This design comes from an exercise in tuning for small area, a short achievable clock period and few clock cycles on the open sky130 flow, not from production work.
In this exercise RTL edits were held to simulation tests only and were not proved equivalent to the original.
Some runs may be left out. An edit can pass the tests and still lose a function that they never use.

==> flow/design.v <==
`timescale 1ns / 1ps
`default_nettype none
module Nbit_reg #(parameter n=1, r=0)
   (input  wire [n-1:0] in,
    output wire [n-1:0] out,
    input  wire         clk,
    input  wire         we,
    input  wire         gwe,
    input  wire         rst
    );
   reg [n-1:0] state;
   assign out = state;
   always @(posedge clk) 
     begin 
       if (gwe & rst) 
         state <= r;
       else if (gwe & we) 
         state <= in; 
     end
endmodule
module gp1(input wire a, b,
           output wire g, p);
   assign g = a & b;
   assign p = a | b;
endmodule
module gp4(input wire [3:0] gin, pin,
           input wire cin,
           output wire gout, pout,
           output wire [2:0] cout);
  assign pout = (&  pin [3:0]);
  assign gout = (gin[0] & pin[1] & pin[2] & pin[3]) |(gin[1] & pin[2] & pin[3])| (gin[2] & pin[3]) | gin[3];
  assign cout[0] = (gin[0] | pin[0] & cin); 
  assign cout[1] = (gin[1] | pin[1] & cout[0]);
  assign cout[2] = (gin[2] | pin[2] & cout[1]);
endmodule
module cla16
  (input wire [15:0]  a, b,
   input wire         cin,
   output wire [15:0] sum);
  wire [15:0] gin, pin;
  genvar i;
  for(i = 0; i < 16; i=i+1) begin
    gp1 g(.a(a[i]), .b(b[i]), .g(gin[i]), .p(pin[i]));
  end
  wire [15:0] cout;
  wire g30_1, p30_1;
  gpn #(4) gf1(.gin(gin[3:0]), .pin(pin[3:0]), .cin(cin), .gout(g30_1), .pout(p30_1), .cout(cout[2:0]));
  assign cout[3] = (cin & p30_1) | g30_1;
  wire g30_2, p30_2;
  gp4 gf2(.gin(gin[7:4]), .pin(pin[7:4]), .cin(cout[3]), .gout(g30_2), .pout(p30_2), .cout(cout[6:4]));
  assign cout[7] = (cout[3] & p30_2) | g30_2;
  wire g30_3, p30_3;
  gp4 gf3(.gin(gin[11:8]), .pin(pin[11:8]), .cin(cout[7]), .gout(g30_3), .pout(p30_3), .cout(cout[10:8]));
  assign cout[11] = (cout[7] & p30_3) | g30_3;
  wire g30_4, p30_4;
  gp4 gf4(.gin(gin[15:12]), .pin(pin[15:12]), .cin(cout[11]), .gout(g30_4), .pout(p30_4), .cout(cout[14:12]));
  assign cout[15] = (cout[11] & p30_4) | g30_4;
  assign sum[0] = a[0] ^ b[0] ^ cin;
  for(i = 1; i < 16; i = i + 1) begin
    assign sum[i] = a[i] ^ b[i] ^ cout[i - 1];
  end
endmodule
module gpn
  #(parameter N = 4)
  (input wire [N-1:0] gin, pin,
   input wire  cin,
   output wire gout, pout,
   output wire [N-2:0] cout);
  assign pout = (&  pin [N - 1:0]);
  wire [N-2: 0] temp;
  genvar i;
  for (i = 0; i < N-1; i = i + 1) begin
    assign temp[i] = gin[i] & (& pin[N-1:i+1]);
  end
  assign gout = (| temp [N-2:0]) | gin[N-1];
  assign cout[0] = (gin[0] | pin[0] & cin); 
  for(i = 0; i < N - 2; i = i + 1) begin
    assign cout[i + 1] = (gin[i + 1] | pin[i + 1] & cout[i]);
  end
endmodule
`timescale 1ns / 1ps
`default_nettype none
module lc4_divider(input  wire [15:0] i_dividend,
                   input  wire [15:0] i_divisor,
                   output wire [15:0] o_remainder,
                   output wire [15:0] o_quotient);
      wire [15:0] temp_rem [16:0];
      wire [15:0] temp_quot [16:0];
      wire [15:0] temp_div [16:0];
      assign temp_rem[0] = 16'b0;
      assign temp_quot[0] = 16'b0;
      assign temp_div[0] = i_dividend;
      genvar i;
      for (i = 0; i < 16; i = i + 1) begin
            lc4_divider_one_iter div_one_iter(.i_dividend(temp_div[i]),
                              .i_divisor(i_divisor),
                              .i_remainder(temp_rem[i]),
                              .i_quotient(temp_quot[i]),
                              .o_dividend(temp_div[i + 1]),
                              .o_remainder(temp_rem[i + 1]),
                              .o_quotient(temp_quot[i + 1]));
      end
      wire divisor_zero_check = (i_divisor == 16'b0);
      assign o_quotient = divisor_zero_check ? 16'b0 : temp_quot[16];
      assign o_remainder = divisor_zero_check ? 16'b0 : temp_rem[16];
endmodule  
module lc4_divider_one_iter(input  wire [15:0] i_dividend,
                            input  wire [15:0] i_divisor,
                            input  wire [15:0] i_remainder,
                            input  wire [15:0] i_quotient,
                            output wire [15:0] o_dividend,
                            output wire [15:0] o_remainder,
                            output wire [15:0] o_quotient);
       wire zerocheck = 0 == i_divisor;
      assign o_dividend = i_dividend << 1;
      wire [15:0] div_shift_t, a_comp_t, prequot, preremainder, tempquot, remshift;
      assign remshift = i_remainder << 1;
      assign div_shift_t = (i_dividend >> 15) & 1'b1;
      assign a_comp_t =  div_shift_t | remshift;
      wire select_t = a_comp_t < i_divisor;
      assign preremainder = (select_t ? a_comp_t : (a_comp_t - i_divisor));
      assign o_remainder = zerocheck ? 16'b0 : preremainder;
      assign tempquot = i_quotient << 1;
      assign prequot = (select_t ? tempquot : tempquot | 1'b1);
      assign o_quotient = zerocheck ? 16'b0 : prequot;
endmodule
`timescale 1ns / 1ps
`default_nettype none
module cla_input_rs (  
      input wire [15:0] insn,
      input wire [15:0] pc,
      input wire [15:0] r1,
      output wire [15:0] rs
);
      assign rs = (insn[15:12] == 4'd1) | (insn[15:12] == 4'd6) | (insn[15:12] == 4'd7) ? r1 : pc;
endmodule
module cla_input_rt (  
      input wire [15:0] insn,
      input wire [15:0] r2,
      input wire [15:0] imm11,
      input wire [15:0] imm5,
      input wire [15:0] uimm7,
      input wire [15:0] imm9,
      input wire [15:0] imm6,
      output wire [15:0] rt
);
      wire [15:0] mux1, mux2;
      assign mux1 = (insn[5:4] == 2'b00) ? r2 : ((insn[5:4] == 2'b01) ? ~r2 : imm5);
      assign mux2 = imm9;
      assign rt = (insn[15:12] == 4'b1100) ? imm11 : 
                  ((insn[15:12] == 4'b0001) ? mux1 : 
                   (insn[15:12] == 4'b0010) ? uimm7 :
                   (insn[15:12] == 4'b0000) ? mux2 :
                   (insn[15:12] == 4'b0110 | insn[15:12] == 4'b0111) ? imm6:
                   16'b0
                  );
endmodule
module cla_input_ci (
      input wire [15:0] insn,
      output wire cin
);
      wire mux_top = (insn[5:3] == 3'b010) ? ((insn[15:12] == 4'b0001) ? 1 : 0) : 0;
      wire mux_bot = (insn[15:12] == 4'b0000 | insn[15:12] == 4'b0100 | insn[15:12] == 4'b1100 | insn[15:12] == 4'b1111) ? 1 : 0;
      assign cin = mux_top | mux_bot;
endmodule
module comparators (
      input wire [15:0] insn,
      input wire [15:0] r1,
      input wire [15:0] r2,
      input wire [15:0] imm7,
      input wire [15:0] uimm7,
      output wire [15:0] comp_out
);
      wire [15:0] mux_rs = (insn[8:7] == 2'b00 | insn[8:7] == 2'b10) ? $signed(r1) : r1; 
      wire [15:0] mux_rt = (insn[8:7] == 2'b00) ? $signed(r2) : 
                        (insn[8:7] == 2'b01) ? r2 :
                        (insn[8:7] == 2'b10) ? imm7 :
                        uimm7;
      wire signed [15:0] signed_comp_out = ($signed(mux_rs) > $signed(mux_rt)) ? 16'b1 : ($signed(mux_rs) == $signed(mux_rt)) ? 16'b0 : 16'hFFFF;
      wire [15:0] unsigned_comp_out = (mux_rs > mux_rt) ? 16'b1 : (mux_rs == mux_rt) ? 16'b0 : 16'hFFFF;
      assign comp_out = (insn[8:7] == 2'b00 | insn[8:7] == 2'b10) ? signed_comp_out : unsigned_comp_out;
endmodule
module lc4_alu(input  wire [15:0] i_insn,
               input wire [15:0]  i_pc,
               input wire [15:0]  i_r1data,
               input wire [15:0]  i_r2data,
               output wire [15:0] o_result);
      wire [15:0] imm5, imm6, imm7, imm9, imm11, uimm4, uimm7, uimm8;
      assign uimm4 = {12'b0, i_insn[3:0]};
      assign uimm7 = {9'b0, i_insn[6:0]};
      assign uimm8 = {8'b0, i_insn[7:0]};
      assign imm5 = {{12{i_insn[4]}}, i_insn[3:0]};
      assign imm6 = {{11{i_insn[5]}}, i_insn[4:0]};
      assign imm7 = {{10{i_insn[6]}}, i_insn[5:0]};
      assign imm9 = {{8{i_insn[8]}}, i_insn[7:0]};
      assign imm11 = {{6{i_insn[10]}}, i_insn[9:0]};
      wire cla_cin;
      wire [15:0] cla_rt, cla_rs;
      cla_input_ci get_cin(.insn(i_insn), .cin(cla_cin));
      cla_input_rs get_rs(.insn(i_insn), .pc(i_pc), .r1(i_r1data), .rs(cla_rs));
      cla_input_rt get_rt(.insn(i_insn), .r2(i_r2data), .imm11(imm11), .imm5(imm5), .uimm7(uimm7), .imm9(imm9), .imm6(imm6), .rt(cla_rt));
      wire [15:0] cla_output;
      cla16 get_cla_out(.a(cla_rs), .b(cla_rt), .cin(cla_cin), .sum(cla_output));
      wire [15:0] mult_out = i_r1data * i_r2data;
      wire [15:0] div_out, mod_out;
      lc4_divider div(.i_dividend(i_r1data), .i_divisor(i_r2data), .o_remainder(mod_out), .o_quotient(div_out));
      wire [15:0] math_mux = (i_insn[5:3] == 3'b011) ? div_out : (i_insn[5:3] == 3'b001) ? mult_out : cla_output;
      wire [15:0] comp_result;
      comparators get_comp(.insn(i_insn), .r1(i_r1data), .r2(i_r2data), .imm7(imm7), .uimm7(uimm7), .comp_out(comp_result));
      wire signed [15:0] sra_temp = $signed(i_r1data) >>> uimm4;
      wire [15:0] shift_result = (i_insn[5:4] == 2'b00) ? (i_r1data << uimm4) : 
                              (i_insn[5:4] == 2'b01) ? sra_temp : 
                              (i_insn[5:4] == 2'b10) ? (i_r1data >> uimm4) : 
                              mod_out;
      wire [15:0] hiconst = (i_r1data & 8'hFF) | (uimm8 << 8);
      wire [15:0] trap = 16'h8000 | uimm8;
      wire [15:0] basic_log = (i_insn[5:3] == 3'b000) ? i_r1data & i_r2data :
                              (i_insn[5:3] == 3'b001) ? ~i_r1data :
                              (i_insn[5:3] == 3'b010) ? i_r1data | i_r2data :
                              (i_insn[5:3] == 3'b011) ? i_r1data ^ i_r2data :
                              i_r1data & imm5;
      wire [15:0] jsr_out =  (i_insn[11] == 1) ? ((i_pc & 16'h8000) | (i_insn[10:0] << 4)) : i_r1data;
      wire [15:0] jmp_out = (i_insn[11] == 1) ? cla_output : i_r1data;
      assign o_result =  (i_insn[15:12] == 4'b0100) ? jsr_out : 
                        (i_insn[15:12] == 4'b0101) ? basic_log : 
                        (i_insn[15:12] == 4'b1101) ? hiconst : 
                        (i_insn[15:12] == 4'b1111) ? trap :  
                        (i_insn[15:12] == 4'b1001) ? imm9 : 
                        (i_insn[15:12] == 4'b1010) ? shift_result : 
                        (i_insn[15:12] == 4'b0010) ? comp_result : 
                        (i_insn[15:12] == 4'b0001) ? math_mux : 
                        (i_insn[15:12] == 4'b1100) ? jmp_out : 
                        (i_insn[15:12] == 4'b0000) ? cla_output : 
                        (i_insn[15:12] == 4'b0110) ? cla_output : 
                        (i_insn[15:12] == 4'b0111) ? cla_output :
                        (i_insn[15:12] == 4'b1000) ? i_r1data : 
                        16'b0;
endmodule
`timescale 1ns / 1ps
`default_nettype none
module lc4_decoder(input  wire [15:0] insn,                
                   output wire [ 2:0] r1sel,               
                   output wire        r1re,                
                   output wire [ 2:0] r2sel,               
                   output wire        r2re,                
                   output wire [ 2:0] wsel,                
                   output wire        regfile_we,          
                   output wire        nzp_we,              
                   output wire        select_pc_plus_one,  
                   output wire        is_load,             
                   output wire        is_store,            
                   output wire        is_branch,           
                   output wire        is_control_insn      
                   );
   wire [3:0] opcode = insn[15:12];
   assign     is_branch = (opcode == 4'b0000 & insn != 0);
   wire       is_arith = (opcode == 4'b0001);
   wire       is_add = (is_arith & (insn[5:3] == 3'b000));
   wire       is_mul = (is_arith & (insn[5:3] == 3'b001));
   wire       is_sub = (is_arith & (insn[5:3] == 3'b010));
   wire       is_div = (is_arith & (insn[5:3] == 3'b011));
   wire       is_addi = (is_arith & insn[5]);
   wire       is_compare = (opcode == 4'b0010);
   wire       is_cmp = (is_compare & (insn[8:7] == 2'b00));
   wire       is_cmpu = (is_compare & (insn[8:7] == 2'b01));
   wire       is_cmpi = (is_compare & (insn[8:7] == 2'b10));
   wire       is_cmpiu = (is_compare & (insn[8:7] == 2'b11));
   wire       is_jsr = (insn[15:11] == 5'b01001);
   wire       is_jsrr = (insn[15:11] == 5'b01000);
   wire       is_logic = (opcode == 4'b0101);
   wire       is_and = (is_logic & (insn[5:3] == 3'b000));
   wire       is_not = (is_logic & (insn[5:3] == 3'b001));
   wire       is_or = (is_logic & (insn[5:3] == 3'b010));
   wire       is_xor = (is_logic & (insn[5:3] == 3'b011));
   wire       is_andi = (is_logic & insn[5]);
   wire       is_ldr = (opcode == 4'b0110);
   wire       is_str = (opcode == 4'b0111);
   wire       is_rti = (opcode == 4'b1000);
   wire       is_const = (opcode == 4'b1001);
   wire       is_shift = (opcode == 4'b1010);
   wire       is_sll = (is_shift & (insn[5:4] == 2'b00));
   wire       is_sra = (is_shift & (insn[5:4] == 2'b01));
   wire       is_srl = (is_shift & (insn[5:4] == 2'b10));
   wire       is_mod = (is_shift & (insn[5:4] == 2'b11));
   wire       is_jmpr = (insn[15:11] == 5'b11000);
   wire       is_jmp = (insn[15:11] == 5'b11001);
   wire       is_hiconst = (opcode == 4'b1101);
   wire       is_trap = (opcode == 4'b1111);
   assign r1sel = (is_compare | is_hiconst) ? insn[11:9] :   
                  (is_rti) ? 3'd7 : insn[8:6];
   assign r1re = is_arith | 
                 is_compare | 
                 is_jsrr | 
                 is_logic | 
                 is_ldr | 
                 is_str | 
                 is_rti | 
                 is_shift | 
                 is_jmpr |
                 is_hiconst
                 ;
   assign r2sel = (is_str) ? insn[11:9] : insn[2:0];  
   assign r2re = is_add | is_mul |  is_sub | is_div |
                 is_cmp | is_cmpu |
                 is_and | is_or | is_xor |
                 is_str |
                 is_mod;
   assign wsel = (is_jsr | is_jsrr | is_trap) ? 3'd7 : insn[11:9];   
   assign regfile_we = is_arith | is_jsr | is_jsrr | is_logic | is_ldr | is_const | is_shift | is_hiconst | is_trap;
   assign nzp_we = regfile_we | is_compare;
   assign select_pc_plus_one = is_trap | is_jsrr | is_jsr;
   assign is_load = is_ldr;
   assign is_store = is_str;
   assign is_control_insn =  is_jsr | is_jsrr | is_rti | is_jmpr | is_jmp | is_trap;
endmodule
`timescale 1ns / 1ps
`default_nettype none
module lc4_regfile #(parameter n = 16)
   (input  wire         clk,
    input  wire         gwe,
    input  wire         rst,
    input  wire [  2:0] i_rs,       
    output wire [n-1:0] o_rs_data,  
    input  wire [  2:0] i_rt,       
    output wire [n-1:0] o_rt_data,  
    input  wire [  2:0] i_rd,       
    input  wire [n-1:0] i_wdata,    
    input  wire         i_rd_we     
    );
    wire [8:0] registers_write_q;
    wire [16:0] o_data_temp [8:0];
    genvar i;
    for (i = 0; i < 8; i=i+1) begin
        assign registers_write_q[i] = (i_rd == i) & i_rd_we;
        Nbit_reg #(16, 0) thing_register(.in(i_wdata), .out(o_data_temp[i]), .clk(clk), .we(registers_write_q[i]), .gwe(gwe), .rst(rst));
    end
    assign o_rs_data = i_rs == 0 ? o_data_temp[0] :
                       i_rs == 1 ? o_data_temp[1] :
                       i_rs == 2 ? o_data_temp[2] :
                       i_rs == 3 ? o_data_temp[3] :
                       i_rs == 4 ? o_data_temp[4] :
                       i_rs == 5 ? o_data_temp[5] :
                       i_rs == 6 ? o_data_temp[6] :
                       o_data_temp[7];
    assign o_rt_data = i_rt == 0 ? o_data_temp[0] :
                       i_rt == 1 ? o_data_temp[1] :
                       i_rt == 2 ? o_data_temp[2] :
                       i_rt == 3 ? o_data_temp[3] :
                       i_rt == 4 ? o_data_temp[4] :
                       i_rt == 5 ? o_data_temp[5] :
                       i_rt == 6 ? o_data_temp[6] :
                       o_data_temp[7];
endmodule
`timescale 1ns / 1ps
`default_nettype none
module lc4_processor
   (input  wire        clk,                 
    input  wire        rst,                 
    input  wire        gwe,                 
    output wire [15:0] o_cur_pc,            
    input  wire [15:0] i_cur_insn,          
    output wire [15:0] o_dmem_addr,         
    input  wire [15:0] i_cur_dmem_data,     
    output wire        o_dmem_we,           
    output wire [15:0] o_dmem_towrite,      
    output wire [1:0]  test_stall,          
    output wire [15:0] test_cur_pc,         
    output wire [15:0] test_cur_insn,       
    output wire        test_regfile_we,     
    output wire [2:0]  test_regfile_wsel,   
    output wire [15:0] test_regfile_data,   
    output wire        test_nzp_we,         
    output wire [2:0]  test_nzp_new_bits,   
    output wire        test_dmem_we,        
    output wire [15:0] test_dmem_addr,      
    output wire [15:0] test_dmem_data,      
    input  wire [7:0]  switch_data,         
    output wire [7:0]  led_data             
    );
   assign led_data = switch_data;
   assign test_stall = 2'b0; 
   wire [15:0]   pc;       
   wire [15:0]   next_pc;  
   Nbit_reg #(16, 16'h8200) pc_reg (.in(next_pc), .out(pc), .clk(clk), .we(1'b1), .gwe(gwe), .rst(rst));
   wire [2:0] r1sel,r2sel, wsel;
   wire r1re, r2re, regfile_we, nzp_we, select_pc_plus_one, is_load, is_store, is_branch, is_control_insn;
   lc4_decoder decodermain(.insn(i_cur_insn),  .r1sel(r1sel), .r1re(r1re), .r2sel(r2sel), .r2re(r2re), .wsel(wsel), .regfile_we(regfile_we), .nzp_we(nzp_we), .select_pc_plus_one(select_pc_plus_one), .is_load(is_load), .is_store(is_store), .is_branch(is_branch), .is_control_insn(is_control_insn));
   wire [15:0] o_rs_data, o_rt_data;
   lc4_regfile #(16) theregisterfile(.clk(clk), .gwe(gwe), .rst(rst),
    .i_rs(r1sel),       
    .o_rs_data(o_rs_data),  
    .i_rt(r2sel),       
    .o_rt_data(o_rt_data),  
    .i_rd(wsel),       
    .i_wdata(i_wdata),    
    .i_rd_we(regfile_we)     
    );
   wire [15:0] alu_result;
   lc4_alu alu_main(.i_insn(i_cur_insn), .i_pc(pc), .i_r1data(o_rs_data), .i_r2data(o_rt_data),
               .o_result(alu_result));
   wire [15:0] alu_datamem_output;
   assign o_dmem_addr = (is_load == 1 | is_store == 1) ? alu_result : 16'b0;
   assign o_dmem_towrite = is_store == 1 ? o_rt_data : 16'b0;
   assign o_dmem_we = is_store;
   assign alu_datamem_output = is_load ? i_cur_dmem_data : alu_result;
   wire [15:0] pc_plus_1;
   cla16 cla_one(.a(pc), .b(0), .cin(1), .sum(pc_plus_1));
   wire [2:0] nzp_new_bits = ($signed(i_wdata) == 0) ? 3'b010 : 
                        ($signed(i_wdata) > 0) ? 3'b001 :
                        3'b100;
   wire [2:0] nzp_old_bits;
   Nbit_reg #(3, 0) nzp_reg (.in(nzp_new_bits), .out(nzp_old_bits), .clk(clk), .we(nzp_we), .gwe(gwe), .rst(rst));
   wire nzp_correct = i_cur_insn[11] == 1 & nzp_old_bits == 3'b100 | i_cur_insn[10] == 1 & nzp_old_bits == 3'b010 | i_cur_insn[9] == 1 & nzp_old_bits == 3'b001;
   assign next_pc = (is_control_insn == 1) | (is_branch == 1 & nzp_correct) ?
      alu_datamem_output : pc_plus_1;
   wire  [15:0] i_wdata = select_pc_plus_one == 1 ? pc_plus_1 : alu_datamem_output;
   assign test_cur_pc = pc;
   assign test_cur_insn = i_cur_insn;
   assign test_regfile_wsel = wsel;
   assign test_regfile_data = i_wdata;
   assign test_nzp_we = nzp_we;
   assign test_dmem_we = is_store;
   assign test_nzp_new_bits = nzp_new_bits;
   assign test_dmem_addr = o_dmem_addr;
   assign test_regfile_we = regfile_we;
   assign test_dmem_data = is_store == 1 ? o_dmem_towrite :
                           is_load == 1 ? i_cur_dmem_data:
                           0;
   assign o_cur_pc = pc;
endmodule
`timescale 1ns / 1ps
`default_nettype none
module lc4_core
   (input  wire        clk,
    input  wire        rst,
    output wire [15:0] o_cur_pc,
    input  wire [15:0] i_cur_insn,
    output wire [15:0] o_dmem_addr,
    input  wire [15:0] i_cur_dmem_data,
    output wire        o_dmem_we,
    output wire [15:0] o_dmem_towrite,
    output wire [1:0]  test_stall,
    output wire [15:0] test_cur_pc,
    output wire [15:0] test_cur_insn,
    output wire        test_regfile_we,
    output wire [2:0]  test_regfile_wsel,
    output wire [15:0] test_regfile_data,
    output wire        test_nzp_we,
    output wire [2:0]  test_nzp_new_bits,
    output wire        test_dmem_we,
    output wire [15:0] test_dmem_addr,
    output wire [15:0] test_dmem_data
    );
   wire [7:0] led_unused;
   lc4_processor proc (.clk(clk), .rst(rst), .gwe(1'b1),
                       .o_cur_pc(o_cur_pc), .i_cur_insn(i_cur_insn),
                       .o_dmem_addr(o_dmem_addr), .i_cur_dmem_data(i_cur_dmem_data),
                       .o_dmem_we(o_dmem_we), .o_dmem_towrite(o_dmem_towrite),
                       .test_stall(test_stall), .test_cur_pc(test_cur_pc),
                       .test_cur_insn(test_cur_insn), .test_regfile_we(test_regfile_we),
                       .test_regfile_wsel(test_regfile_wsel), .test_regfile_data(test_regfile_data),
                       .test_nzp_we(test_nzp_we), .test_nzp_new_bits(test_nzp_new_bits),
                       .test_dmem_we(test_dmem_we), .test_dmem_addr(test_dmem_addr),
                       .test_dmem_data(test_dmem_data),
                       .switch_data(8'd0), .led_data(led_unused));
endmodule
==> flow/run.sh <==
#!/bin/bash
# synth_recipe.tcl (not shown) runs the flow's synth.tcl, then flattens the netlist and writes it again
# the make line also repeats each setting of config.mk as NAME=value (left out here)
make -C /OpenROAD-flow-scripts/flow DESIGN_CONFIG=/design/flow/config.mk WORK_HOME=/design/flow/orfs CLKGATE_MAP_FILE= SYNTH_SCRIPT=/design/flow/synth_recipe.tcl finish
==> flow/config.mk <==
export PLATFORM = sky130hd
export DESIGN_NAME = lc4_core
export DESIGN_NICKNAME = lc4_core
export VERILOG_FILES = /design/flow/design.v
export SDC_FILE = /design/flow/constraint.sdc
export NUM_CORES = 4
export LEC_CHECK = 0
export CAP_MARGIN = 20
export CORE_MARGIN = 2
export CORE_UTILIZATION = 40
export SLEW_MARGIN = 20
==> flow/constraint.sdc <==
create_clock -name core_clock -period 60.0 [get_ports {clk}]
set_input_delay 12.0000 -clock core_clock [delete_from_list [all_inputs] [get_ports {clk}]]
set_output_delay 12.0000 -clock core_clock [all_outputs]
set_load 0.01 [all_outputs]
==> run_1/drive_strength.png <==
Scale: 1.5 px per um.
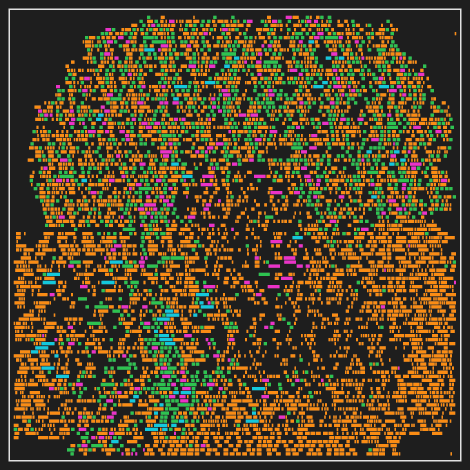
- magenta: drive 2 (cells 266)
- green: drive 3 to 4 (cells 1289)
- cyan: drive 6 and up (cells 59)
- orange: drive 1 or less (cells 4528)
Signal buffers: 1423
final non-filler cell area: 47700 um2
Area Overhead vs Synth: 36.1%
worst setup margin: 1310 ps

==> run_1/wire_density.png <==
Scale: 1 px per um. 30 x 30 tiles, from white (low) to dark blue (high), scaled to the fullest tile. Values are wire area over tile area, all layers added.
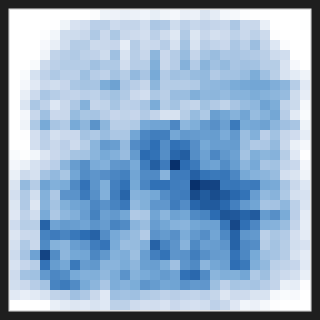
- fullest tile: 0.99
- tiles over half the peak: 29%
- nearly empty tiles: 7.6%
- emptiest ninth of the die: upper left
- mean over tiles: 0.37
- densest ninth of the die: centre
DR WL/cell: 25.8 um
routed wire length: 188 mm
overall routing resource usage: 40.3%
via count: 45200

==> flow_metrics.tcl, run 1 <==
set metrics [dict create \
    fillers 8473 \
    layout_common_cells "buf_4 (1221), nor2_1 (619), nand2_1 (539), a21oi_1 (412), ha_1 (381)" \
    grt_overflow 0 \
    clock_cell_area_share_pct 1.17 \
    synth_edf_count 0 \
    fin_nets 6659 \
    rows 108 \
    grt_pass1_wl_mm 276 \
    cts_tree "built" \
    avgViaCountPerCell 6.19 \
    grt_max_degree 137 \
    critPathTopFamily "compound AO/OA/AOI/OAI gates" \
    hold_depth 2 \
    fp.dieW_um 300 \
    synth.area.top_cells "ha_1 (14%), dfxtp_1 (8.4%), nor2_1 (6.8%)" \
    final-nonclk-buf-share_pct 23.7 \
    synthCells 5053 \
    gp_congestion 1.05 \
    fin_crit_ps 58690 \
    cts_root_buf "clkbuf_16" \
    run_status "timing/DRC/antenna clean" \
    nNonClkInverters 299 \
    core_region_area_um2 86800 \
    initial_core_util_pct 40.4 \
    insertion_delay_ps 460 \
    n_clock_buffer 18 \
    critPathSlowestCell "or4_4" \
    dominant-cell-class "multi-input gates" \
    setup_violations 0 \
    post-route-period-util_pct 97.8 \
    slowest_delay_ps 540 \
    cts_max_path_buffers 2 \
    multi_input_area_share_pct 63.5 \
    r2r_end "proc.nzp_reg.state[1]" \
    dr.pass1.iters 7 \
    slew_headroom_pct 16.0 \
    synth_seq_area_share_pct 8.40 \
    clk_pin_slew_ps 70 \
    max_freq_ghz 0.0170 \
    place_area_um2 45500 \
    fp.dieH_um 300 \
    cp.arrival_ps 46690 \
    ys_ff_latch 147 \
    finalHoldViolCount 0 \
    yosysUniqueCellTypes 123 \
    multiInputGateArea_um2 30300 \
    stdcell_count 7302 \
    yosys.area.top_type "ha_1" \
    antenna_cells 5 \
    critPathBufInv 33 \
    ff2ff_path_depth 185 \
    path_max_fanout 8 \
    final_common_cell "buf_4" \
    dieArea_um2 90000 \
    htreeDepth 4 \
    ios 174 \
    regToRegSetupSlack_ps 25380 \
    fin_tns_setup_ps 0 \
    drc 0 \
    antenna_found_initial 11 \
    nWellTaps 1155 \
    crit_required_ps 48000 \
    fin_worst_skew_ps 17.7 \
    antenna_left 0 \
    drive_gt1_share_pct 26.3 \
    worst-setup-path-type "in2out" \
    synth_top_area_share_pct 13.9 \
    max-cap-violations 0 \
    endpoint_kind "output pin" \
    drt_iter0_drc 5497 \
    pre_cts_ws_ps -1900 \
    synth_ff_type "dfxtp_1" \
    post-place-cells 7185 \
    drv_slew 0 \
    syn-mean-instance-area_um2 6.93 \
    tightest_slew_ps 1260 \
    netlist_area_um2 35000 \
    clock-sinks 147 \
    cp_common_cell "buf_4" \
    hold_ws_ps 476 \
    ys_warn_count 7 \
    grt_pass1_vias 42900 \
    ys_async_sr_fraction_pct 0 \
    start_kind "primary input" \
    design.seq.count 147 \
    numPortBuffers 171 \
    numCtsBuffers 17 \
    worstHoldPathType "reg2reg" \
    place.detailed.hpwl_mm 143 \
    multiInputCombCellCount 4241 \
]
Testbench counts for the RTL of run 1, summed over its fixed seeds: cycles 48,000.
==> run_1/registers.png <==
Scale: 1 px per um.
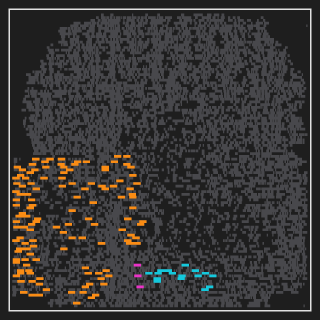
- orange: `proc.theregisterfile.genblk1.thing_register.state` (sequential cells 128)
- magenta: `proc.nzp_reg.state` (sequential cells 3)
- cyan: `proc.pc_reg.state` (sequential cells 16; where bottom centre)
storage element area: 2940 um2
Finished Core Util: 55.0%
Seq/total area: 6.17%

==> run_1/met1.png <==
Scale: 2 px per um. Supply wires on this layer in grey. Cells faint in the background.
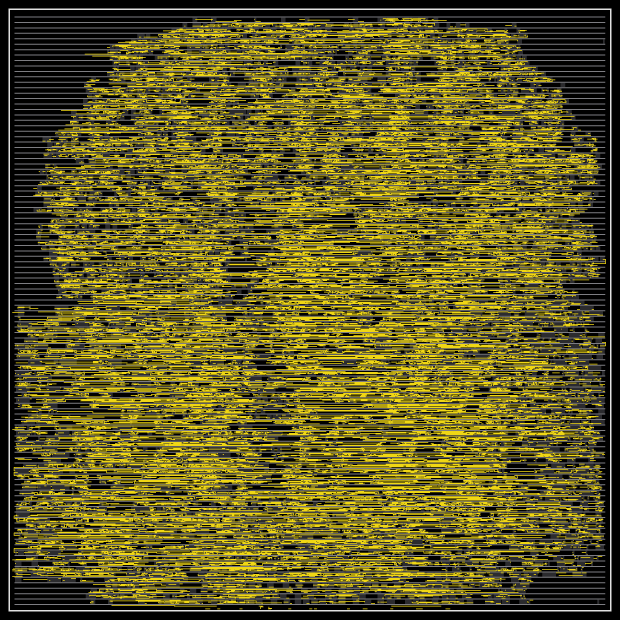
- longest straight run: 83.0 um
- main direction: horizontal
met1 GRT Util: 52.3%

run 1: timing repair:
item / CTS / global route
pin swaps: 14 / 108
setup endpoints to repair: 47 / 47
cloned: 0 / 1
buffers inserted: 16 / 64
resized for setup: 67 / 265
hold buffers: 0 / 0
run 1: cell families after synthesis:
group	count (synthesis)	share of synthesized area, %
other cells	1	0.0107
buf+inv	673	8.45
xor+xnor	184	4.83
simple gates	1731	22.4
fa+ha+maj	496	20.0
flops	147	8.40
mux	99	3.41
compound gates	1722	32.5
run 1: sequential cells by signal, indices dropped and copies added, names as in the netlist:
name                                               count
proc.pc_reg.state                                     16
proc.theregisterfile.genblk1.thing_register.state    128
proc.nzp_reg.state                                     3
run 1: Yosys cell counts, types with 14 or more instances:
master,number
a2111oi_0,15
a211o_1,18
a211oi_1,139
a21boi_0,39
a21o_1,86
a21oi_1,444
a221oi_1,28
a22oi_1,15
a31oi_1,64
a41oi_1,14
and2_1,69
and3_1,25
buf_1,29
buf_2,39
buf_4,76
clkbuf_1,215
dfxtp_1,147
fa_1,107
ha_1,389
inv_1,281
mux2_2,19
mux2i_1,61
nand2_1,546
nand2b_1,48
nand3_1,92
nand3b_1,16
nand4_1,25
nor2_1,631
nor2b_1,29
nor3_1,121
nor3b_1,22
nor4_1,20
o211ai_1,60
o21a_1,81
o21ai_0,359
o21bai_1,17
o221ai_1,38
o22ai_1,47
o31a_1,28
o31ai_1,40
or3_1,22
xnor2_1,126
xor2_1,52
run 1: metal layers:
layer	vias up	GRT usage, %	share of wire [%]
met5	-	0	0.025
met4	8	23.0	7.0
met3	713	9.72	11
met2	2667	60.7	42
met1	21500	52.3	40
li1	20400	-	-
run 1: how the worst max path moves through the flow:
| stage | cells past startpoint | from | to |
|---|---|---|---|
| after detailed placement | 187 | i_cur_insn[12] | test_nzp_new_bits[1] |
| final | 189 | i_cur_insn[13] | test_nzp_new_bits[0] |
| after global routing | 192 | i_cur_insn[14] | test_nzp_new_bits[0] |
| after CTS | 188 | i_cur_insn[15] | test_nzp_new_bits[1] |
| after global placement | 184 | i_cur_insn[14] | test_nzp_new_bits[1] |
| after floorplan | 191 | i_cur_insn[15] | test_nzp_new_bits[1] |
==> run_1/final_worst_path.png <==
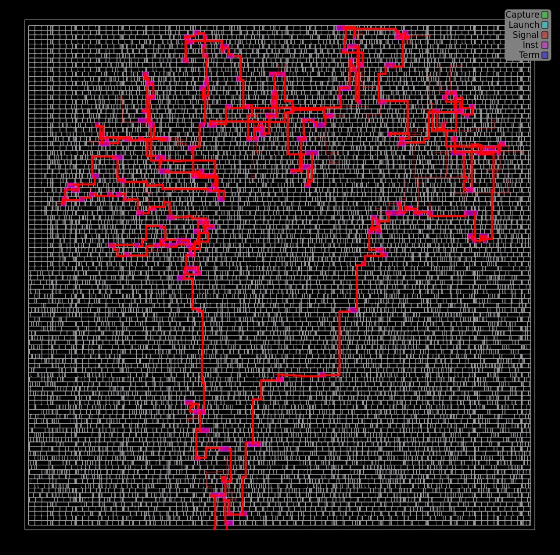

--- run 2 (changed files replaced; the others as in run 1) ---
==> flow/design.v <==
`timescale 1ns / 1ps
`default_nettype none
module lc4_divider
   (input  wire        clk,
    input  wire        rst,
    input  wire        i_go,         
    input  wire [15:0] i_dividend,
    input  wire [15:0] i_divisor,
    output wire        o_done,       
    output wire [15:0] o_quotient,
    output wire [15:0] o_remainder);
   reg        busy;
   reg [1:0]  k;
   reg [15:0] rr;
   reg [11:0] qq;
   wire [15:0] a = i_dividend;
   wire [15:0] b = i_divisor;
   wire bz = (b == 16'd0);
   wire c1 = ({4'd0,  a[15:4]}  < b);
   wire c2 = ({8'd0,  a[15:8]}  < b);
   wire c3 = ({12'd0, a[15:12]} < b);
   wire [1:0]  j  = (c1 | bz) ? 2'd0 : c2 ? 2'd1 : c3 ? 2'd2 : 2'd3;
   wire [15:0] r0 = c1 ? {4'd0, a[15:4]} : c2 ? {8'd0, a[15:8]} :
                    c3 ? {12'd0, a[15:12]} : 16'd0;
   wire [1:0]  kk  = busy ? k : j;
   wire [15:0] rin = busy ? rr : r0;
   wire [11:0] qin = busy ? qq : 12'd0;
   wire [3:0]  bits = (kk == 2'd0) ? a[3:0] : (kk == 2'd1) ? a[7:4] :
                      (kk == 2'd2) ? a[11:8] : a[15:12];
   wire [15:0] rs0, rs1, rs2, rs3;
   wire [3:0]  qc;
   lc4_div_row row3 (.i_r(rin), .i_bit(bits[3]), .i_b(b), .o_q(qc[3]), .o_r(rs3));
   lc4_div_row row2 (.i_r(rs3), .i_bit(bits[2]), .i_b(b), .o_q(qc[2]), .o_r(rs2));
   lc4_div_row row1 (.i_r(rs2), .i_bit(bits[1]), .i_b(b), .o_q(qc[1]), .o_r(rs1));
   lc4_div_row row0 (.i_r(rs1), .i_bit(bits[0]), .i_b(b), .o_q(qc[0]), .o_r(rs0));
   assign o_done      = (kk == 2'd0);
   assign o_quotient  = bz ? 16'd0 : {qin, qc};
   assign o_remainder = bz ? 16'd0 : rs0;
   always @(posedge clk) begin
      if (rst)
        busy <= 1'b0;
      else if (i_go)
        busy <= (kk != 2'd0);
      if (i_go) begin
         k  <= kk - 2'd1;
         rr <= rs0;
         qq <= {qin[7:0], qc};
      end
   end
endmodule
module lc4_div_row
   (input  wire [15:0] i_r,
    input  wire        i_bit,
    input  wire [15:0] i_b,
    output wire        o_q,
    output wire [15:0] o_r);
   wire [16:0] t = {i_r, i_bit};
   wire [17:0] d = {1'b0, t} - {2'b0, i_b};
   assign o_q = ~d[17];
   assign o_r = o_q ? d[15:0] : t[15:0];
endmodule
`timescale 1ns / 1ps
`default_nettype none
module lc4_regfile
   (input  wire        clk,
    input  wire        rst,
    input  wire [2:0]  i_rs,
    output wire [15:0] o_rs_data,
    input  wire [2:0]  i_rt,
    output wire [15:0] o_rt_data,
    input  wire [2:0]  i_rd,
    input  wire [15:0] i_wdata,
    input  wire        i_rd_we);
   reg [15:0] r [0:7];
   wire [15:0] wd = rst ? 16'd0 : i_wdata;
   genvar i;
   for (i = 0; i < 8; i = i + 1) begin : g_reg
      always @(posedge clk)
        if (rst | (i_rd_we & (i_rd == i))) r[i] <= wd;
   end
   assign o_rs_data = r[i_rs];
   assign o_rt_data = r[i_rt];
endmodule
`timescale 1ns / 1ps
`default_nettype none
module lc4_core
   (input  wire        clk,
    input  wire        rst,
    output wire [15:0] o_cur_pc,
    input  wire [15:0] i_cur_insn,
    output wire [15:0] o_dmem_addr,
    input  wire [15:0] i_cur_dmem_data,
    output wire        o_dmem_we,
    output wire [15:0] o_dmem_towrite,
    output wire [1:0]  test_stall,
    output wire [15:0] test_cur_pc,
    output wire [15:0] test_cur_insn,
    output wire        test_regfile_we,
    output wire [2:0]  test_regfile_wsel,
    output wire [15:0] test_regfile_data,
    output wire        test_nzp_we,
    output wire [2:0]  test_nzp_new_bits,
    output wire        test_dmem_we,
    output wire [15:0] test_dmem_addr,
    output wire [15:0] test_dmem_data
    );
   reg [15:0] pc;
   reg [2:0]  nzp;
   reg        x_valid;
   reg [15:0] x_insn, x_pc, x_a, x_b;
   reg        w_valid, w_rf_we, w_nzp_we, w_dmem_we;
   reg [15:0] w_pc, w_insn, w_val, w_addr;
   reg [2:0]  w_wsel, w_nzp;
   wire        x_stall;
   wire        x_rf_we, x_nzp_we;
   wire [2:0]  x_wsel, x_nzp;
   wire [15:0] x_res;
   wire [15:0] f_insn = i_cur_insn;
   wire [3:0]  f_op   = f_insn[15:12];
   wire [2:0]  f_asel = (f_op == 4'b0010 || f_op == 4'b1101) ? f_insn[11:9] :
                        (f_op == 4'b1000) ? 3'd7 : f_insn[8:6];
   wire [2:0]  f_bsel = (f_op == 4'b0111) ? f_insn[11:9] : f_insn[2:0];
   wire [15:0] rf_a, rf_b;
   wire        x_wr = x_valid & x_rf_we;
   lc4_regfile rf (.clk(clk), .rst(rst),
                   .i_rs(f_asel), .o_rs_data(rf_a),
                   .i_rt(f_bsel), .o_rt_data(rf_b),
                   .i_rd(x_wsel), .i_wdata(x_res), .i_rd_we(x_wr & ~x_stall));
   wire [15:0] f_a = (x_wr && x_wsel == f_asel) ? x_res : rf_a;
   wire [15:0] f_b = (x_wr && x_wsel == f_bsel) ? x_res : rf_b;
   wire [2:0]  f_nzp = (x_valid & x_nzp_we) ? x_nzp : nzp;
   wire [15:0] pc1 = pc + 16'd1;
   wire        f_is_br = (f_op == 4'b0000);
   wire [15:0] f_off = f_is_br ? {{7{f_insn[8]}}, f_insn[8:0]} : {{5{f_insn[10]}}, f_insn[10:0]};
   wire [15:0] f_tgt = pc1 + f_off;
   wire        f_taken = |(f_insn[11:9] & f_nzp);
   reg [15:0] f_npc;
   always @* begin
      case (f_op)
        4'b0000: f_npc = f_taken ? f_tgt : pc1;                         
        4'b0100: f_npc = f_insn[11] ? {pc[15], f_insn[10:0], 4'b0000}   
                                    : f_a;                              
        4'b1000: f_npc = f_a;                                           
        4'b1100: f_npc = f_insn[11] ? f_tgt : f_a;                      
        4'b1111: f_npc = {8'h80, f_insn[7:0]};                          
        default: f_npc = pc1;
      endcase
   end
   always @(posedge clk) begin
      if (rst) begin
         pc      <= 16'h8200;
         x_valid <= 1'b0;
      end else if (!x_stall) begin
         pc      <= f_npc;
         x_valid <= 1'b1;
      end
      if (!x_stall) begin
         x_insn <= f_insn;
         x_pc   <= pc;
         x_a    <= f_a;
         x_b    <= f_b;
      end
   end
   assign o_cur_pc = pc;
   wire [3:0] x_op = x_insn[15:12];
   wire x_arith = (x_op == 4'b0001);
   wire x_cmp   = (x_op == 4'b0010);
   wire x_jsr   = (x_op == 4'b0100);
   wire x_logic = (x_op == 4'b0101);
   wire x_ldr   = (x_op == 4'b0110);
   wire x_str   = (x_op == 4'b0111);
   wire x_const = (x_op == 4'b1001);
   wire x_shift = (x_op == 4'b1010);
   wire x_hic   = (x_op == 4'b1101);
   wire x_trap  = (x_op == 4'b1111);
   wire x_ari_r = x_arith & ~x_insn[5];
   wire x_mul   = x_ari_r & (x_insn[4:3] == 2'b01);
   wire x_sub   = x_ari_r & (x_insn[4:3] == 2'b10);
   wire x_div   = x_ari_r & (x_insn[4:3] == 2'b11);
   wire x_mod   = x_shift & (x_insn[5:4] == 2'b11);
   wire x_addr  = x_ldr | x_str;
   assign x_rf_we  = x_arith | x_jsr | x_logic | x_ldr | x_const | x_shift | x_hic | x_trap;
   assign x_nzp_we = x_rf_we | x_cmp;
   assign x_wsel   = (x_jsr | x_trap) ? 3'd7 : x_insn[11:9];
   wire [15:0] sx5 = {{11{x_insn[4]}}, x_insn[4:0]};
   wire [15:0] sx6 = {{10{x_insn[5]}}, x_insn[5:0]};
   wire [15:0] sx7 = {{9{x_insn[6]}}, x_insn[6:0]};
   wire [15:0] ux7 = {9'd0, x_insn[6:0]};
   wire [15:0] op2 = x_addr ? sx6 :
                     x_arith ? (x_insn[5] ? sx5 : x_b) :
                     (x_insn[8:7] == 2'b10) ? sx7 :
                     (x_insn[8:7] == 2'b11) ? ux7 : x_b;
   wire        x_neg = x_sub | x_cmp;
   wire        x_sgn = x_cmp & ~x_insn[7];
   wire [16:0] sum = {x_sgn & x_a[15], x_a} + ({x_sgn & op2[15], op2} ^ {17{x_neg}}) + {16'd0, x_neg};
   wire        c_lt = sum[16];
   wire        c_eq = (x_a == op2);
   wire [15:0] prod = x_a * x_b;
   wire        d_done;
   wire [15:0] quo, rem;
   lc4_divider div (.clk(clk), .rst(rst), .i_go(x_valid & (x_div | x_mod)),
                    .i_dividend(x_a), .i_divisor(x_b),
                    .o_done(d_done), .o_quotient(quo), .o_remainder(rem));
   assign x_stall = x_valid & (x_div | x_mod) & ~d_done;
   reg [15:0] lg;
   always @* begin
      if (x_insn[5]) lg = x_a & sx5;
      else case (x_insn[4:3])
             2'b00: lg = x_a & x_b;
             2'b01: lg = ~x_a;
             2'b10: lg = x_a | x_b;
             default: lg = x_a ^ x_b;
           endcase
   end
   wire [3:0]  sh  = x_insn[3:0];
   wire [15:0] sll = x_a << sh;
   wire [15:0] srl = x_a >> sh;
   wire [15:0] sra = $signed(x_a) >>> sh;
   wire [15:0] shr = (x_insn[5:4] == 2'b00) ? sll : (x_insn[5:4] == 2'b01) ? sra :
                     (x_insn[5:4] == 2'b10) ? srl : rem;
   wire [15:0] x_pc1 = x_pc + 16'd1;
   reg [15:0] res;
   always @* begin
      case (x_op)
        4'b0001: res = x_mul ? prod : x_div ? quo : sum[15:0];
        4'b0101: res = lg;
        4'b0110: res = i_cur_dmem_data;
        4'b1001: res = {{7{x_insn[8]}}, x_insn[8:0]};
        4'b1010: res = shr;
        4'b1101: res = {x_insn[7:0], x_a[7:0]};
        default: res = x_pc1;                         
      endcase
   end
   assign x_res = res;
   assign x_nzp = x_cmp ? {c_lt, c_eq, ~c_lt & ~c_eq}
                        : {res[15], res == 16'd0, ~res[15] & (res != 16'd0)};
   always @(posedge clk) begin
      if (rst)
        nzp <= 3'b000;
      else if (x_valid & x_nzp_we & ~x_stall)
        nzp <= x_nzp;
   end
   assign o_dmem_addr    = sum[15:0];
   assign o_dmem_we      = x_valid & x_str;
   assign o_dmem_towrite = x_b;
   always @(posedge clk) begin
      if (rst)
        w_valid <= 1'b0;
      else
        w_valid <= x_valid & ~x_stall;
      w_pc      <= x_pc;
      w_insn    <= x_insn;
      w_rf_we   <= x_rf_we;
      w_wsel    <= x_wsel;
      w_nzp_we  <= x_nzp_we;
      w_nzp     <= x_nzp;
      w_dmem_we <= x_str;
      w_addr    <= sum[15:0];
      w_val     <= x_str ? x_b : res;
   end
   assign test_stall        = {1'b0, ~w_valid};
   assign test_cur_pc       = w_pc;
   assign test_cur_insn     = w_insn;
   assign test_regfile_we   = w_rf_we;
   assign test_regfile_wsel = w_wsel;
   assign test_regfile_data = w_val;
   assign test_nzp_we       = w_nzp_we;
   assign test_nzp_new_bits = w_nzp;
   assign test_dmem_we      = w_dmem_we;
   assign test_dmem_addr    = w_addr;
   assign test_dmem_data    = w_val;
endmodule
==> run_2/final_worst_path.png <==
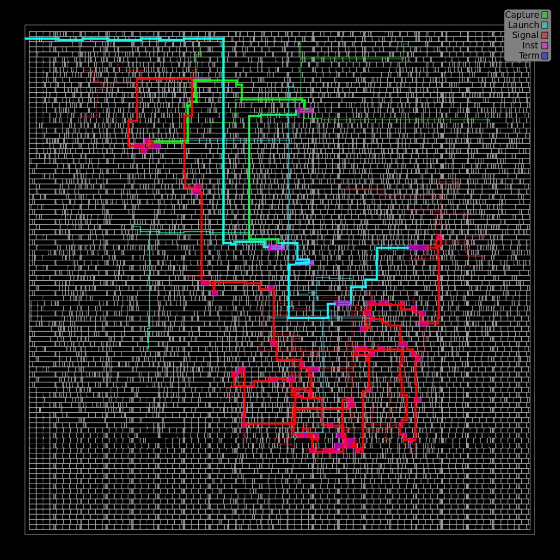
Post-Layout Cell Count: 4458
Finished Core Util: 46.1%
worst setup margin: 41590 ps
Min Clock Period, post-route: 18410 ps
Final TNS setup: 0 ps

==> run_2/cts_layout.png <==
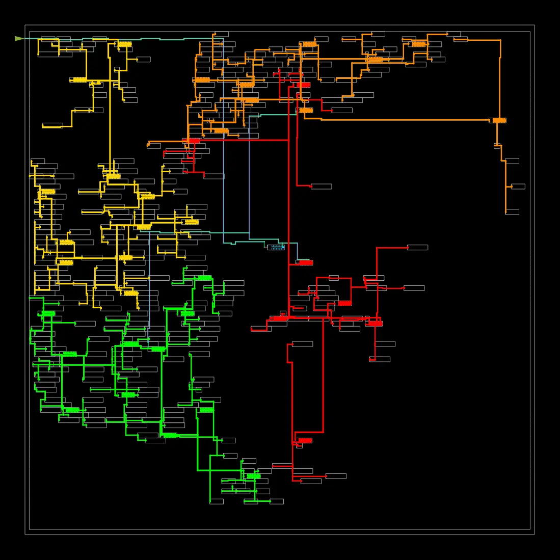
total CTS buffers: 39
CTS sink cnt: 317
H-tree depth: 2

==> run_2/met1.png <==
Scale: 2 px per um. Supply wires on this layer in grey. Cells faint in the background.
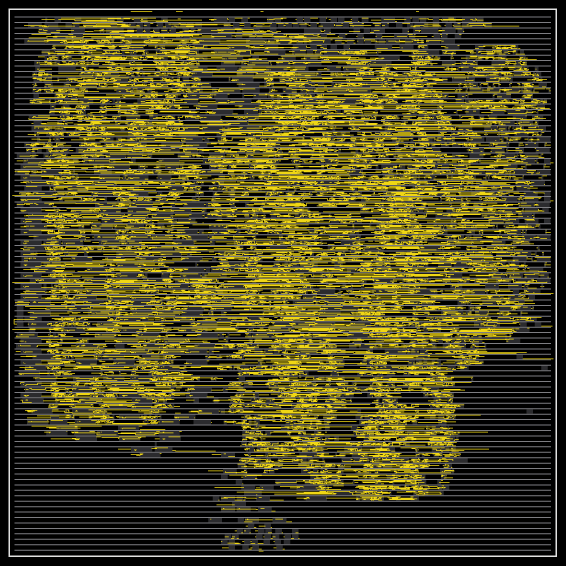
- wire length on this layer: 46.2 mm
- main direction: horizontal
- share of all routed wire: 40%
met1 GRT Util: 40.0%
routed wire length: 117 mm
via count: 27400

==> run_2/drive_strength.png <==
Scale: 1.5 px per um.
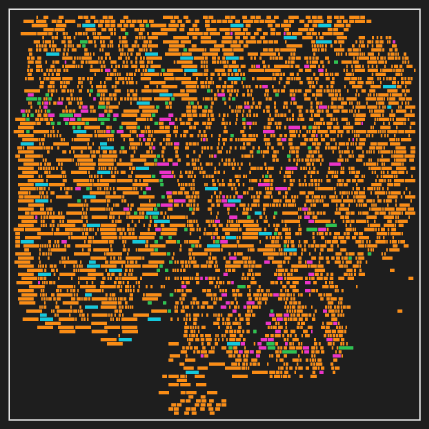
final non-filler cell area: 32900 um2
Area Overhead vs Synth: 13.9%
Signal buffers: 253

==> run 2 against run 1 <==
- critical path depth down 132
- largest cell class unchanged
- final area down 31%
- core utilization down 8.9 points
- critical path type is now reg2reg
- still clean on timing, DRC and antenna
==> flow_metrics.tcl, run 2 <==
set metrics [dict create \
    run_status "timing/DRC/antenna clean" \
    synth_ff_type "edfxtp_1" \
    antenna_found_initial 3 \
    fin_worst_skew_ps 30.0 \
    tightest_slew_ps 1070 \
    worst-setup-path-type "reg2reg" \
    antenna_cells 0 \
    regMostFlops "rf.r" \
    slew_headroom_pct 28.3 \
    grt_pass1_wl_mm 171 \
    fp.dieW_um 273 \
    cts_resized 0 \
    slowest_delay_ps 760 \
    dr.pass1.iters 6 \
    fin_nets 3808 \
    synthCells 3378 \
    clk_pin_slew_ps 60 \
    start_kind "flip-flop" \
    numPortBuffers 172 \
    synth_top_area_share_pct 23.1 \
    synth_edf_count 222 \
    endpoint_kind "flip-flop" \
    finalHoldViolCount 0 \
    dieArea_um2 74400 \
    path_max_fanout 17 \
    yosys.area.top_type "edfxtp_1" \
    largest_reg_flops 128 \
    cts_tree "built" \
    drc 0 \
    place.detailed.hpwl_mm 85.5 \
    synth.area.top_cells "edfxtp_1 (23%), ha_1 (9.1%), dfxtp_1 (6.6%)" \
    cp.arrival_ps 18840 \
    post-place-cells 4387 \
    drive_gt1_share_pct 7.70 \
    critPathSlowestCell "clkinv_1" \
    grt_overflow 0 \
    netlist_area_um2 28900 \
    gp_congestion 1.04 \
    antenna_left 0 \
    final_common_cell "nand2_1" \
    drt_iter0_drc 3169 \
    post-route-period-util_pct 30.7 \
    yosysUniqueCellTypes 110 \
    syn-mean-instance-area_um2 8.56 \
    layout_common_cells "nand2_1 (371), nor2_1 (313), a21oi_1 (279), inv_1 (233), edfxtp_1 (222)" \
    avgViaCountPerCell 6.15 \
    synth_seq_area_share_pct 29.6 \
    max-cap-violations 0 \
    post_cts_buffers 0 \
    holdBufCountCts 0 \
    grt_max_degree 66 \
    max_freq_ghz 0.0543 \
    ys_warn_count 4 \
    gr-usage-all-layers_pct 30.5 \
    cts_root_buf "clkbuf_16" \
    wl_per_cell_um 26.1 \
    rows 98 \
    grt_pass1_vias 26100 \
    setup_violations 0 \
    core_region_area_um2 71500 \
    insertion_delay_ps 590 \
    drv_slew 0 \
    cp_common_cell "ha_1" \
    yosys-top-cells-count "nand2_1 (371), nor2_1 (313), a21oi_1 (280)" \
    crit_required_ps 60430 \
    yosysMostFrequentCell "nand2_1" \
    fp.dieH_um 273 \
    ys_async_sr_fraction_pct 0 \
    ios 174 \
    worstHoldPathType "reg2reg" \
    initial_core_util_pct 40.4 \
    rsz0062_at_grt "false" \
    fillers 6921 \
    ys_ff_latch 317 \
    cts_max_path_buffers 3 \
]
Testbench counts for the RTL of run 2, summed over its fixed seeds: cycles 48,366.
==> run 2: critical path: cells and delay by family, from the launching register on <==
| family | cells | cell delay, ps |
|---|---|---|
| DFF | 1 | 640 |
| buffers and inverters | 4 | 1450 |
| AOI/OAI and AO/OA | 31 | 9220 |
| muxes | 3 | 1200 |
| and+or+nand+nor | 13 | 3580 |
| adders and majority gates | 6 | 2110 |
==> run 2: metrics by stage <==
step	instance area [um2]	hold slack, ps	setup WS, ps	utilization [%]
after floorplan	28900	346	43940	-
after global placement	31700	398	42400	44.3
after detailed placement	31700	410	42030	44.3
after CTS	32900	429	41900	46.1
after global routing	32900	446	40370	46.1
final	32900	429	41590	46.1
==> run 2: final cells by class <==
cell class / instances / area, um2 / area share, %
multi-input cells: 2620 / 18600 / 56.6
flip-flops and latches: 317 / 8570 / 26.0
repair buffers: 253 / 2330 / 7.08
well taps: 950 / 1190 / 3.61
clock buffers: 54 / 1090 / 3.32
inverters: 247 / 930 / 2.82
clock inverters: 17 / 174 / 0.528
==> run 2: path summary, 6_finish.rpt <==
check	start	endpoint	slack, ps	depth (start not counted)
max	x_b[2]	pc[0]	41590	57
min	x_pc[9]	w_pc[9]	430	0
max reg2reg	x_b[2]	pc[0]	41590	57
min reg2reg	x_pc[9]	w_pc[9]	430	0
==> run 2: logic make-up after synthesis <==
| family | Yosys count | share of synthesized area, % |
|---|---|---|
| compound gates | 1007 | 22.8 |
| xor+xnor | 166 | 5.03 |
| fa+ha+maj | 296 | 15.0 |
| buf+inv | 441 | 6.15 |
| flops | 317 | 29.6 |
| mux | 132 | 5.32 |
| other cells | 1 | 0.0130 |
| simple gates | 1018 | 16.0 |
==> run 2: routing by layer <==
layer	routed length [um]	GRT usage (%)	up-vias
met5	11	0	-
met4	7360	16.8	2
met3	10700	4.53	324
met2	52300	48.5	1488
met1	46200	40.0	13200
li1	-	-	12400
==> run_2/registers.png <==
Scale: 1.5 px per um.
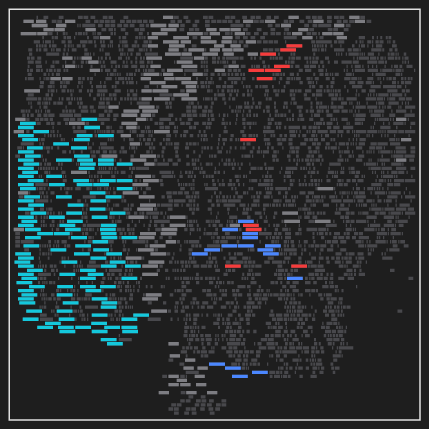

## Run 3: files that changed since run 2, shown whole
==> flow/design.v <==
`timescale 1ns / 1ps
`default_nettype none
module lc4_divider
   (input  wire        clk,
    input  wire        rst,
    input  wire        i_go,         
    input  wire [15:0] i_dividend,   
    input  wire [15:0] i_divisor,
    output wire        o_done,       
    output wire [15:0] o_shifted,    
    output wire [15:0] o_quotient,
    output wire [15:0] o_remainder);
   reg        busy;
   reg [2:0]  k;
   reg [15:0] rr;
   wire [15:0] a = i_dividend;
   wire [15:0] b = i_divisor;
   wire bz   = (b == 16'd0);
   wire fast = ~busy & ({2'd0, a[15:2]} < b);
   wire [15:0] rin  = fast ? {2'd0, a[15:2]} : busy ? rr : 16'd0;
   wire [1:0]  bits = fast ? a[1:0] : a[15:14];
   wire [15:0] rs1, rs0;
   wire [1:0]  qc;
   lc4_div_row row1 (.i_r(rin), .i_bit(bits[1]), .i_b(b), .o_q(qc[1]), .o_r(rs1));
   lc4_div_row row0 (.i_r(rs1), .i_bit(bits[0]), .i_b(b), .o_q(qc[0]), .o_r(rs0));
   assign o_done      = bz | fast | (busy & (k == 3'd0));
   assign o_shifted   = {a[13:0], qc};
   assign o_quotient  = bz ? 16'd0 : {busy ? a[13:0] : 14'd0, qc};
   assign o_remainder = bz ? 16'd0 : rs0;
   always @(posedge clk) begin
      if (rst)
        busy <= 1'b0;
      else if (i_go)
        busy <= ~o_done;
      k  <= busy ? k - 3'd1 : 3'd6;
      rr <= rs0;
   end
endmodule
module lc4_div_row
   (input  wire [15:0] i_r,
    input  wire        i_bit,
    input  wire [15:0] i_b,
    output wire        o_q,
    output wire [15:0] o_r);
   wire [16:0] t = {i_r, i_bit};
   wire [17:0] d = {1'b0, t} - {2'b0, i_b};
   assign o_q = ~d[17];
   assign o_r = o_q ? d[15:0] : t[15:0];
endmodule
`timescale 1ns / 1ps
`default_nettype none
module lc4_mul16
   (input  wire [15:0] i_a,
    input  wire [15:0] i_b,
    output wire [15:0] o_p);
   wire pp0_0 = i_a[0] & i_b[0];
   wire pp0_1 = i_a[0] & i_b[1];
   wire pp0_2 = i_a[0] & i_b[2];
   wire pp0_3 = i_a[0] & i_b[3];
   wire pp0_4 = i_a[0] & i_b[4];
   wire pp0_5 = i_a[0] & i_b[5];
   wire pp0_6 = i_a[0] & i_b[6];
   wire pp0_7 = i_a[0] & i_b[7];
   wire pp0_8 = i_a[0] & i_b[8];
   wire pp0_9 = i_a[0] & i_b[9];
   wire pp0_10 = i_a[0] & i_b[10];
   wire pp0_11 = i_a[0] & i_b[11];
   wire pp0_12 = i_a[0] & i_b[12];
   wire pp0_13 = i_a[0] & i_b[13];
   wire pp0_14 = i_a[0] & i_b[14];
   wire pp0_15 = i_a[0] & i_b[15];
   wire pp1_0 = i_a[1] & i_b[0];
   wire pp1_1 = i_a[1] & i_b[1];
   wire pp1_2 = i_a[1] & i_b[2];
   wire pp1_3 = i_a[1] & i_b[3];
   wire pp1_4 = i_a[1] & i_b[4];
   wire pp1_5 = i_a[1] & i_b[5];
   wire pp1_6 = i_a[1] & i_b[6];
   wire pp1_7 = i_a[1] & i_b[7];
   wire pp1_8 = i_a[1] & i_b[8];
   wire pp1_9 = i_a[1] & i_b[9];
   wire pp1_10 = i_a[1] & i_b[10];
   wire pp1_11 = i_a[1] & i_b[11];
   wire pp1_12 = i_a[1] & i_b[12];
   wire pp1_13 = i_a[1] & i_b[13];
   wire pp1_14 = i_a[1] & i_b[14];
   wire pp2_0 = i_a[2] & i_b[0];
   wire pp2_1 = i_a[2] & i_b[1];
   wire pp2_2 = i_a[2] & i_b[2];
   wire pp2_3 = i_a[2] & i_b[3];
   wire pp2_4 = i_a[2] & i_b[4];
   wire pp2_5 = i_a[2] & i_b[5];
   wire pp2_6 = i_a[2] & i_b[6];
   wire pp2_7 = i_a[2] & i_b[7];
   wire pp2_8 = i_a[2] & i_b[8];
   wire pp2_9 = i_a[2] & i_b[9];
   wire pp2_10 = i_a[2] & i_b[10];
   wire pp2_11 = i_a[2] & i_b[11];
   wire pp2_12 = i_a[2] & i_b[12];
   wire pp2_13 = i_a[2] & i_b[13];
   wire pp3_0 = i_a[3] & i_b[0];
   wire pp3_1 = i_a[3] & i_b[1];
   wire pp3_2 = i_a[3] & i_b[2];
   wire pp3_3 = i_a[3] & i_b[3];
   wire pp3_4 = i_a[3] & i_b[4];
   wire pp3_5 = i_a[3] & i_b[5];
   wire pp3_6 = i_a[3] & i_b[6];
   wire pp3_7 = i_a[3] & i_b[7];
   wire pp3_8 = i_a[3] & i_b[8];
   wire pp3_9 = i_a[3] & i_b[9];
   wire pp3_10 = i_a[3] & i_b[10];
   wire pp3_11 = i_a[3] & i_b[11];
   wire pp3_12 = i_a[3] & i_b[12];
   wire pp4_0 = i_a[4] & i_b[0];
   wire pp4_1 = i_a[4] & i_b[1];
   wire pp4_2 = i_a[4] & i_b[2];
   wire pp4_3 = i_a[4] & i_b[3];
   wire pp4_4 = i_a[4] & i_b[4];
   wire pp4_5 = i_a[4] & i_b[5];
   wire pp4_6 = i_a[4] & i_b[6];
   wire pp4_7 = i_a[4] & i_b[7];
   wire pp4_8 = i_a[4] & i_b[8];
   wire pp4_9 = i_a[4] & i_b[9];
   wire pp4_10 = i_a[4] & i_b[10];
   wire pp4_11 = i_a[4] & i_b[11];
   wire pp5_0 = i_a[5] & i_b[0];
   wire pp5_1 = i_a[5] & i_b[1];
   wire pp5_2 = i_a[5] & i_b[2];
   wire pp5_3 = i_a[5] & i_b[3];
   wire pp5_4 = i_a[5] & i_b[4];
   wire pp5_5 = i_a[5] & i_b[5];
   wire pp5_6 = i_a[5] & i_b[6];
   wire pp5_7 = i_a[5] & i_b[7];
   wire pp5_8 = i_a[5] & i_b[8];
   wire pp5_9 = i_a[5] & i_b[9];
   wire pp5_10 = i_a[5] & i_b[10];
   wire pp6_0 = i_a[6] & i_b[0];
   wire pp6_1 = i_a[6] & i_b[1];
   wire pp6_2 = i_a[6] & i_b[2];
   wire pp6_3 = i_a[6] & i_b[3];
   wire pp6_4 = i_a[6] & i_b[4];
   wire pp6_5 = i_a[6] & i_b[5];
   wire pp6_6 = i_a[6] & i_b[6];
   wire pp6_7 = i_a[6] & i_b[7];
   wire pp6_8 = i_a[6] & i_b[8];
   wire pp6_9 = i_a[6] & i_b[9];
   wire pp7_0 = i_a[7] & i_b[0];
   wire pp7_1 = i_a[7] & i_b[1];
   wire pp7_2 = i_a[7] & i_b[2];
   wire pp7_3 = i_a[7] & i_b[3];
   wire pp7_4 = i_a[7] & i_b[4];
   wire pp7_5 = i_a[7] & i_b[5];
   wire pp7_6 = i_a[7] & i_b[6];
   wire pp7_7 = i_a[7] & i_b[7];
   wire pp7_8 = i_a[7] & i_b[8];
   wire pp8_0 = i_a[8] & i_b[0];
   wire pp8_1 = i_a[8] & i_b[1];
   wire pp8_2 = i_a[8] & i_b[2];
   wire pp8_3 = i_a[8] & i_b[3];
   wire pp8_4 = i_a[8] & i_b[4];
   wire pp8_5 = i_a[8] & i_b[5];
   wire pp8_6 = i_a[8] & i_b[6];
   wire pp8_7 = i_a[8] & i_b[7];
   wire pp9_0 = i_a[9] & i_b[0];
   wire pp9_1 = i_a[9] & i_b[1];
   wire pp9_2 = i_a[9] & i_b[2];
   wire pp9_3 = i_a[9] & i_b[3];
   wire pp9_4 = i_a[9] & i_b[4];
   wire pp9_5 = i_a[9] & i_b[5];
   wire pp9_6 = i_a[9] & i_b[6];
   wire pp10_0 = i_a[10] & i_b[0];
   wire pp10_1 = i_a[10] & i_b[1];
   wire pp10_2 = i_a[10] & i_b[2];
   wire pp10_3 = i_a[10] & i_b[3];
   wire pp10_4 = i_a[10] & i_b[4];
   wire pp10_5 = i_a[10] & i_b[5];
   wire pp11_0 = i_a[11] & i_b[0];
   wire pp11_1 = i_a[11] & i_b[1];
   wire pp11_2 = i_a[11] & i_b[2];
   wire pp11_3 = i_a[11] & i_b[3];
   wire pp11_4 = i_a[11] & i_b[4];
   wire pp12_0 = i_a[12] & i_b[0];
   wire pp12_1 = i_a[12] & i_b[1];
   wire pp12_2 = i_a[12] & i_b[2];
   wire pp12_3 = i_a[12] & i_b[3];
   wire pp13_0 = i_a[13] & i_b[0];
   wire pp13_1 = i_a[13] & i_b[1];
   wire pp13_2 = i_a[13] & i_b[2];
   wire pp14_0 = i_a[14] & i_b[0];
   wire pp14_1 = i_a[14] & i_b[1];
   wire pp15_0 = i_a[15] & i_b[0];
   wire s0, c0;
   lc4_fa fa0 (.a(pp0_2), .b(pp1_1), .c(pp2_0), .s(s0), .co(c0));
   wire s1, c1;
   lc4_fa fa1 (.a(pp0_3), .b(pp1_2), .c(pp2_1), .s(s1), .co(c1));
   wire s2, c2;
   lc4_fa fa2 (.a(pp0_4), .b(pp1_3), .c(pp2_2), .s(s2), .co(c2));
   wire s3 = pp3_1 ^ pp4_0;
   wire c3 = pp3_1 & pp4_0;
   wire s4, c4;
   lc4_fa fa4 (.a(pp0_5), .b(pp1_4), .c(pp2_3), .s(s4), .co(c4));
   wire s5, c5;
   lc4_fa fa5 (.a(pp3_2), .b(pp4_1), .c(pp5_0), .s(s5), .co(c5));
   wire s6, c6;
   lc4_fa fa6 (.a(pp0_6), .b(pp1_5), .c(pp2_4), .s(s6), .co(c6));
   wire s7, c7;
   lc4_fa fa7 (.a(pp3_3), .b(pp4_2), .c(pp5_1), .s(s7), .co(c7));
   wire s8, c8;
   lc4_fa fa8 (.a(pp0_7), .b(pp1_6), .c(pp2_5), .s(s8), .co(c8));
   wire s9, c9;
   lc4_fa fa9 (.a(pp3_4), .b(pp4_3), .c(pp5_2), .s(s9), .co(c9));
   wire s10 = pp6_1 ^ pp7_0;
   wire c10 = pp6_1 & pp7_0;
   wire s11, c11;
   lc4_fa fa11 (.a(pp0_8), .b(pp1_7), .c(pp2_6), .s(s11), .co(c11));
   wire s12, c12;
   lc4_fa fa12 (.a(pp3_5), .b(pp4_4), .c(pp5_3), .s(s12), .co(c12));
   wire s13, c13;
   lc4_fa fa13 (.a(pp6_2), .b(pp7_1), .c(pp8_0), .s(s13), .co(c13));
   wire s14, c14;
   lc4_fa fa14 (.a(pp0_9), .b(pp1_8), .c(pp2_7), .s(s14), .co(c14));
   wire s15, c15;
   lc4_fa fa15 (.a(pp3_6), .b(pp4_5), .c(pp5_4), .s(s15), .co(c15));
   wire s16, c16;
   lc4_fa fa16 (.a(pp6_3), .b(pp7_2), .c(pp8_1), .s(s16), .co(c16));
   wire s17, c17;
   lc4_fa fa17 (.a(pp0_10), .b(pp1_9), .c(pp2_8), .s(s17), .co(c17));
   wire s18, c18;
   lc4_fa fa18 (.a(pp3_7), .b(pp4_6), .c(pp5_5), .s(s18), .co(c18));
   wire s19, c19;
   lc4_fa fa19 (.a(pp6_4), .b(pp7_3), .c(pp8_2), .s(s19), .co(c19));
   wire s20 = pp9_1 ^ pp10_0;
   wire c20 = pp9_1 & pp10_0;
   wire s21, c21;
   lc4_fa fa21 (.a(pp0_11), .b(pp1_10), .c(pp2_9), .s(s21), .co(c21));
   wire s22, c22;
   lc4_fa fa22 (.a(pp3_8), .b(pp4_7), .c(pp5_6), .s(s22), .co(c22));
   wire s23, c23;
   lc4_fa fa23 (.a(pp6_5), .b(pp7_4), .c(pp8_3), .s(s23), .co(c23));
   wire s24, c24;
   lc4_fa fa24 (.a(pp9_2), .b(pp10_1), .c(pp11_0), .s(s24), .co(c24));
   wire s25, c25;
   lc4_fa fa25 (.a(pp0_12), .b(pp1_11), .c(pp2_10), .s(s25), .co(c25));
   wire s26, c26;
   lc4_fa fa26 (.a(pp3_9), .b(pp4_8), .c(pp5_7), .s(s26), .co(c26));
   wire s27, c27;
   lc4_fa fa27 (.a(pp6_6), .b(pp7_5), .c(pp8_4), .s(s27), .co(c27));
   wire s28, c28;
   lc4_fa fa28 (.a(pp9_3), .b(pp10_2), .c(pp11_1), .s(s28), .co(c28));
   wire s29, c29;
   lc4_fa fa29 (.a(pp0_13), .b(pp1_12), .c(pp2_11), .s(s29), .co(c29));
   wire s30, c30;
   lc4_fa fa30 (.a(pp3_10), .b(pp4_9), .c(pp5_8), .s(s30), .co(c30));
   wire s31, c31;
   lc4_fa fa31 (.a(pp6_7), .b(pp7_6), .c(pp8_5), .s(s31), .co(c31));
   wire s32, c32;
   lc4_fa fa32 (.a(pp9_4), .b(pp10_3), .c(pp11_2), .s(s32), .co(c32));
   wire s33 = pp12_1 ^ pp13_0;
   wire c33 = pp12_1 & pp13_0;
   wire s34, c34;
   lc4_fa fa34 (.a(pp0_14), .b(pp1_13), .c(pp2_12), .s(s34), .co(c34));
   wire s35, c35;
   lc4_fa fa35 (.a(pp3_11), .b(pp4_10), .c(pp5_9), .s(s35), .co(c35));
   wire s36, c36;
   lc4_fa fa36 (.a(pp6_8), .b(pp7_7), .c(pp8_6), .s(s36), .co(c36));
   wire s37, c37;
   lc4_fa fa37 (.a(pp9_5), .b(pp10_4), .c(pp11_3), .s(s37), .co(c37));
   wire s38, c38;
   lc4_fa fa38 (.a(pp12_2), .b(pp13_1), .c(pp14_0), .s(s38), .co(c38));
   wire s39, c39;
   lc4_fa fa39 (.a(pp0_15), .b(pp1_14), .c(pp2_13), .s(s39), .co(c39));
   wire s40, c40;
   lc4_fa fa40 (.a(pp3_12), .b(pp4_11), .c(pp5_10), .s(s40), .co(c40));
   wire s41, c41;
   lc4_fa fa41 (.a(pp6_9), .b(pp7_8), .c(pp8_7), .s(s41), .co(c41));
   wire s42, c42;
   lc4_fa fa42 (.a(pp9_6), .b(pp10_5), .c(pp11_4), .s(s42), .co(c42));
   wire s43, c43;
   lc4_fa fa43 (.a(pp12_3), .b(pp13_2), .c(pp14_1), .s(s43), .co(c43));
   wire s44, c44;
   lc4_fa fa44 (.a(c0), .b(s1), .c(pp3_0), .s(s44), .co(c44));
   wire s45, c45;
   lc4_fa fa45 (.a(c1), .b(s2), .c(s3), .s(s45), .co(c45));
   wire s46, c46;
   lc4_fa fa46 (.a(c2), .b(c3), .c(s4), .s(s46), .co(c46));
   wire s47, c47;
   lc4_fa fa47 (.a(c4), .b(c5), .c(s6), .s(s47), .co(c47));
   wire s48 = s7 ^ pp6_0;
   wire c48 = s7 & pp6_0;
   wire s49, c49;
   lc4_fa fa49 (.a(c6), .b(c7), .c(s8), .s(s49), .co(c49));
   wire s50 = s9 ^ s10;
   wire c50 = s9 & s10;
   wire s51, c51;
   lc4_fa fa51 (.a(c8), .b(c9), .c(c10), .s(s51), .co(c51));
   wire s52, c52;
   lc4_fa fa52 (.a(s11), .b(s12), .c(s13), .s(s52), .co(c52));
   wire s53, c53;
   lc4_fa fa53 (.a(c11), .b(c12), .c(c13), .s(s53), .co(c53));
   wire s54, c54;
   lc4_fa fa54 (.a(s14), .b(s15), .c(s16), .s(s54), .co(c54));
   wire s55, c55;
   lc4_fa fa55 (.a(c14), .b(c15), .c(c16), .s(s55), .co(c55));
   wire s56, c56;
   lc4_fa fa56 (.a(s17), .b(s18), .c(s19), .s(s56), .co(c56));
   wire s57, c57;
   lc4_fa fa57 (.a(c17), .b(c18), .c(c19), .s(s57), .co(c57));
   wire s58, c58;
   lc4_fa fa58 (.a(c20), .b(s21), .c(s22), .s(s58), .co(c58));
   wire s59 = s23 ^ s24;
   wire c59 = s23 & s24;
   wire s60, c60;
   lc4_fa fa60 (.a(c21), .b(c22), .c(c23), .s(s60), .co(c60));
   wire s61, c61;
   lc4_fa fa61 (.a(c24), .b(s25), .c(s26), .s(s61), .co(c61));
   wire s62, c62;
   lc4_fa fa62 (.a(s27), .b(s28), .c(pp12_0), .s(s62), .co(c62));
   wire s63, c63;
   lc4_fa fa63 (.a(c25), .b(c26), .c(c27), .s(s63), .co(c63));
   wire s64, c64;
   lc4_fa fa64 (.a(c28), .b(s29), .c(s30), .s(s64), .co(c64));
   wire s65, c65;
   lc4_fa fa65 (.a(s31), .b(s32), .c(s33), .s(s65), .co(c65));
   wire s66, c66;
   lc4_fa fa66 (.a(c29), .b(c30), .c(c31), .s(s66), .co(c66));
   wire s67, c67;
   lc4_fa fa67 (.a(c32), .b(c33), .c(s34), .s(s67), .co(c67));
   wire s68, c68;
   lc4_fa fa68 (.a(s35), .b(s36), .c(s37), .s(s68), .co(c68));
   wire s69, c69;
   lc4_fa fa69 (.a(c34), .b(c35), .c(c36), .s(s69), .co(c69));
   wire s70, c70;
   lc4_fa fa70 (.a(c37), .b(c38), .c(s39), .s(s70), .co(c70));
   wire s71, c71;
   lc4_fa fa71 (.a(s40), .b(s41), .c(s42), .s(s71), .co(c71));
   wire s72 = s43 ^ pp15_0;
   wire c72 = s43 & pp15_0;
   wire s73, c73;
   lc4_fa fa73 (.a(c45), .b(s46), .c(s5), .s(s73), .co(c73));
   wire s74, c74;
   lc4_fa fa74 (.a(c46), .b(s47), .c(s48), .s(s74), .co(c74));
   wire s75, c75;
   lc4_fa fa75 (.a(c47), .b(c48), .c(s49), .s(s75), .co(c75));
   wire s76, c76;
   lc4_fa fa76 (.a(c49), .b(c50), .c(s51), .s(s76), .co(c76));
   wire s77, c77;
   lc4_fa fa77 (.a(c51), .b(c52), .c(s53), .s(s77), .co(c77));
   wire s78 = s54 ^ pp9_0;
   wire c78 = s54 & pp9_0;
   wire s79, c79;
   lc4_fa fa79 (.a(c53), .b(c54), .c(s55), .s(s79), .co(c79));
   wire s80 = s56 ^ s20;
   wire c80 = s56 & s20;
   wire s81, c81;
   lc4_fa fa81 (.a(c55), .b(c56), .c(s57), .s(s81), .co(c81));
   wire s82 = s58 ^ s59;
   wire c82 = s58 & s59;
   wire s83, c83;
   lc4_fa fa83 (.a(c57), .b(c58), .c(c59), .s(s83), .co(c83));
   wire s84, c84;
   lc4_fa fa84 (.a(s60), .b(s61), .c(s62), .s(s84), .co(c84));
   wire s85, c85;
   lc4_fa fa85 (.a(c60), .b(c61), .c(c62), .s(s85), .co(c85));
   wire s86, c86;
   lc4_fa fa86 (.a(s63), .b(s64), .c(s65), .s(s86), .co(c86));
   wire s87, c87;
   lc4_fa fa87 (.a(c63), .b(c64), .c(c65), .s(s87), .co(c87));
   wire s88, c88;
   lc4_fa fa88 (.a(s66), .b(s67), .c(s68), .s(s88), .co(c88));
   wire s89, c89;
   lc4_fa fa89 (.a(c66), .b(c67), .c(c68), .s(s89), .co(c89));
   wire s90, c90;
   lc4_fa fa90 (.a(s69), .b(s70), .c(s71), .s(s90), .co(c90));
   wire s91, c91;
   lc4_fa fa91 (.a(c74), .b(s75), .c(s50), .s(s91), .co(c91));
   wire s92, c92;
   lc4_fa fa92 (.a(c75), .b(s76), .c(s52), .s(s92), .co(c92));
   wire s93, c93;
   lc4_fa fa93 (.a(c76), .b(s77), .c(s78), .s(s93), .co(c93));
   wire s94, c94;
   lc4_fa fa94 (.a(c77), .b(c78), .c(s79), .s(s94), .co(c94));
   wire s95, c95;
   lc4_fa fa95 (.a(c79), .b(c80), .c(s81), .s(s95), .co(c95));
   wire s96, c96;
   lc4_fa fa96 (.a(c81), .b(c82), .c(s83), .s(s96), .co(c96));
   wire s97, c97;
   lc4_fa fa97 (.a(c83), .b(c84), .c(s85), .s(s97), .co(c97));
   wire s98, c98;
   lc4_fa fa98 (.a(c85), .b(c86), .c(s87), .s(s98), .co(c98));
   wire s99 = s88 ^ s38;
   wire c99 = s88 & s38;
   wire s100, c100;
   lc4_fa fa100 (.a(c87), .b(c88), .c(s89), .s(s100), .co(c100));
   wire s101 = s90 ^ s72;
   wire c101 = s90 & s72;
   wire s102, c102;
   lc4_fa fa102 (.a(c93), .b(s94), .c(s80), .s(s102), .co(c102));
   wire s103, c103;
   lc4_fa fa103 (.a(c94), .b(s95), .c(s82), .s(s103), .co(c103));
   wire s104, c104;
   lc4_fa fa104 (.a(c95), .b(s96), .c(s84), .s(s104), .co(c104));
   wire s105, c105;
   lc4_fa fa105 (.a(c96), .b(s97), .c(s86), .s(s105), .co(c105));
   wire s106, c106;
   lc4_fa fa106 (.a(c97), .b(s98), .c(s99), .s(s106), .co(c106));
   wire s107, c107;
   lc4_fa fa107 (.a(c98), .b(c99), .c(s100), .s(s107), .co(c107));
   wire s108, c108;
   lc4_fa fa108 (.a(c106), .b(s107), .c(s101), .s(s108), .co(c108));
   wire [15:0] xx = {s108, c105, c104, c103, c102, s102, c92, c91, s91, c73, s73, c44, s44, s0, pp0_1, pp0_0};
   wire [15:0] yy = {1'b0, s106, s105, s104, s103, 1'b0, s93, s92, 1'b0, s74, 1'b0, s45, 1'b0, 1'b0, pp1_0, 1'b0};
   assign o_p = xx + yy;
endmodule
module lc4_fa(input wire a, b, c, output wire s, co);
   assign s  = a ^ b ^ c;
   assign co = (a & b) | (a & c) | (b & c);
endmodule
`timescale 1ns / 1ps
`default_nettype none
module lc4_regfile
   (input  wire        clk,
    input  wire        rst,
    input  wire [2:0]  i_rs,
    output wire [15:0] o_rs_data,
    input  wire [2:0]  i_rt,
    output wire [15:0] o_rt_data,
    input  wire [2:0]  i_rd,
    input  wire [15:0] i_wdata,
    input  wire        i_rd_we);
   reg [15:0] r [0:7];
   wire [15:0] wd = rst ? 16'd0 : i_wdata;
   genvar i;
   for (i = 0; i < 8; i = i + 1) begin : g_reg
      always @(posedge clk)
        if (rst | (i_rd_we & (i_rd == i))) r[i] <= wd;
   end
   assign o_rs_data = r[i_rs];
   assign o_rt_data = r[i_rt];
endmodule
`timescale 1ns / 1ps
`default_nettype none
module lc4_core
   (input  wire        clk,
    input  wire        rst,
    output wire [15:0] o_cur_pc,
    input  wire [15:0] i_cur_insn,
    output wire [15:0] o_dmem_addr,
    input  wire [15:0] i_cur_dmem_data,
    output wire        o_dmem_we,
    output wire [15:0] o_dmem_towrite,
    output wire [1:0]  test_stall,
    output wire [15:0] test_cur_pc,
    output wire [15:0] test_cur_insn,
    output wire        test_regfile_we,
    output wire [2:0]  test_regfile_wsel,
    output wire [15:0] test_regfile_data,
    output wire        test_nzp_we,
    output wire [2:0]  test_nzp_new_bits,
    output wire        test_dmem_we,
    output wire [15:0] test_dmem_addr,
    output wire [15:0] test_dmem_data
    );
   reg [15:0] pc;
   reg [2:0]  nzp;
   reg        x_valid;
   reg [15:0] x_insn, x_pc, x_a, x_b;
   reg        w_valid, w_rf_we, w_nzp_we, w_dmem_we;
   reg [15:0] w_pc, w_insn, w_val, w_addr;
   reg [2:0]  w_wsel, w_nzp;
   wire        x_stall;
   wire        x_rf_we, x_nzp_we, x_ldr;
   wire [2:0]  x_wsel, x_nzp_alu, ld_nzp;
   wire [15:0] x_res;
   wire [15:0] f_insn = i_cur_insn;
   wire [3:0]  f_op   = f_insn[15:12];
   wire [2:0]  f_asel = (f_op == 4'b0010 || f_op == 4'b1101) ? f_insn[11:9] :
                        (f_op == 4'b1000) ? 3'd7 : f_insn[8:6];
   wire [2:0]  f_bsel = (f_op == 4'b0111) ? f_insn[11:9] : f_insn[2:0];
   wire [15:0] rf_a, rf_b;
   wire        x_wr = x_valid & x_rf_we;
   lc4_regfile rf (.clk(clk), .rst(rst),
                   .i_rs(f_asel), .o_rs_data(rf_a),
                   .i_rt(f_bsel), .o_rt_data(rf_b),
                   .i_rd(x_wsel), .i_wdata(x_res), .i_rd_we(x_wr & ~x_stall));
   wire [15:0] f_a = (x_wr && x_wsel == f_asel) ? x_res : rf_a;
   wire [15:0] f_b = (x_wr && x_wsel == f_bsel) ? x_res : rf_b;
   wire [2:0]  f_nzp = ~(x_valid & x_nzp_we) ? nzp : x_ldr ? ld_nzp : x_nzp_alu;
   wire        f_taken = |(f_insn[11:9] & f_nzp);
   wire [15:0] pc1 = pc + 16'd1;
   wire [9:0]  t9_lo = {1'b0, pc1[8:0]} + {1'b0, f_insn[8:0]};
   wire [6:0]  t9_hi = (t9_lo[9] & ~f_insn[8]) ? pc1[15:9] + 7'd1 :
                       (~t9_lo[9] & f_insn[8]) ? pc1[15:9] - 7'd1 : pc1[15:9];
   wire [15:0] t9 = {t9_hi, t9_lo[8:0]};
   wire [11:0] t11_lo = {1'b0, pc1[10:0]} + {1'b0, f_insn[10:0]};
   wire [4:0]  t11_hi = (t11_lo[11] & ~f_insn[10]) ? pc1[15:11] + 5'd1 :
                        (~t11_lo[11] & f_insn[10]) ? pc1[15:11] - 5'd1 : pc1[15:11];
   wire [15:0] t11 = {t11_hi, t11_lo[10:0]};
   wire f_br    = (f_op == 4'b0000);
   wire f_jmp   = (f_insn[15:11] == 5'b11001);
   wire f_jsr   = (f_insn[15:11] == 5'b01001);
   wire f_trap  = (f_op == 4'b1111);
   wire f_ind   = (f_insn[15:11] == 5'b11000) | (f_insn[15:11] == 5'b01000) |
                  (f_op == 4'b1000);                         
   wire f_seq   = ~(f_br | f_jmp | f_jsr | f_trap | f_ind);
   wire [15:0] f_npc =
      ({16{f_br & f_taken}}  & t9) |
      ({16{f_br & ~f_taken}} & pc1) |
      ({16{f_seq}}           & pc1) |
      ({16{f_jmp}}           & t11) |
      ({16{f_jsr}}           & {pc[15], f_insn[10:0], 4'b0000}) |
      ({16{f_trap}}          & {8'h80, f_insn[7:0]}) |
      ({16{f_ind}}           & f_a);
   wire [15:0] d_shifted;
   always @(posedge clk) begin
      if (rst) begin
         pc      <= 16'h8200;
         x_valid <= 1'b0;
      end else if (!x_stall) begin
         pc      <= f_npc;
         x_valid <= 1'b1;
      end
      if (!x_stall) begin
         x_insn <= f_insn;
         x_pc   <= pc;
         x_b    <= f_b;
      end
      x_a <= x_stall ? d_shifted : f_a;
   end
   assign o_cur_pc = pc;
   wire [3:0] x_op = x_insn[15:12];
   wire x_arith = (x_op == 4'b0001);
   wire x_cmp   = (x_op == 4'b0010);
   wire x_jsrx  = (x_op == 4'b0100);
   wire x_logic = (x_op == 4'b0101);
   wire x_str   = (x_op == 4'b0111);
   wire x_const = (x_op == 4'b1001);
   wire x_shift = (x_op == 4'b1010);
   wire x_hic   = (x_op == 4'b1101);
   wire x_trap  = (x_op == 4'b1111);
   assign x_ldr = (x_op == 4'b0110);
   wire x_ari_r = x_arith & ~x_insn[5];
   wire x_mul   = x_ari_r & (x_insn[4:3] == 2'b01);
   wire x_sub   = x_ari_r & (x_insn[4:3] == 2'b10);
   wire x_div   = x_ari_r & (x_insn[4:3] == 2'b11);
   wire x_mod   = x_shift & (x_insn[5:4] == 2'b11);
   wire x_shr   = x_shift & (x_insn[5] ^ x_insn[4]);    
   wire x_sh    = x_shift & ~(x_insn[5] & x_insn[4]);   
   assign x_rf_we  = x_arith | x_jsrx | x_logic | x_ldr | x_const | x_shift | x_hic | x_trap;
   assign x_nzp_we = x_rf_we | x_cmp;
   assign x_wsel   = (x_jsrx | x_trap) ? 3'd7 : x_insn[11:9];
   wire [15:0] addr = x_a + {{10{x_insn[5]}}, x_insn[5:0]};
   wire [15:0] sx5 = {{11{x_insn[4]}}, x_insn[4:0]};
   wire [15:0] op2 = x_arith ? (x_insn[5] ? sx5 : x_b) :
                     (x_insn[8:7] == 2'b10) ? {{9{x_insn[6]}}, x_insn[6:0]} :
                     (x_insn[8:7] == 2'b11) ? {9'd0, x_insn[6:0]} : x_b;
   wire        x_neg = x_sub | x_cmp;
   wire        x_sgn = x_cmp & ~x_insn[7];
   wire [16:0] sum = {x_sgn & x_a[15], x_a} + ({x_sgn & op2[15], op2} ^ {17{x_neg}}) + {16'd0, x_neg};
   wire        c_lt = sum[16];
   wire        c_eq = (x_a == op2);
   wire [15:0] x_a_rev, onehot;
   genvar i;
   for (i = 0; i < 16; i = i + 1) begin : g_rev
      assign x_a_rev[i] = x_a[15-i];
      assign onehot[i]  = (x_insn[3:0] == i);
   end
   wire [15:0] m_a = x_shr ? x_a_rev : x_a;
   wire [15:0] m_b = x_sh ? onehot : x_b;
   wire [15:0] prod, prod_rev;
   lc4_mul16 mul (.i_a(m_a), .i_b(m_b), .o_p(prod));
   for (i = 0; i < 16; i = i + 1) begin : g_prev
      assign prod_rev[i] = prod[15-i];
   end
   wire [15:0] sra_fill = {16{x_a[15] & ~x_insn[5] & x_insn[4]}} & ~(16'hFFFF >> x_insn[3:0]);
   wire        d_done;
   wire [15:0] quo, rem;
   lc4_divider div (.clk(clk), .rst(rst), .i_go(x_valid & (x_div | x_mod)),
                    .i_dividend(x_a), .i_divisor(x_b),
                    .o_done(d_done), .o_shifted(d_shifted),
                    .o_quotient(quo), .o_remainder(rem));
   assign x_stall = x_valid & (x_div | x_mod) & ~d_done;
   reg [15:0] lg;
   always @* begin
      if (x_insn[5]) lg = x_a & sx5;
      else case (x_insn[4:3])
             2'b00: lg = x_a & x_b;
             2'b01: lg = ~x_a;
             2'b10: lg = x_a | x_b;
             default: lg = x_a ^ x_b;
           endcase
   end
   wire [15:0] x_pc1 = x_pc + 16'd1;
   reg [15:0] res;
   always @* begin
      case (x_op)
        4'b0001: res = x_mul ? prod : x_div ? quo : sum[15:0];
        4'b0101: res = lg;
        4'b0110: res = i_cur_dmem_data;
        4'b1001: res = {{7{x_insn[8]}}, x_insn[8:0]};
        4'b1010: res = x_mod ? rem : x_shr ? (prod_rev | sra_fill) : prod;
        4'b1101: res = {x_insn[7:0], x_a[7:0]};
        default: res = x_pc1;                         
      endcase
   end
   assign x_res = res;
   wire [2:0] res_nzp = {res[15], res == 16'd0, ~res[15] & (res != 16'd0)};
   assign x_nzp_alu = x_cmp ? {c_lt, c_eq, ~c_lt & ~c_eq} : res_nzp;
   wire   ld_zero = (i_cur_dmem_data == 16'd0);
   assign ld_nzp  = {i_cur_dmem_data[15], ld_zero, ~i_cur_dmem_data[15] & ~ld_zero};
   always @(posedge clk) begin
      if (rst)
        nzp <= 3'b000;
      else if (x_valid & x_nzp_we & ~x_stall)
        nzp <= x_nzp_alu;
   end
   assign o_dmem_addr    = addr;
   assign o_dmem_we      = x_valid & x_str;
   assign o_dmem_towrite = x_b;
   always @(posedge clk) begin
      if (rst)
        w_valid <= 1'b0;
      else
        w_valid <= x_valid & ~x_stall;
      w_pc      <= x_pc;
      w_insn    <= x_insn;
      w_rf_we   <= x_rf_we;
      w_wsel    <= x_wsel;
      w_nzp_we  <= x_nzp_we;
      w_nzp     <= x_nzp_alu;
      w_dmem_we <= x_str;
      w_addr    <= addr;
      w_val     <= x_str ? x_b : res;
   end
   assign test_stall        = {1'b0, ~w_valid};
   assign test_cur_pc       = w_pc;
   assign test_cur_insn     = w_insn;
   assign test_regfile_we   = w_rf_we;
   assign test_regfile_wsel = w_wsel;
   assign test_regfile_data = w_val;
   assign test_nzp_we       = w_nzp_we;
   assign test_nzp_new_bits = w_nzp;
   assign test_dmem_we      = w_dmem_we;
   assign test_dmem_addr    = w_addr;
   assign test_dmem_data    = w_val;
endmodule
==> run_3/registers.png <==
Scale: 1.5 px per um.
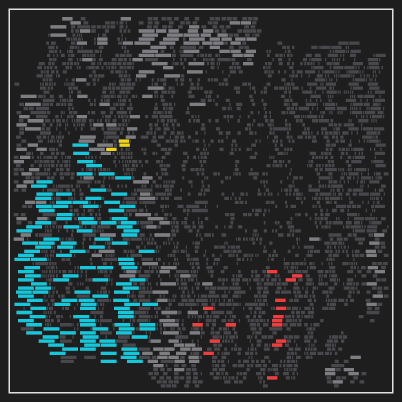
storage element area: 7890 um2

==> run_3/met1.png <==
Scale: 2 px per um. Supply wires on this layer in grey. Cells faint in the background.
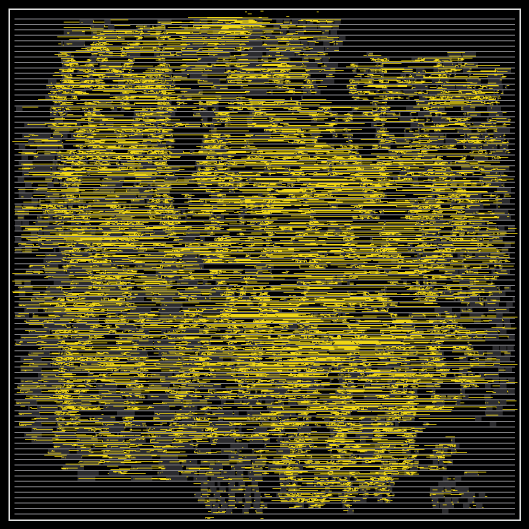
routed wire length: 108 mm
met1 GRT Util: 41.5%
via count: 24000

==> run_3/cts_layout.png <==
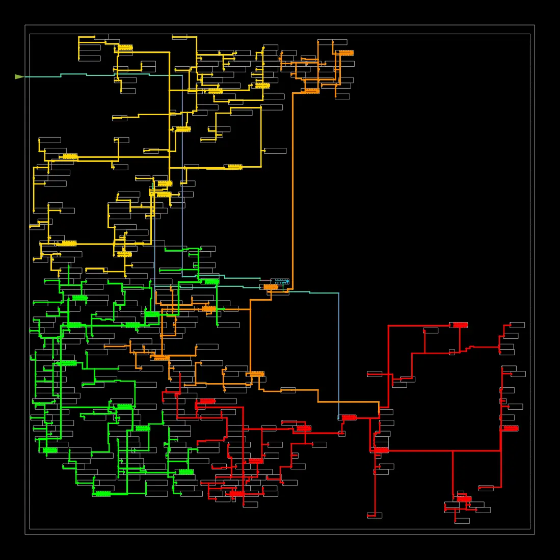
Seq Cell Count: 306
CTS sink cnt: 306
total CTS buffers: 37
CTS root buffer: clkbuf_16

==> run_3/wire_density.png <==
Scale: 1.5 px per um. 25 x 25 tiles, from white (low) to dark blue (high), scaled to the fullest tile. Values are wire area over tile area, all layers added.
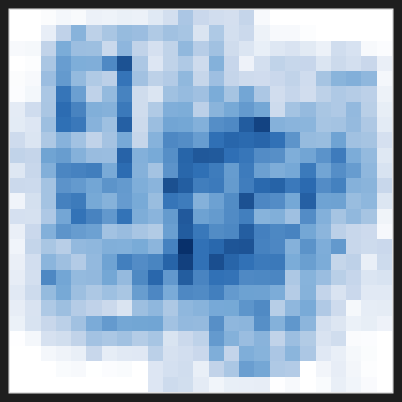
- fullest tile: 0.78
- tiles over half the peak: 29%
- densest ninth of the die: centre
DR WL/cell: 28.1 um
overall routing resource usage: 32.9%

==> run 3 against run 2 <==
- largest cell class unchanged
- clock skew shrank 9.2 ps
- register-to-register slack better by 6500 ps
- clock-buffer cell count down 7
==> flow_metrics.tcl, run 3 <==
set metrics [dict create \
    run_status "timing/DRC/antenna clean" \
    netlist_area_um2 25100 \
    cp_common_cell "a21oi_1" \
    setup_violations 0 \
    multiInputGateArea_um2 15800 \
    post_cts_buffers 0 \
    yosysUniqueCellTypes 90 \
    synth_seq_area_share_pct 31.4 \
    crit_required_ps 48000 \
    fillers 5995 \
    synth_ff_type "edfxtp_1" \
    start_kind "flip-flop" \
    hold_depth 0 \
    grt_overflow 0 \
    core_region_area_um2 61900 \
    dieArea_um2 64900 \
    max_freq_ghz 0.0589 \
    tightest_slew_ps 1100 \
    ff2ff_path_depth 31 \
    post-route-period-util_pct 28.3 \
    slew_headroom_pct 24.8 \
    grt_pass1_vias 23400 \
    synthCells 2862 \
    cts_max_path_buffers 3 \
    stdcell_count 3851 \
    dr.pass1.iters 5 \
    worst-setup-path-type "reg2out" \
    yosys-top-cells-count "nor2_1 (304), nand2_1 (264), a21oi_1 (220)" \
    fp.dieH_um 255 \
    drive_gt1_share_pct 8.10 \
    synth_top_area_share_pct 21.0 \
    rows 91 \
    fin_ws_ps 43010 \
    antenna_found_initial 2 \
    regToRegSetupSlack_ps 48130 \
    slowest_delay_ps 880 \
    cp.arrival_ps 4990 \
    synth_edf_count 176 \
    drt_iter0_drc 2437 \
    final_util_pct 47.1 \
    top_layer_used "met5" \
    synth.area.top_cells "edfxtp_1 (21%), dfxtp_1 (10%), ha_1 (7.4%)" \
    fp.dieW_um 255 \
    finalHoldViolCount 0 \
    rr_startpoint "x_insn[5]" \
    fin_tns_setup_ps 0 \
    numPortBuffers 172 \
    avgViaCountPerCell 6.23 \
    critPathSlowestCell "dfxtp_1" \
    rsz0062_at_grt "false" \
    layout_common_cells "nor2_1 (304), nand2_1 (264), a21oi_1 (220), inv_1 (211), edfxtp_1 (176)" \
    final_common_cell "nor2_1" \
    path_max_fanout 13 \
    ys_async_sr_fraction_pct 0 \
    ys_warn_count 4 \
    drv_slew 0 \
    largest_reg_flops 128 \
    yosys.area.top_type "edfxtp_1" \
    grt_pass1_wl_mm 157 \
    fin_worst_skew_ps 20.8 \
    fin_crit_ps 16990 \
    synthToLayoutAreaGrowth_pct 16.1 \
    clk_pin_slew_ps 60 \
    fin_nets 3255 \
    cts_tree "built" \
    holdBufCountCts 0 \
    initial_core_util_pct 40.6 \
    pre_cts_ws_ps 43250 \
    r2r_end "pc[13]" \
    ios 174 \
    max-cap-violations 0 \
    wl_met2_mm 48.7 \
    min_to "w_pc[15]" \
    met1Wirelength_mm 42.0 \
    yosysMostFrequentCell "nor2_1" \
    endpoint_kind "output pin" \
    worstHoldPathType "reg2reg" \
    cts_resized 0 \
    worstPathCellList "ha_1 > a21o_1 > a21oi_1 > o21ai_0 > a21oi_1 > o21ai_0 > a21oi_1 > o21bai_1 > a21oi_1 > o21bai_1 > a21oi_1 > nor2b_1 > o21a_1 > o21ai_0 > nand2b_1 > a21oi_1 > xor2_1 > clkdlybuf4s50_1" \
    grt_max_degree 69 \
    hold_ws_ps 414 \
    post-place-cells 3782 \
    met3_wirelength_mm 10.2 \
    fin_area_um2 29200 \
    insertion_delay_ps 570 \
    syn-mean-instance-area_um2 8.79 \
    regMostFlops "rf.r" \
    place_area_um2 27900 \
    gp_congestion 1.01 \
    place.detailed.hpwl_mm 80.3 \
    ys_ff_latch 306 \
    drc 0 \
    hp-start "x_pc[15]" \
    htreeDepth 2 \
    antenna_left 0 \
]
Testbench counts for the RTL of run 3, summed over its fixed seeds: cycles 49,549.
==> run 3: cell count changes after synthesis, moves of 21 or more <==
cell,delta
edfxtp_1,-46
xnor2_1,-35
a211oi_1,-32
ha_1,-61
mux2i_1,-31
dfxtp_1,+35
o21ai_0,-58
a21oi_1,-60
nand2_1,-107
inv_1,-21
==> run 3: final cells by class <==
class / instances / area share [%]
Sequential cell: 306 / 27.0
Antenna cell: 1 / 0.00857
Tap cell: 837 / 3.59
Multi-Input combinational cell: 2165 / 54.1
Clock buffer: 47 / 3.44
Clock inverter: 21 / 0.981
Inverter: 215 / 2.77
Timing Repair Buffer: 259 / 8.13
==> run 3: metal layers <==
metal  track usage, %  vias to the layer above
li1                 -                    10600
met1             41.5                    11700
met2             51.8                     1377
met3             6.86                      309
met4             19.6                        2
met5                0                        -
==> run 3: worst max-delay path by stage <==
| stage | slack [ps] | start | end |
|---|---|---|---|
| floorplan | 44830 | i_cur_insn[15] | pc[13] |
| global placement | 43360 | i_cur_dmem_data[14] | pc[6] |
| detailed placement | 43250 | i_cur_dmem_data[12] | pc[13] |
| CTS | 43010 | x_a[1] | o_dmem_addr[15] |
| global route | 42780 | x_a[1] | o_dmem_addr[15] |
| finish | 43010 | x_a[1] | o_dmem_addr[15] |
==> run 3: worst max-delay path, delay by kind of cell, from the launching register on <==
family / cells / cell delay [ps]
compound gates: 13 / 2260
xor+xnor: 1 / 210
fa+ha+maj: 1 / 360
buf+inv: 1 / 560
flops: 1 / 880
simple gates: 2 / 150
==> run 3: cells by family (layout without fill, tap and decap cells) <==
group	count (synthesis)	in the layout	synth area share, %
DFF	306	306	31.4
adders and majority gates	240	240	14.5
muxes	108	108	5.94
AOI/OAI and AO/OA	778	778	20.0
xor gates and xnor gates	149	149	5.46
buffers and inverters	391	542	6.22
and+or+nand+nor	889	889	16.4
other	1	2	0.0149
==> run_3/drive_strength.png <==
Scale: 2 px per um.
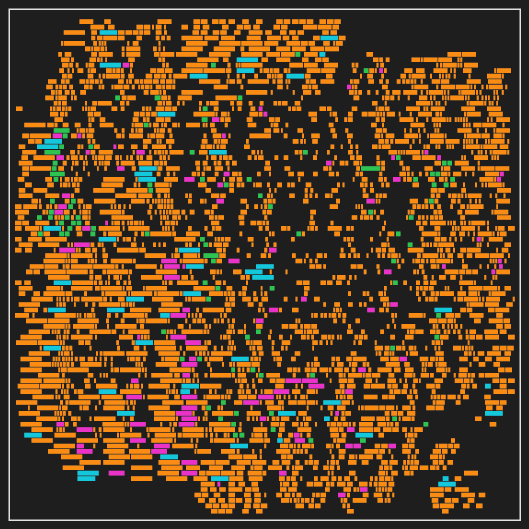

--- run 4: outline of the changes from run 3 ---
flow/design.v: 645 -> 820 lines; modules unchanged: 2
  lc4_add16: new, 74 lines
  lc4_add17: new, 77 lines
  lc4_divider: edited, 36 -> 39 lines
  lc4_div_row: edited, 11 -> 11 lines
  lc4_mul16: edited, 362 -> 363 lines
  lc4_core: edited, 204 -> 222 lines
==> module lc4_add16 as of run 4 <==
module lc4_add16(input wire [15:0] a, input wire [15:0] b, input wire ci, output wire [15:0] s, output wire co);
   wire [15:0] p = a ^ b;
   wire [15:0] g0 = a & b;
   wire gc0 = g0[0] | (p[0] & ci);
   wire G0 = g0[1] | (p[1] & gc0);
   wire P0 = p[1] & p[0];
   wire G1 = g0[3] | (p[3] & g0[2]);
   wire P1 = p[3] & p[2];
   wire G2 = g0[5] | (p[5] & g0[4]);
   wire P2 = p[5] & p[4];
   wire G3 = g0[7] | (p[7] & g0[6]);
   wire P3 = p[7] & p[6];
   wire G4 = g0[9] | (p[9] & g0[8]);
   wire P4 = p[9] & p[8];
   wire G5 = g0[11] | (p[11] & g0[10]);
   wire P5 = p[11] & p[10];
   wire G6 = g0[13] | (p[13] & g0[12]);
   wire P6 = p[13] & p[12];
   wire G7 = g0[15] | (p[15] & g0[14]);
   wire P7 = p[15] & p[14];
   wire G8 = G1 | (P1 & G0);
   wire P8 = P1 & P0;
   wire G9 = G3 | (P3 & G2);
   wire P9 = P3 & P2;
   wire G10 = G5 | (P5 & G4);
   wire P10 = P5 & P4;
   wire G11 = G7 | (P7 & G6);
   wire P11 = P7 & P6;
   wire G12 = G9 | (P9 & G8);
   wire P12 = P9 & P8;
   wire G13 = G11 | (P11 & G10);
   wire P13 = P11 & P10;
   wire G14 = G13 | (P13 & G12);
   wire P14 = P13 & P12;
   wire G15 = G10 | (P10 & G12);
   wire P15 = P10 & P12;
   wire G16 = G2 | (P2 & G8);
   wire P16 = P2 & P8;
   wire G17 = G4 | (P4 & G12);
   wire P17 = P4 & P12;
   wire G18 = G6 | (P6 & G15);
   wire P18 = P6 & P15;
   wire G19 = g0[2] | (p[2] & G0);
   wire P19 = p[2] & P0;
   wire G20 = g0[4] | (p[4] & G8);
   wire P20 = p[4] & P8;
   wire G21 = g0[6] | (p[6] & G16);
   wire P21 = p[6] & P16;
   wire G22 = g0[8] | (p[8] & G12);
   wire P22 = p[8] & P12;
   wire G23 = g0[10] | (p[10] & G17);
   wire P23 = p[10] & P17;
   wire G24 = g0[12] | (p[12] & G15);
   wire P24 = p[12] & P15;
   wire G25 = g0[14] | (p[14] & G18);
   wire P25 = p[14] & P18;
   assign s[0] = p[0] ^ ci;
   assign s[1] = p[1] ^ gc0;
   assign s[2] = p[2] ^ G0;
   assign s[3] = p[3] ^ G19;
   assign s[4] = p[4] ^ G8;
   assign s[5] = p[5] ^ G20;
   assign s[6] = p[6] ^ G16;
   assign s[7] = p[7] ^ G21;
   assign s[8] = p[8] ^ G12;
   assign s[9] = p[9] ^ G22;
   assign s[10] = p[10] ^ G17;
   assign s[11] = p[11] ^ G23;
   assign s[12] = p[12] ^ G15;
   assign s[13] = p[13] ^ G24;
   assign s[14] = p[14] ^ G18;
   assign s[15] = p[15] ^ G25;
   assign co = G14;
endmodule
==> module lc4_add17 as of run 4 <==
module lc4_add17(input wire [16:0] a, input wire [16:0] b, input wire ci, output wire [16:0] s, output wire co);
   wire [16:0] p = a ^ b;
   wire [16:0] g0 = a & b;
   wire gc0 = g0[0] | (p[0] & ci);
   wire G0 = g0[1] | (p[1] & gc0);
   wire P0 = p[1] & p[0];
   wire G1 = g0[3] | (p[3] & g0[2]);
   wire P1 = p[3] & p[2];
   wire G2 = g0[5] | (p[5] & g0[4]);
   wire P2 = p[5] & p[4];
   wire G3 = g0[7] | (p[7] & g0[6]);
   wire P3 = p[7] & p[6];
   wire G4 = g0[9] | (p[9] & g0[8]);
   wire P4 = p[9] & p[8];
   wire G5 = g0[11] | (p[11] & g0[10]);
   wire P5 = p[11] & p[10];
   wire G6 = g0[13] | (p[13] & g0[12]);
   wire P6 = p[13] & p[12];
   wire G7 = g0[15] | (p[15] & g0[14]);
   wire P7 = p[15] & p[14];
   wire G8 = G1 | (P1 & G0);
   wire P8 = P1 & P0;
   wire G9 = G3 | (P3 & G2);
   wire P9 = P3 & P2;
   wire G10 = G5 | (P5 & G4);
   wire P10 = P5 & P4;
   wire G11 = G7 | (P7 & G6);
   wire P11 = P7 & P6;
   wire G12 = G9 | (P9 & G8);
   wire P12 = P9 & P8;
   wire G13 = G11 | (P11 & G10);
   wire P13 = P11 & P10;
   wire G14 = G13 | (P13 & G12);
   wire P14 = P13 & P12;
   wire G15 = G10 | (P10 & G12);
   wire P15 = P10 & P12;
   wire G16 = G2 | (P2 & G8);
   wire P16 = P2 & P8;
   wire G17 = G4 | (P4 & G12);
   wire P17 = P4 & P12;
   wire G18 = G6 | (P6 & G15);
   wire P18 = P6 & P15;
   wire G19 = g0[2] | (p[2] & G0);
   wire P19 = p[2] & P0;
   wire G20 = g0[4] | (p[4] & G8);
   wire P20 = p[4] & P8;
   wire G21 = g0[6] | (p[6] & G16);
   wire P21 = p[6] & P16;
   wire G22 = g0[8] | (p[8] & G12);
   wire P22 = p[8] & P12;
   wire G23 = g0[10] | (p[10] & G17);
   wire P23 = p[10] & P17;
   wire G24 = g0[12] | (p[12] & G15);
   wire P24 = p[12] & P15;
   wire G25 = g0[14] | (p[14] & G18);
   wire P25 = p[14] & P18;
   wire G26 = g0[16] | (p[16] & G14);
   wire P26 = p[16] & P14;
   assign s[0] = p[0] ^ ci;
   assign s[1] = p[1] ^ gc0;
   assign s[2] = p[2] ^ G0;
   assign s[3] = p[3] ^ G19;
   assign s[4] = p[4] ^ G8;
   assign s[5] = p[5] ^ G20;
   assign s[6] = p[6] ^ G16;
   assign s[7] = p[7] ^ G21;
   assign s[8] = p[8] ^ G12;
   assign s[9] = p[9] ^ G22;
   assign s[10] = p[10] ^ G17;
   assign s[11] = p[11] ^ G23;
   assign s[12] = p[12] ^ G15;
   assign s[13] = p[13] ^ G24;
   assign s[14] = p[14] ^ G18;
   assign s[15] = p[15] ^ G25;
   assign s[16] = p[16] ^ G14;
   assign co = G26;
endmodule
==> module lc4_div_row as of run 4 <==
module lc4_div_row
   (input  wire [15:0] i_r,
    input  wire        i_bit,
    input  wire [15:0] i_b,
    output wire        o_q,
    output wire [15:0] o_r);
   wire [16:0] t = {i_r, i_bit};
   wire [16:0] d;
   lc4_add17 sub (.a(t), .b(~{1'b0, i_b}), .ci(1'b1), .s(d), .co(o_q));
   assign o_r = o_q ? d[15:0] : t[15:0];
endmodule
--- a/flow/config.mk
+++ b/flow/config.mk
@@ -9,3 +9,5 @@
 export CORE_MARGIN = 2
 export CORE_UTILIZATION = 40
+export CTS_CLUSTER_DIAMETER = 100
+export CTS_CLUSTER_SIZE = 20
 export SLEW_MARGIN = 20
==> run_4/drive_strength.png <==
Scale: 2 px per um.
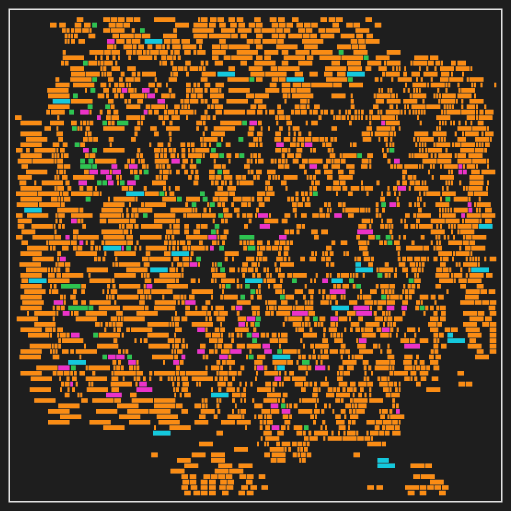
- orange: drive 1 or less (cells 2475)
- green: drive 3 to 4 (cells 90)
- magenta: drive 2 (cells 89)
- cyan: drive 6 and up (cells 27)
final non-filler cell area: 26600 um2
Signal buffers: 254
Area Overhead vs Synth: 14.0%
worst setup margin: 42940 ps

==> run_4/final_worst_path.png <==
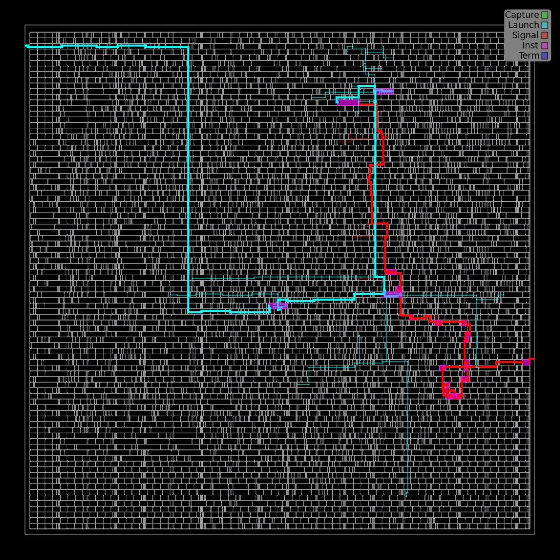
Post-Layout Cell Count: 3446
Finished Core Util: 46.1%
Min Clock Period, post-route: 17060 ps

==> run_4/met1.png <==
Scale: 2 px per um. Supply wires on this layer in grey. Cells faint in the background.
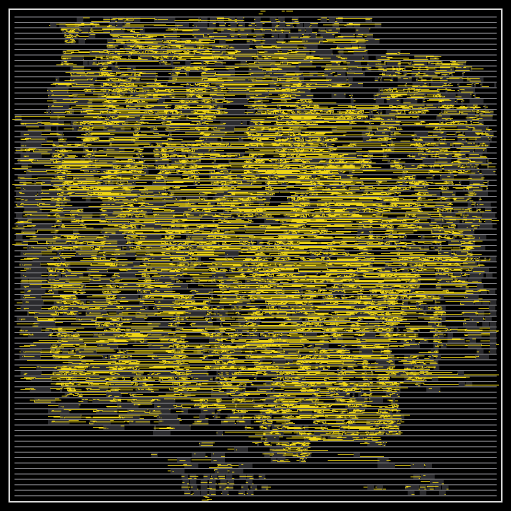
- longest straight run: 78.4 um
- wire length on this layer: 36.8 mm
- nets with wire on the layer: 2792
- main direction: horizontal
- share of all routed wire: 39%
routed wire length: 93.3 mm
via count: 21300
met1 GRT Util: 38.9%

==> run_4/registers.png <==
Scale: 1.5 px per um.
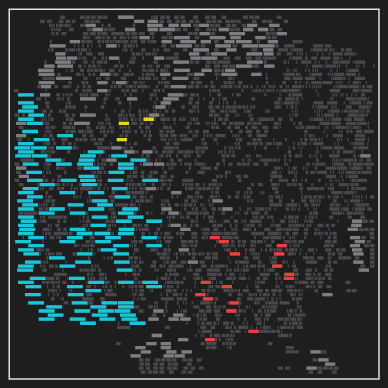
- cyan: `rf.r` (sequential cells 128)
- yellow: `nzp` (sequential cells 3)
- red: `div.rr` (sequential cells 16; where bottom centre)
- not coloured: 140
Seq/total area: 27.7%
storage element area: 7380 um2

==> run 4 against run 3 <==
- still clean
- critical path depth rose by 1
- fmax fell by 0.44%
- final area fell by 8.9%
- register-to-register slack got worse by 1300 ps
- synthesized cell count fell by 11%
- clock skew rose by 4.0 ps
- area after synthesis fell by 7.2%
- final cell count fell by 11%
- wire length fell by 14%
- non-clock buffer count fell by 5
==> flow_metrics.tcl, run 4 <==
set metrics [dict create \
    worst-setup-path-type "reg2out" \
    antenna_found_initial 2 \
    synthCells 2543 \
    tightest_slew_ps 1160 \
    drt_iter0_drc 2312 \
    fin_worst_skew_ps 24.8 \
    numPortBuffers 172 \
    yosysMostFrequentCell "nand2_1" \
    cts_tree "built" \
    grt_max_degree 65 \
    synth_ff_type "edfxtp_1" \
    layout_common_cells "nand2_1 (237), nor2_1 (235), inv_1 (211), a21oi_1 (175), clkdlybuf4s50_1 (172)" \
    rsz0062_at_grt "false" \
    path_max_fanout 19 \
    yosysUniqueCellTypes 102 \
    synth_edf_count 163 \
    endpoint_kind "output pin" \
    fp.dieW_um 246 \
    rows 88 \
    clk_pin_slew_ps 80 \
    cts_root_buf "clkbuf_16" \
    max_freq_ghz 0.0586 \
    slew_headroom_pct 22.6 \
    post_cts_buffers 0 \
    ys_warn_count 4 \
    initial_core_util_pct 40.5 \
    fp.dieH_um 246 \
    avgViaCountPerCell 6.17 \
    dr.pass1.iters 9 \
    crit_required_ps 48000 \
    synth.area.top_cells "edfxtp_1 (21%), dfxtp_1 (11%), fa_1 (9.8%)" \
    wl_per_cell_um 27.1 \
    cts_resized 0 \
    ios 174 \
    cp.arrival_ps 5060 \
    fin_nets 2985 \
    yosys.area.top_type "edfxtp_1" \
    largest_reg_flops 128 \
    synth_seq_area_share_pct 31.6 \
    worstHoldPathType "reg2reg" \
    run_status "timing/DRC/antenna clean" \
    synth_top_area_share_pct 21.0 \
    gr-usage-all-layers_pct 30.3 \
    ys_async_sr_fraction_pct 0 \
    numCtsBuffers 21 \
    regMostFlops "rf.r" \
    grt_pass1_vias 21100 \
    grt_overflow 0 \
    cts_max_path_buffers 3 \
    syn-mean-instance-area_um2 9.18 \
    yosys-top-cells-count "nand2_1 (237), nor2_1 (235), inv_1 (212)" \
    netlist_area_um2 23300 \
    dieArea_um2 60300 \
    fin_tns_setup_ps 0 \
    gp_congestion 1.03 \
    finalHoldViolCount 0 \
    final_common_cell "nand2_1" \
]
Testbench counts for the RTL of run 4, summed over its fixed seeds: cycles 49,549.
-- run 4: kinds of logic (layout without fill, tap and decap cells) --
logic type	count (synthesis)	after routing	synth area share (%)
XOR/XNOR	99	99	3.78
buffers and inverters	366	504	6.58
flip-flops	287	287	31.6
other	1	1	0.0161
adder cells (fa/ha/maj)	285	285	18.9
multiplexers	103	103	4.97
AO/OA/AOI/OAI	678	678	19.8
AND/OR/NAND/NOR	724	724	14.3
-- run 4: worst max-delay path, stage by stage (launching register included) --
cell	delay [ps]
edfxtp_1	810
ha_1	360
a21o_1	170
a21oi_1	260
o21ai_0	110
a21oi_1	250
o21bai_1	100
a21oi_1	230
nor2b_1	80
o21a_1	180
o21ai_0	150
nand2b_1	70
a21oi_1	220
nor2b_1	70
o21a_1	180
o21ai_0	150
nand2b_1	80
a21oi_1	190
xor2_1	250
clkdlybuf4s50_1	580
-- run 4: final timing paths --
kind              slack, ps       from  cells after the start         endpoint
hold / removal          390    x_pc[5]                      0          w_pc[5]
setup / recovery      42940  x_insn[1]                     19  o_dmem_addr[15]
hold reg to reg         390    x_pc[5]                      0          w_pc[5]
setup reg to reg      46800  x_bsel[0]                     40           pc[14]
-- run 4: per-stage QoR --
| step | setup WS (ps) | utilization (%) | std cells | instance area [um2] |
|---|---|---|---|---|
| floorplan | 44700 | - | 2543 | 23300 |
| global placement | 43710 | 45.0 | 3407 | 25900 |
| detailed placement | 43600 | 45.0 | 3407 | 25900 |
| CTS | 42950 | 46.1 | 3445 | 26600 |
| global route | 42490 | 46.1 | 3446 | 26600 |
| finish | 42940 | 46.1 | 3446 | 26600 |
-- run 4: area by class of cell --
cell class / instances / area (um2)
flip-flops and latches: 287 / 7380
fillers: 5647 / 31100
repair buffers: 254 / 2340
clock inverters: 8 / 93.8
well taps: 765 / 957
multi-input cells: 1890 / 14500
inverters: 212 / 796
clock buffers: 30 / 559
-- run 4: per-layer routing --
| layer | GRT usage (%) | part of all wire [%] | up-vias |
|---|---|---|---|
| li1 | - | - | 9299 |
| met1 | 38.9 | 39 | 10500 |
| met2 | 48.6 | 45 | 1176 |
| met3 | 5.39 | 8.8 | 312 |
| met4 | 16.3 | 6.5 | 0 |
| met5 | 0 | 0 | - |
==> run_4/wire_density.png <==
Scale: 1.5 px per um. 25 x 25 tiles, from white (low) to dark blue (high), scaled to the fullest tile. Values are wire area over tile area, all layers added.
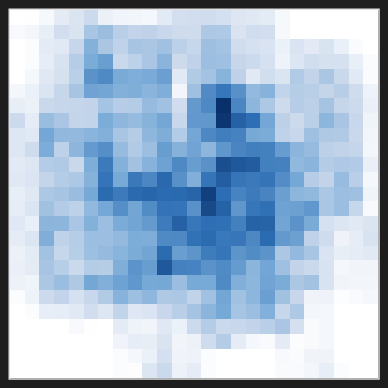

==> run 5: changes to the inputs <==
--- a/flow/config.mk
+++ b/flow/config.mk
@@ -8,6 +8,4 @@
 export CAP_MARGIN = 20
 export CORE_MARGIN = 2
 export CORE_UTILIZATION = 40
-export CTS_CLUSTER_DIAMETER = 100
-export CTS_CLUSTER_SIZE = 20
 export SLEW_MARGIN = 20
==> run_5/wire_density.png <==
Scale: 1.5 px per um. 25 x 25 tiles, from white (low) to dark blue (high), scaled to the fullest tile. Values are wire area over tile area, all layers added.
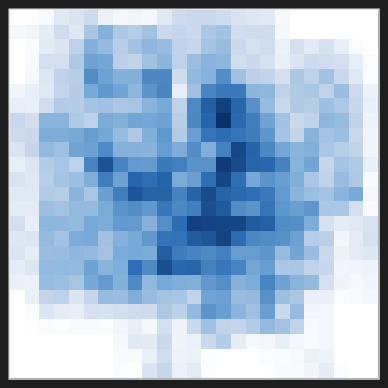
- fullest tile: 0.79
- tiles over half the peak: 26%
- nearly empty tiles: 12%
- densest ninth of the die: centre
- mean over tiles: 0.26
overall routing resource usage: 30.5%
routed wire length: 93.4 mm

==> run_5/cts_layout.png <==
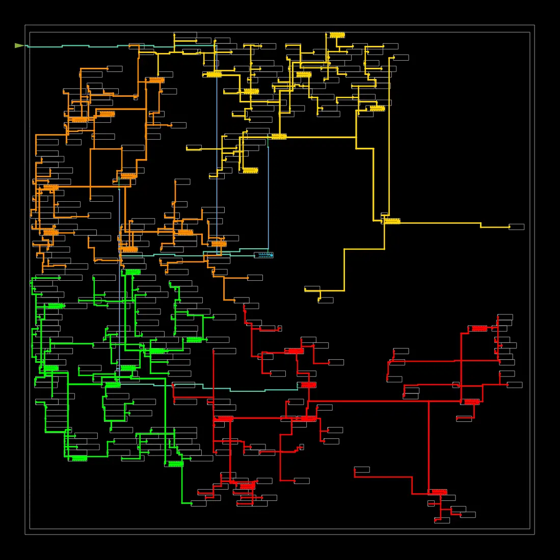
CTS sink cnt: 287
total CTS buffers: 35
Seq Cell Count: 287

==> run_5/final_worst_path.png <==
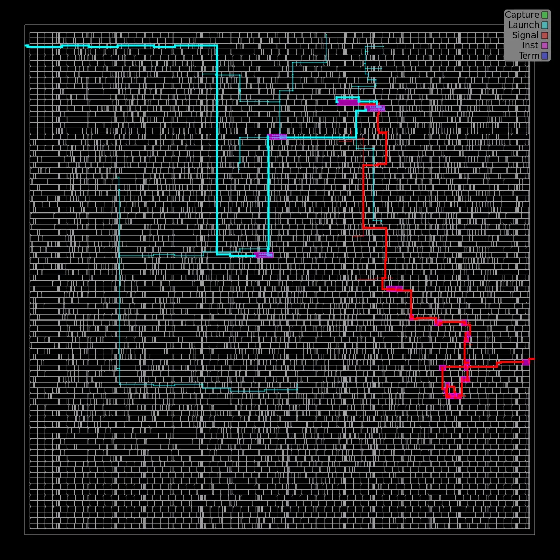
Min Clock Period, post-route: 17000 ps
Post-Layout Cell Count: 3470
Finished Core Util: 47.1%
worst setup margin: 43000 ps

==> run_5/drive_strength.png <==
Scale: 2 px per um.
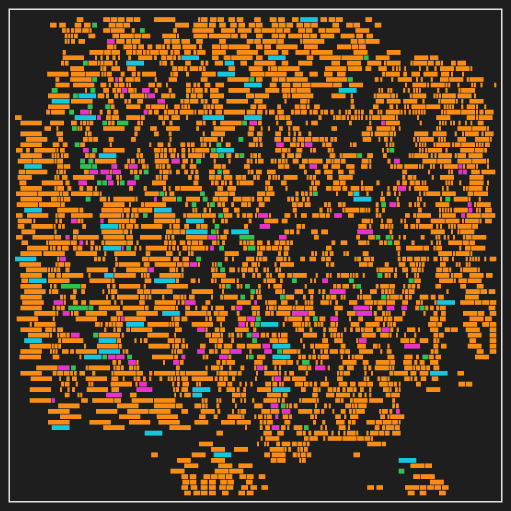
- cyan: drive 6 and up (cells 47)
- magenta: drive 2 (cells 95)
- green: drive 3 to 4 (cells 92)
- orange: drive 1 or less (cells 2471)
final non-filler cell area: 27200 um2
Area Overhead vs Synth: 16.5%

==> run 5 against run 4 <==
- clock skew fell by 1.7 ps
- fmax grew 0.39%
- sequential cell count unchanged
- first-iteration DRC count is 8.2% higher
- sequential share of layout area decreased by 0.59 points
- clock-buffer cell count up 14
- still clean
- largest cell class unchanged
- register-to-register slack improved by 40 ps
- highest routed layer unchanged
==> flow_metrics.tcl, run 5 <==
set metrics [dict create \
    run_status "timing/DRC/antenna clean" \
    place.detailed.hpwl_mm 69.2 \
    drt_iter0_drc 2501 \
    rr_startpoint "x_bsel[0]" \
    synth_top_area_share_pct 21.0 \
    yosysMostFrequentCell "nand2_1" \
    seq_area_um2 7380 \
    yosys-top-cells-count "nand2_1 (237), nor2_1 (235), inv_1 (212)" \
    drive_gt1_share_pct 8.65 \
    synth.area.top_cells "edfxtp_1 (21%), dfxtp_1 (11%), fa_1 (9.8%)" \
    regMostFlops "rf.r" \
    post_cts_buffers 0 \
    grt_max_degree 65 \
    insertion_delay_ps 570 \
    fin_tns_setup_ps 0 \
    ios 174 \
    synth_edf_count 163 \
    gp_congestion 1.03 \
    grt_pass1_wl_mm 137 \
    path_max_fanout 19 \
    rows 88 \
    wl_met2_mm 42.3 \
    cts_tree "built" \
    largest_reg_flops 128 \
    ys_ff_latch 287 \
    yosys.area.top_type "edfxtp_1" \
    core_region_area_um2 57700 \
    dr.pass1.iters 9 \
    grt_pass1_vias 21100 \
    syn-mean-instance-area_um2 9.18 \
    clk_pin_slew_ps 60 \
    synth_ff_type "edfxtp_1" \
    crit_required_ps 48000 \
    layout_common_cells "nand2_1 (237), nor2_1 (235), inv_1 (211), a21oi_1 (175), clkdlybuf4s50_1 (172)" \
    crit_start "x_insn[1]" \
    netlist_area_um2 23300 \
    grt_overflow 0 \
    tightest_slew_ps 1210 \
    ys_warn_count 4 \
    cts_resized 0 \
    cts_root_buf "clkbuf_16" \
    worstHoldPathType "reg2reg" \
    yosysUniqueCellTypes 102 \
    worst-setup-path-type "reg2out" \
    htreeDepth 2 \
    fin_nets 2999 \
    met1Wirelength_mm 36.6 \
    initial_core_util_pct 40.5 \
    synthCells 2543 \
    cp-endpoint "o_dmem_addr[15]" \
    numPortBuffers 172 \
    drv_slew 0 \
    vias 21200 \
    fp.dieW_um 246 \
    top_layer_used "met4" \
    ff2ff_path_depth 40 \
    setup_violations 0 \
    max-cap-violations 0 \
    fillers 5565 \
    drc 0 \
    antenna_left 0 \
    antenna_found_initial 2 \
    holdBufCountCts 0 \
    met3_wirelength_mm 8.61 \
    fp.dieH_um 246 \
    synth_seq_area_share_pct 31.6 \
    start_kind "flip-flop" \
    final_common_cell "nand2_1" \
    wl_per_cell_um 26.9 \
    dieArea_um2 60300 \
    endpoint_kind "output pin" \
    multiInputGateArea_um2 14500 \
    fin_worst_skew_ps 23.1 \
    ys_async_sr_fraction_pct 0 \
    regToRegSetupSlack_ps 46840 \
    finalHoldViolCount 0 \
    r2r_end "pc[14]" \
    slew_headroom_pct 19.4 \
    antenna_cells 0 \
    cp.arrival_ps 5000 \
    cts_max_path_buffers 3 \
    avgViaCountPerCell 6.12 \
    max_freq_ghz 0.0588 \
    post-route-period-util_pct 28.3 \
    rsz0062_at_grt "false" \
]
run 5: cell counts after synthesis:
Identical to the previous run, type by type.
run 5: cells by family (layout without fill, tap and decap cells):
family | Yosys count | in the layout | synth area share [%]
mux | 103 | 103 | 4.97
fa+ha+maj | 285 | 285 | 18.9
simple gates | 724 | 724 | 14.3
flops | 287 | 287 | 31.6
other cells | 1 | 1 | 0.0161
xor+xnor | 99 | 99 | 3.78
compound gates | 678 | 678 | 19.8
buf+inv | 366 | 528 | 6.58
run 5: layout make-up:
type	count	share of cell area, %
Multi-Input combinational cell	1890	53.3
Sequential cell	287	27.1
Timing Repair Buffer	254	8.60
Clock buffer	44	3.61
Tap cell	765	3.52
Inverter	212	2.93
Clock inverter	18	0.934
run 5: per-stage QoR:
step	hold slack [ps]	instances	setup WS, ps	instance area (um2)
final	381	3470	43000	27200
after global routing	395	3470	42510	27200
after CTS	381	3469	42980	27200
after detailed placement	368	3407	43600	25900
after global placement	369	3407	43710	25900
after floorplan	346	2543	44700	23300
run 5: worst max-delay path, stage by stage (launching register included):
cell and delay (ps):
edfxtp_1 780, ha_1 350, a21o_1 170, a21oi_1 240, o21ai_0 110, a21oi_1 250, o21bai_1 100, a21oi_1 230
nor2b_1 80, o21a_1 180, o21ai_0 150, nand2b_1 70, a21oi_1 220, nor2b_1 70, o21a_1 180, o21ai_0 180
nand2b_1 80, a21oi_1 190, xor2_1 240, clkdlybuf4s50_1 580
run 5: how the worst min path moves through the flow:
| stage | start | endpoint | slack [ps] | cells past startpoint |
|---|---|---|---|---|
| 2_1_floorplan | x_insn[9] | w_insn[9] | 350 | 0 |
| 3_3_place_gp | x_pc[5] | w_pc[5] | 370 | 0 |
| 3_5_place_dp | x_pc[5] | w_pc[5] | 370 | 0 |
| 4_1_cts | x_pc[5] | w_pc[5] | 380 | 0 |
| 5_1_grt | x_pc[5] | w_pc[5] | 390 | 0 |
| 6_report | x_pc[5] | w_pc[5] | 380 | 0 |
run 5: per-layer routing:
layer	track usage [%]	vias up
met5	0	-
li1	-	9329
met4	17.5	0
met1	38.9	10400
met2	48.5	1203
met3	5.53	335

-- port drivers added, routing unchanged --
Ports are ideal in the flow. The routed layouts listed here were re-timed in OpenROAD. Step 1 assumes that a clkbuf_16 drives the clock port and a buf_2 every other input. Step 2, shift: input delay + t, output delay - t, t = (earliest + latest rising clock arrival at the registers) / 2. This alone moves slack from input paths to output paths. a / b / c = no drivers / after step 1 / after step 2; a / b = the first two.
run	t (ns)	slack for setup (ns)	worst setup path at the end	clock arrival spread, ns	cell pins on the clock port's net
run 1	0.500	1.315 / 1.286 / 1.286	input to output	0.018 / 0.018	1
run 2	0.639	41.594 / 41.594 / 41.594	register to register	0.031 / 0.031	1
run 3	0.621	43.011 / 42.948 / 42.987	input to register	0.021 / 0.020	1
run 4	0.645	42.936 / 42.869 / 43.513	register to output	0.027 / 0.027	1
run 5	0.621	43.002 / 42.940 / 43.557	input to register	0.023 / 0.023	1
After both steps setup and hold are still met in every run listed. For run 1, which loses most, drivers alone change the setup slack by -0.029 ns; drivers and shift together by -0.029 ns.
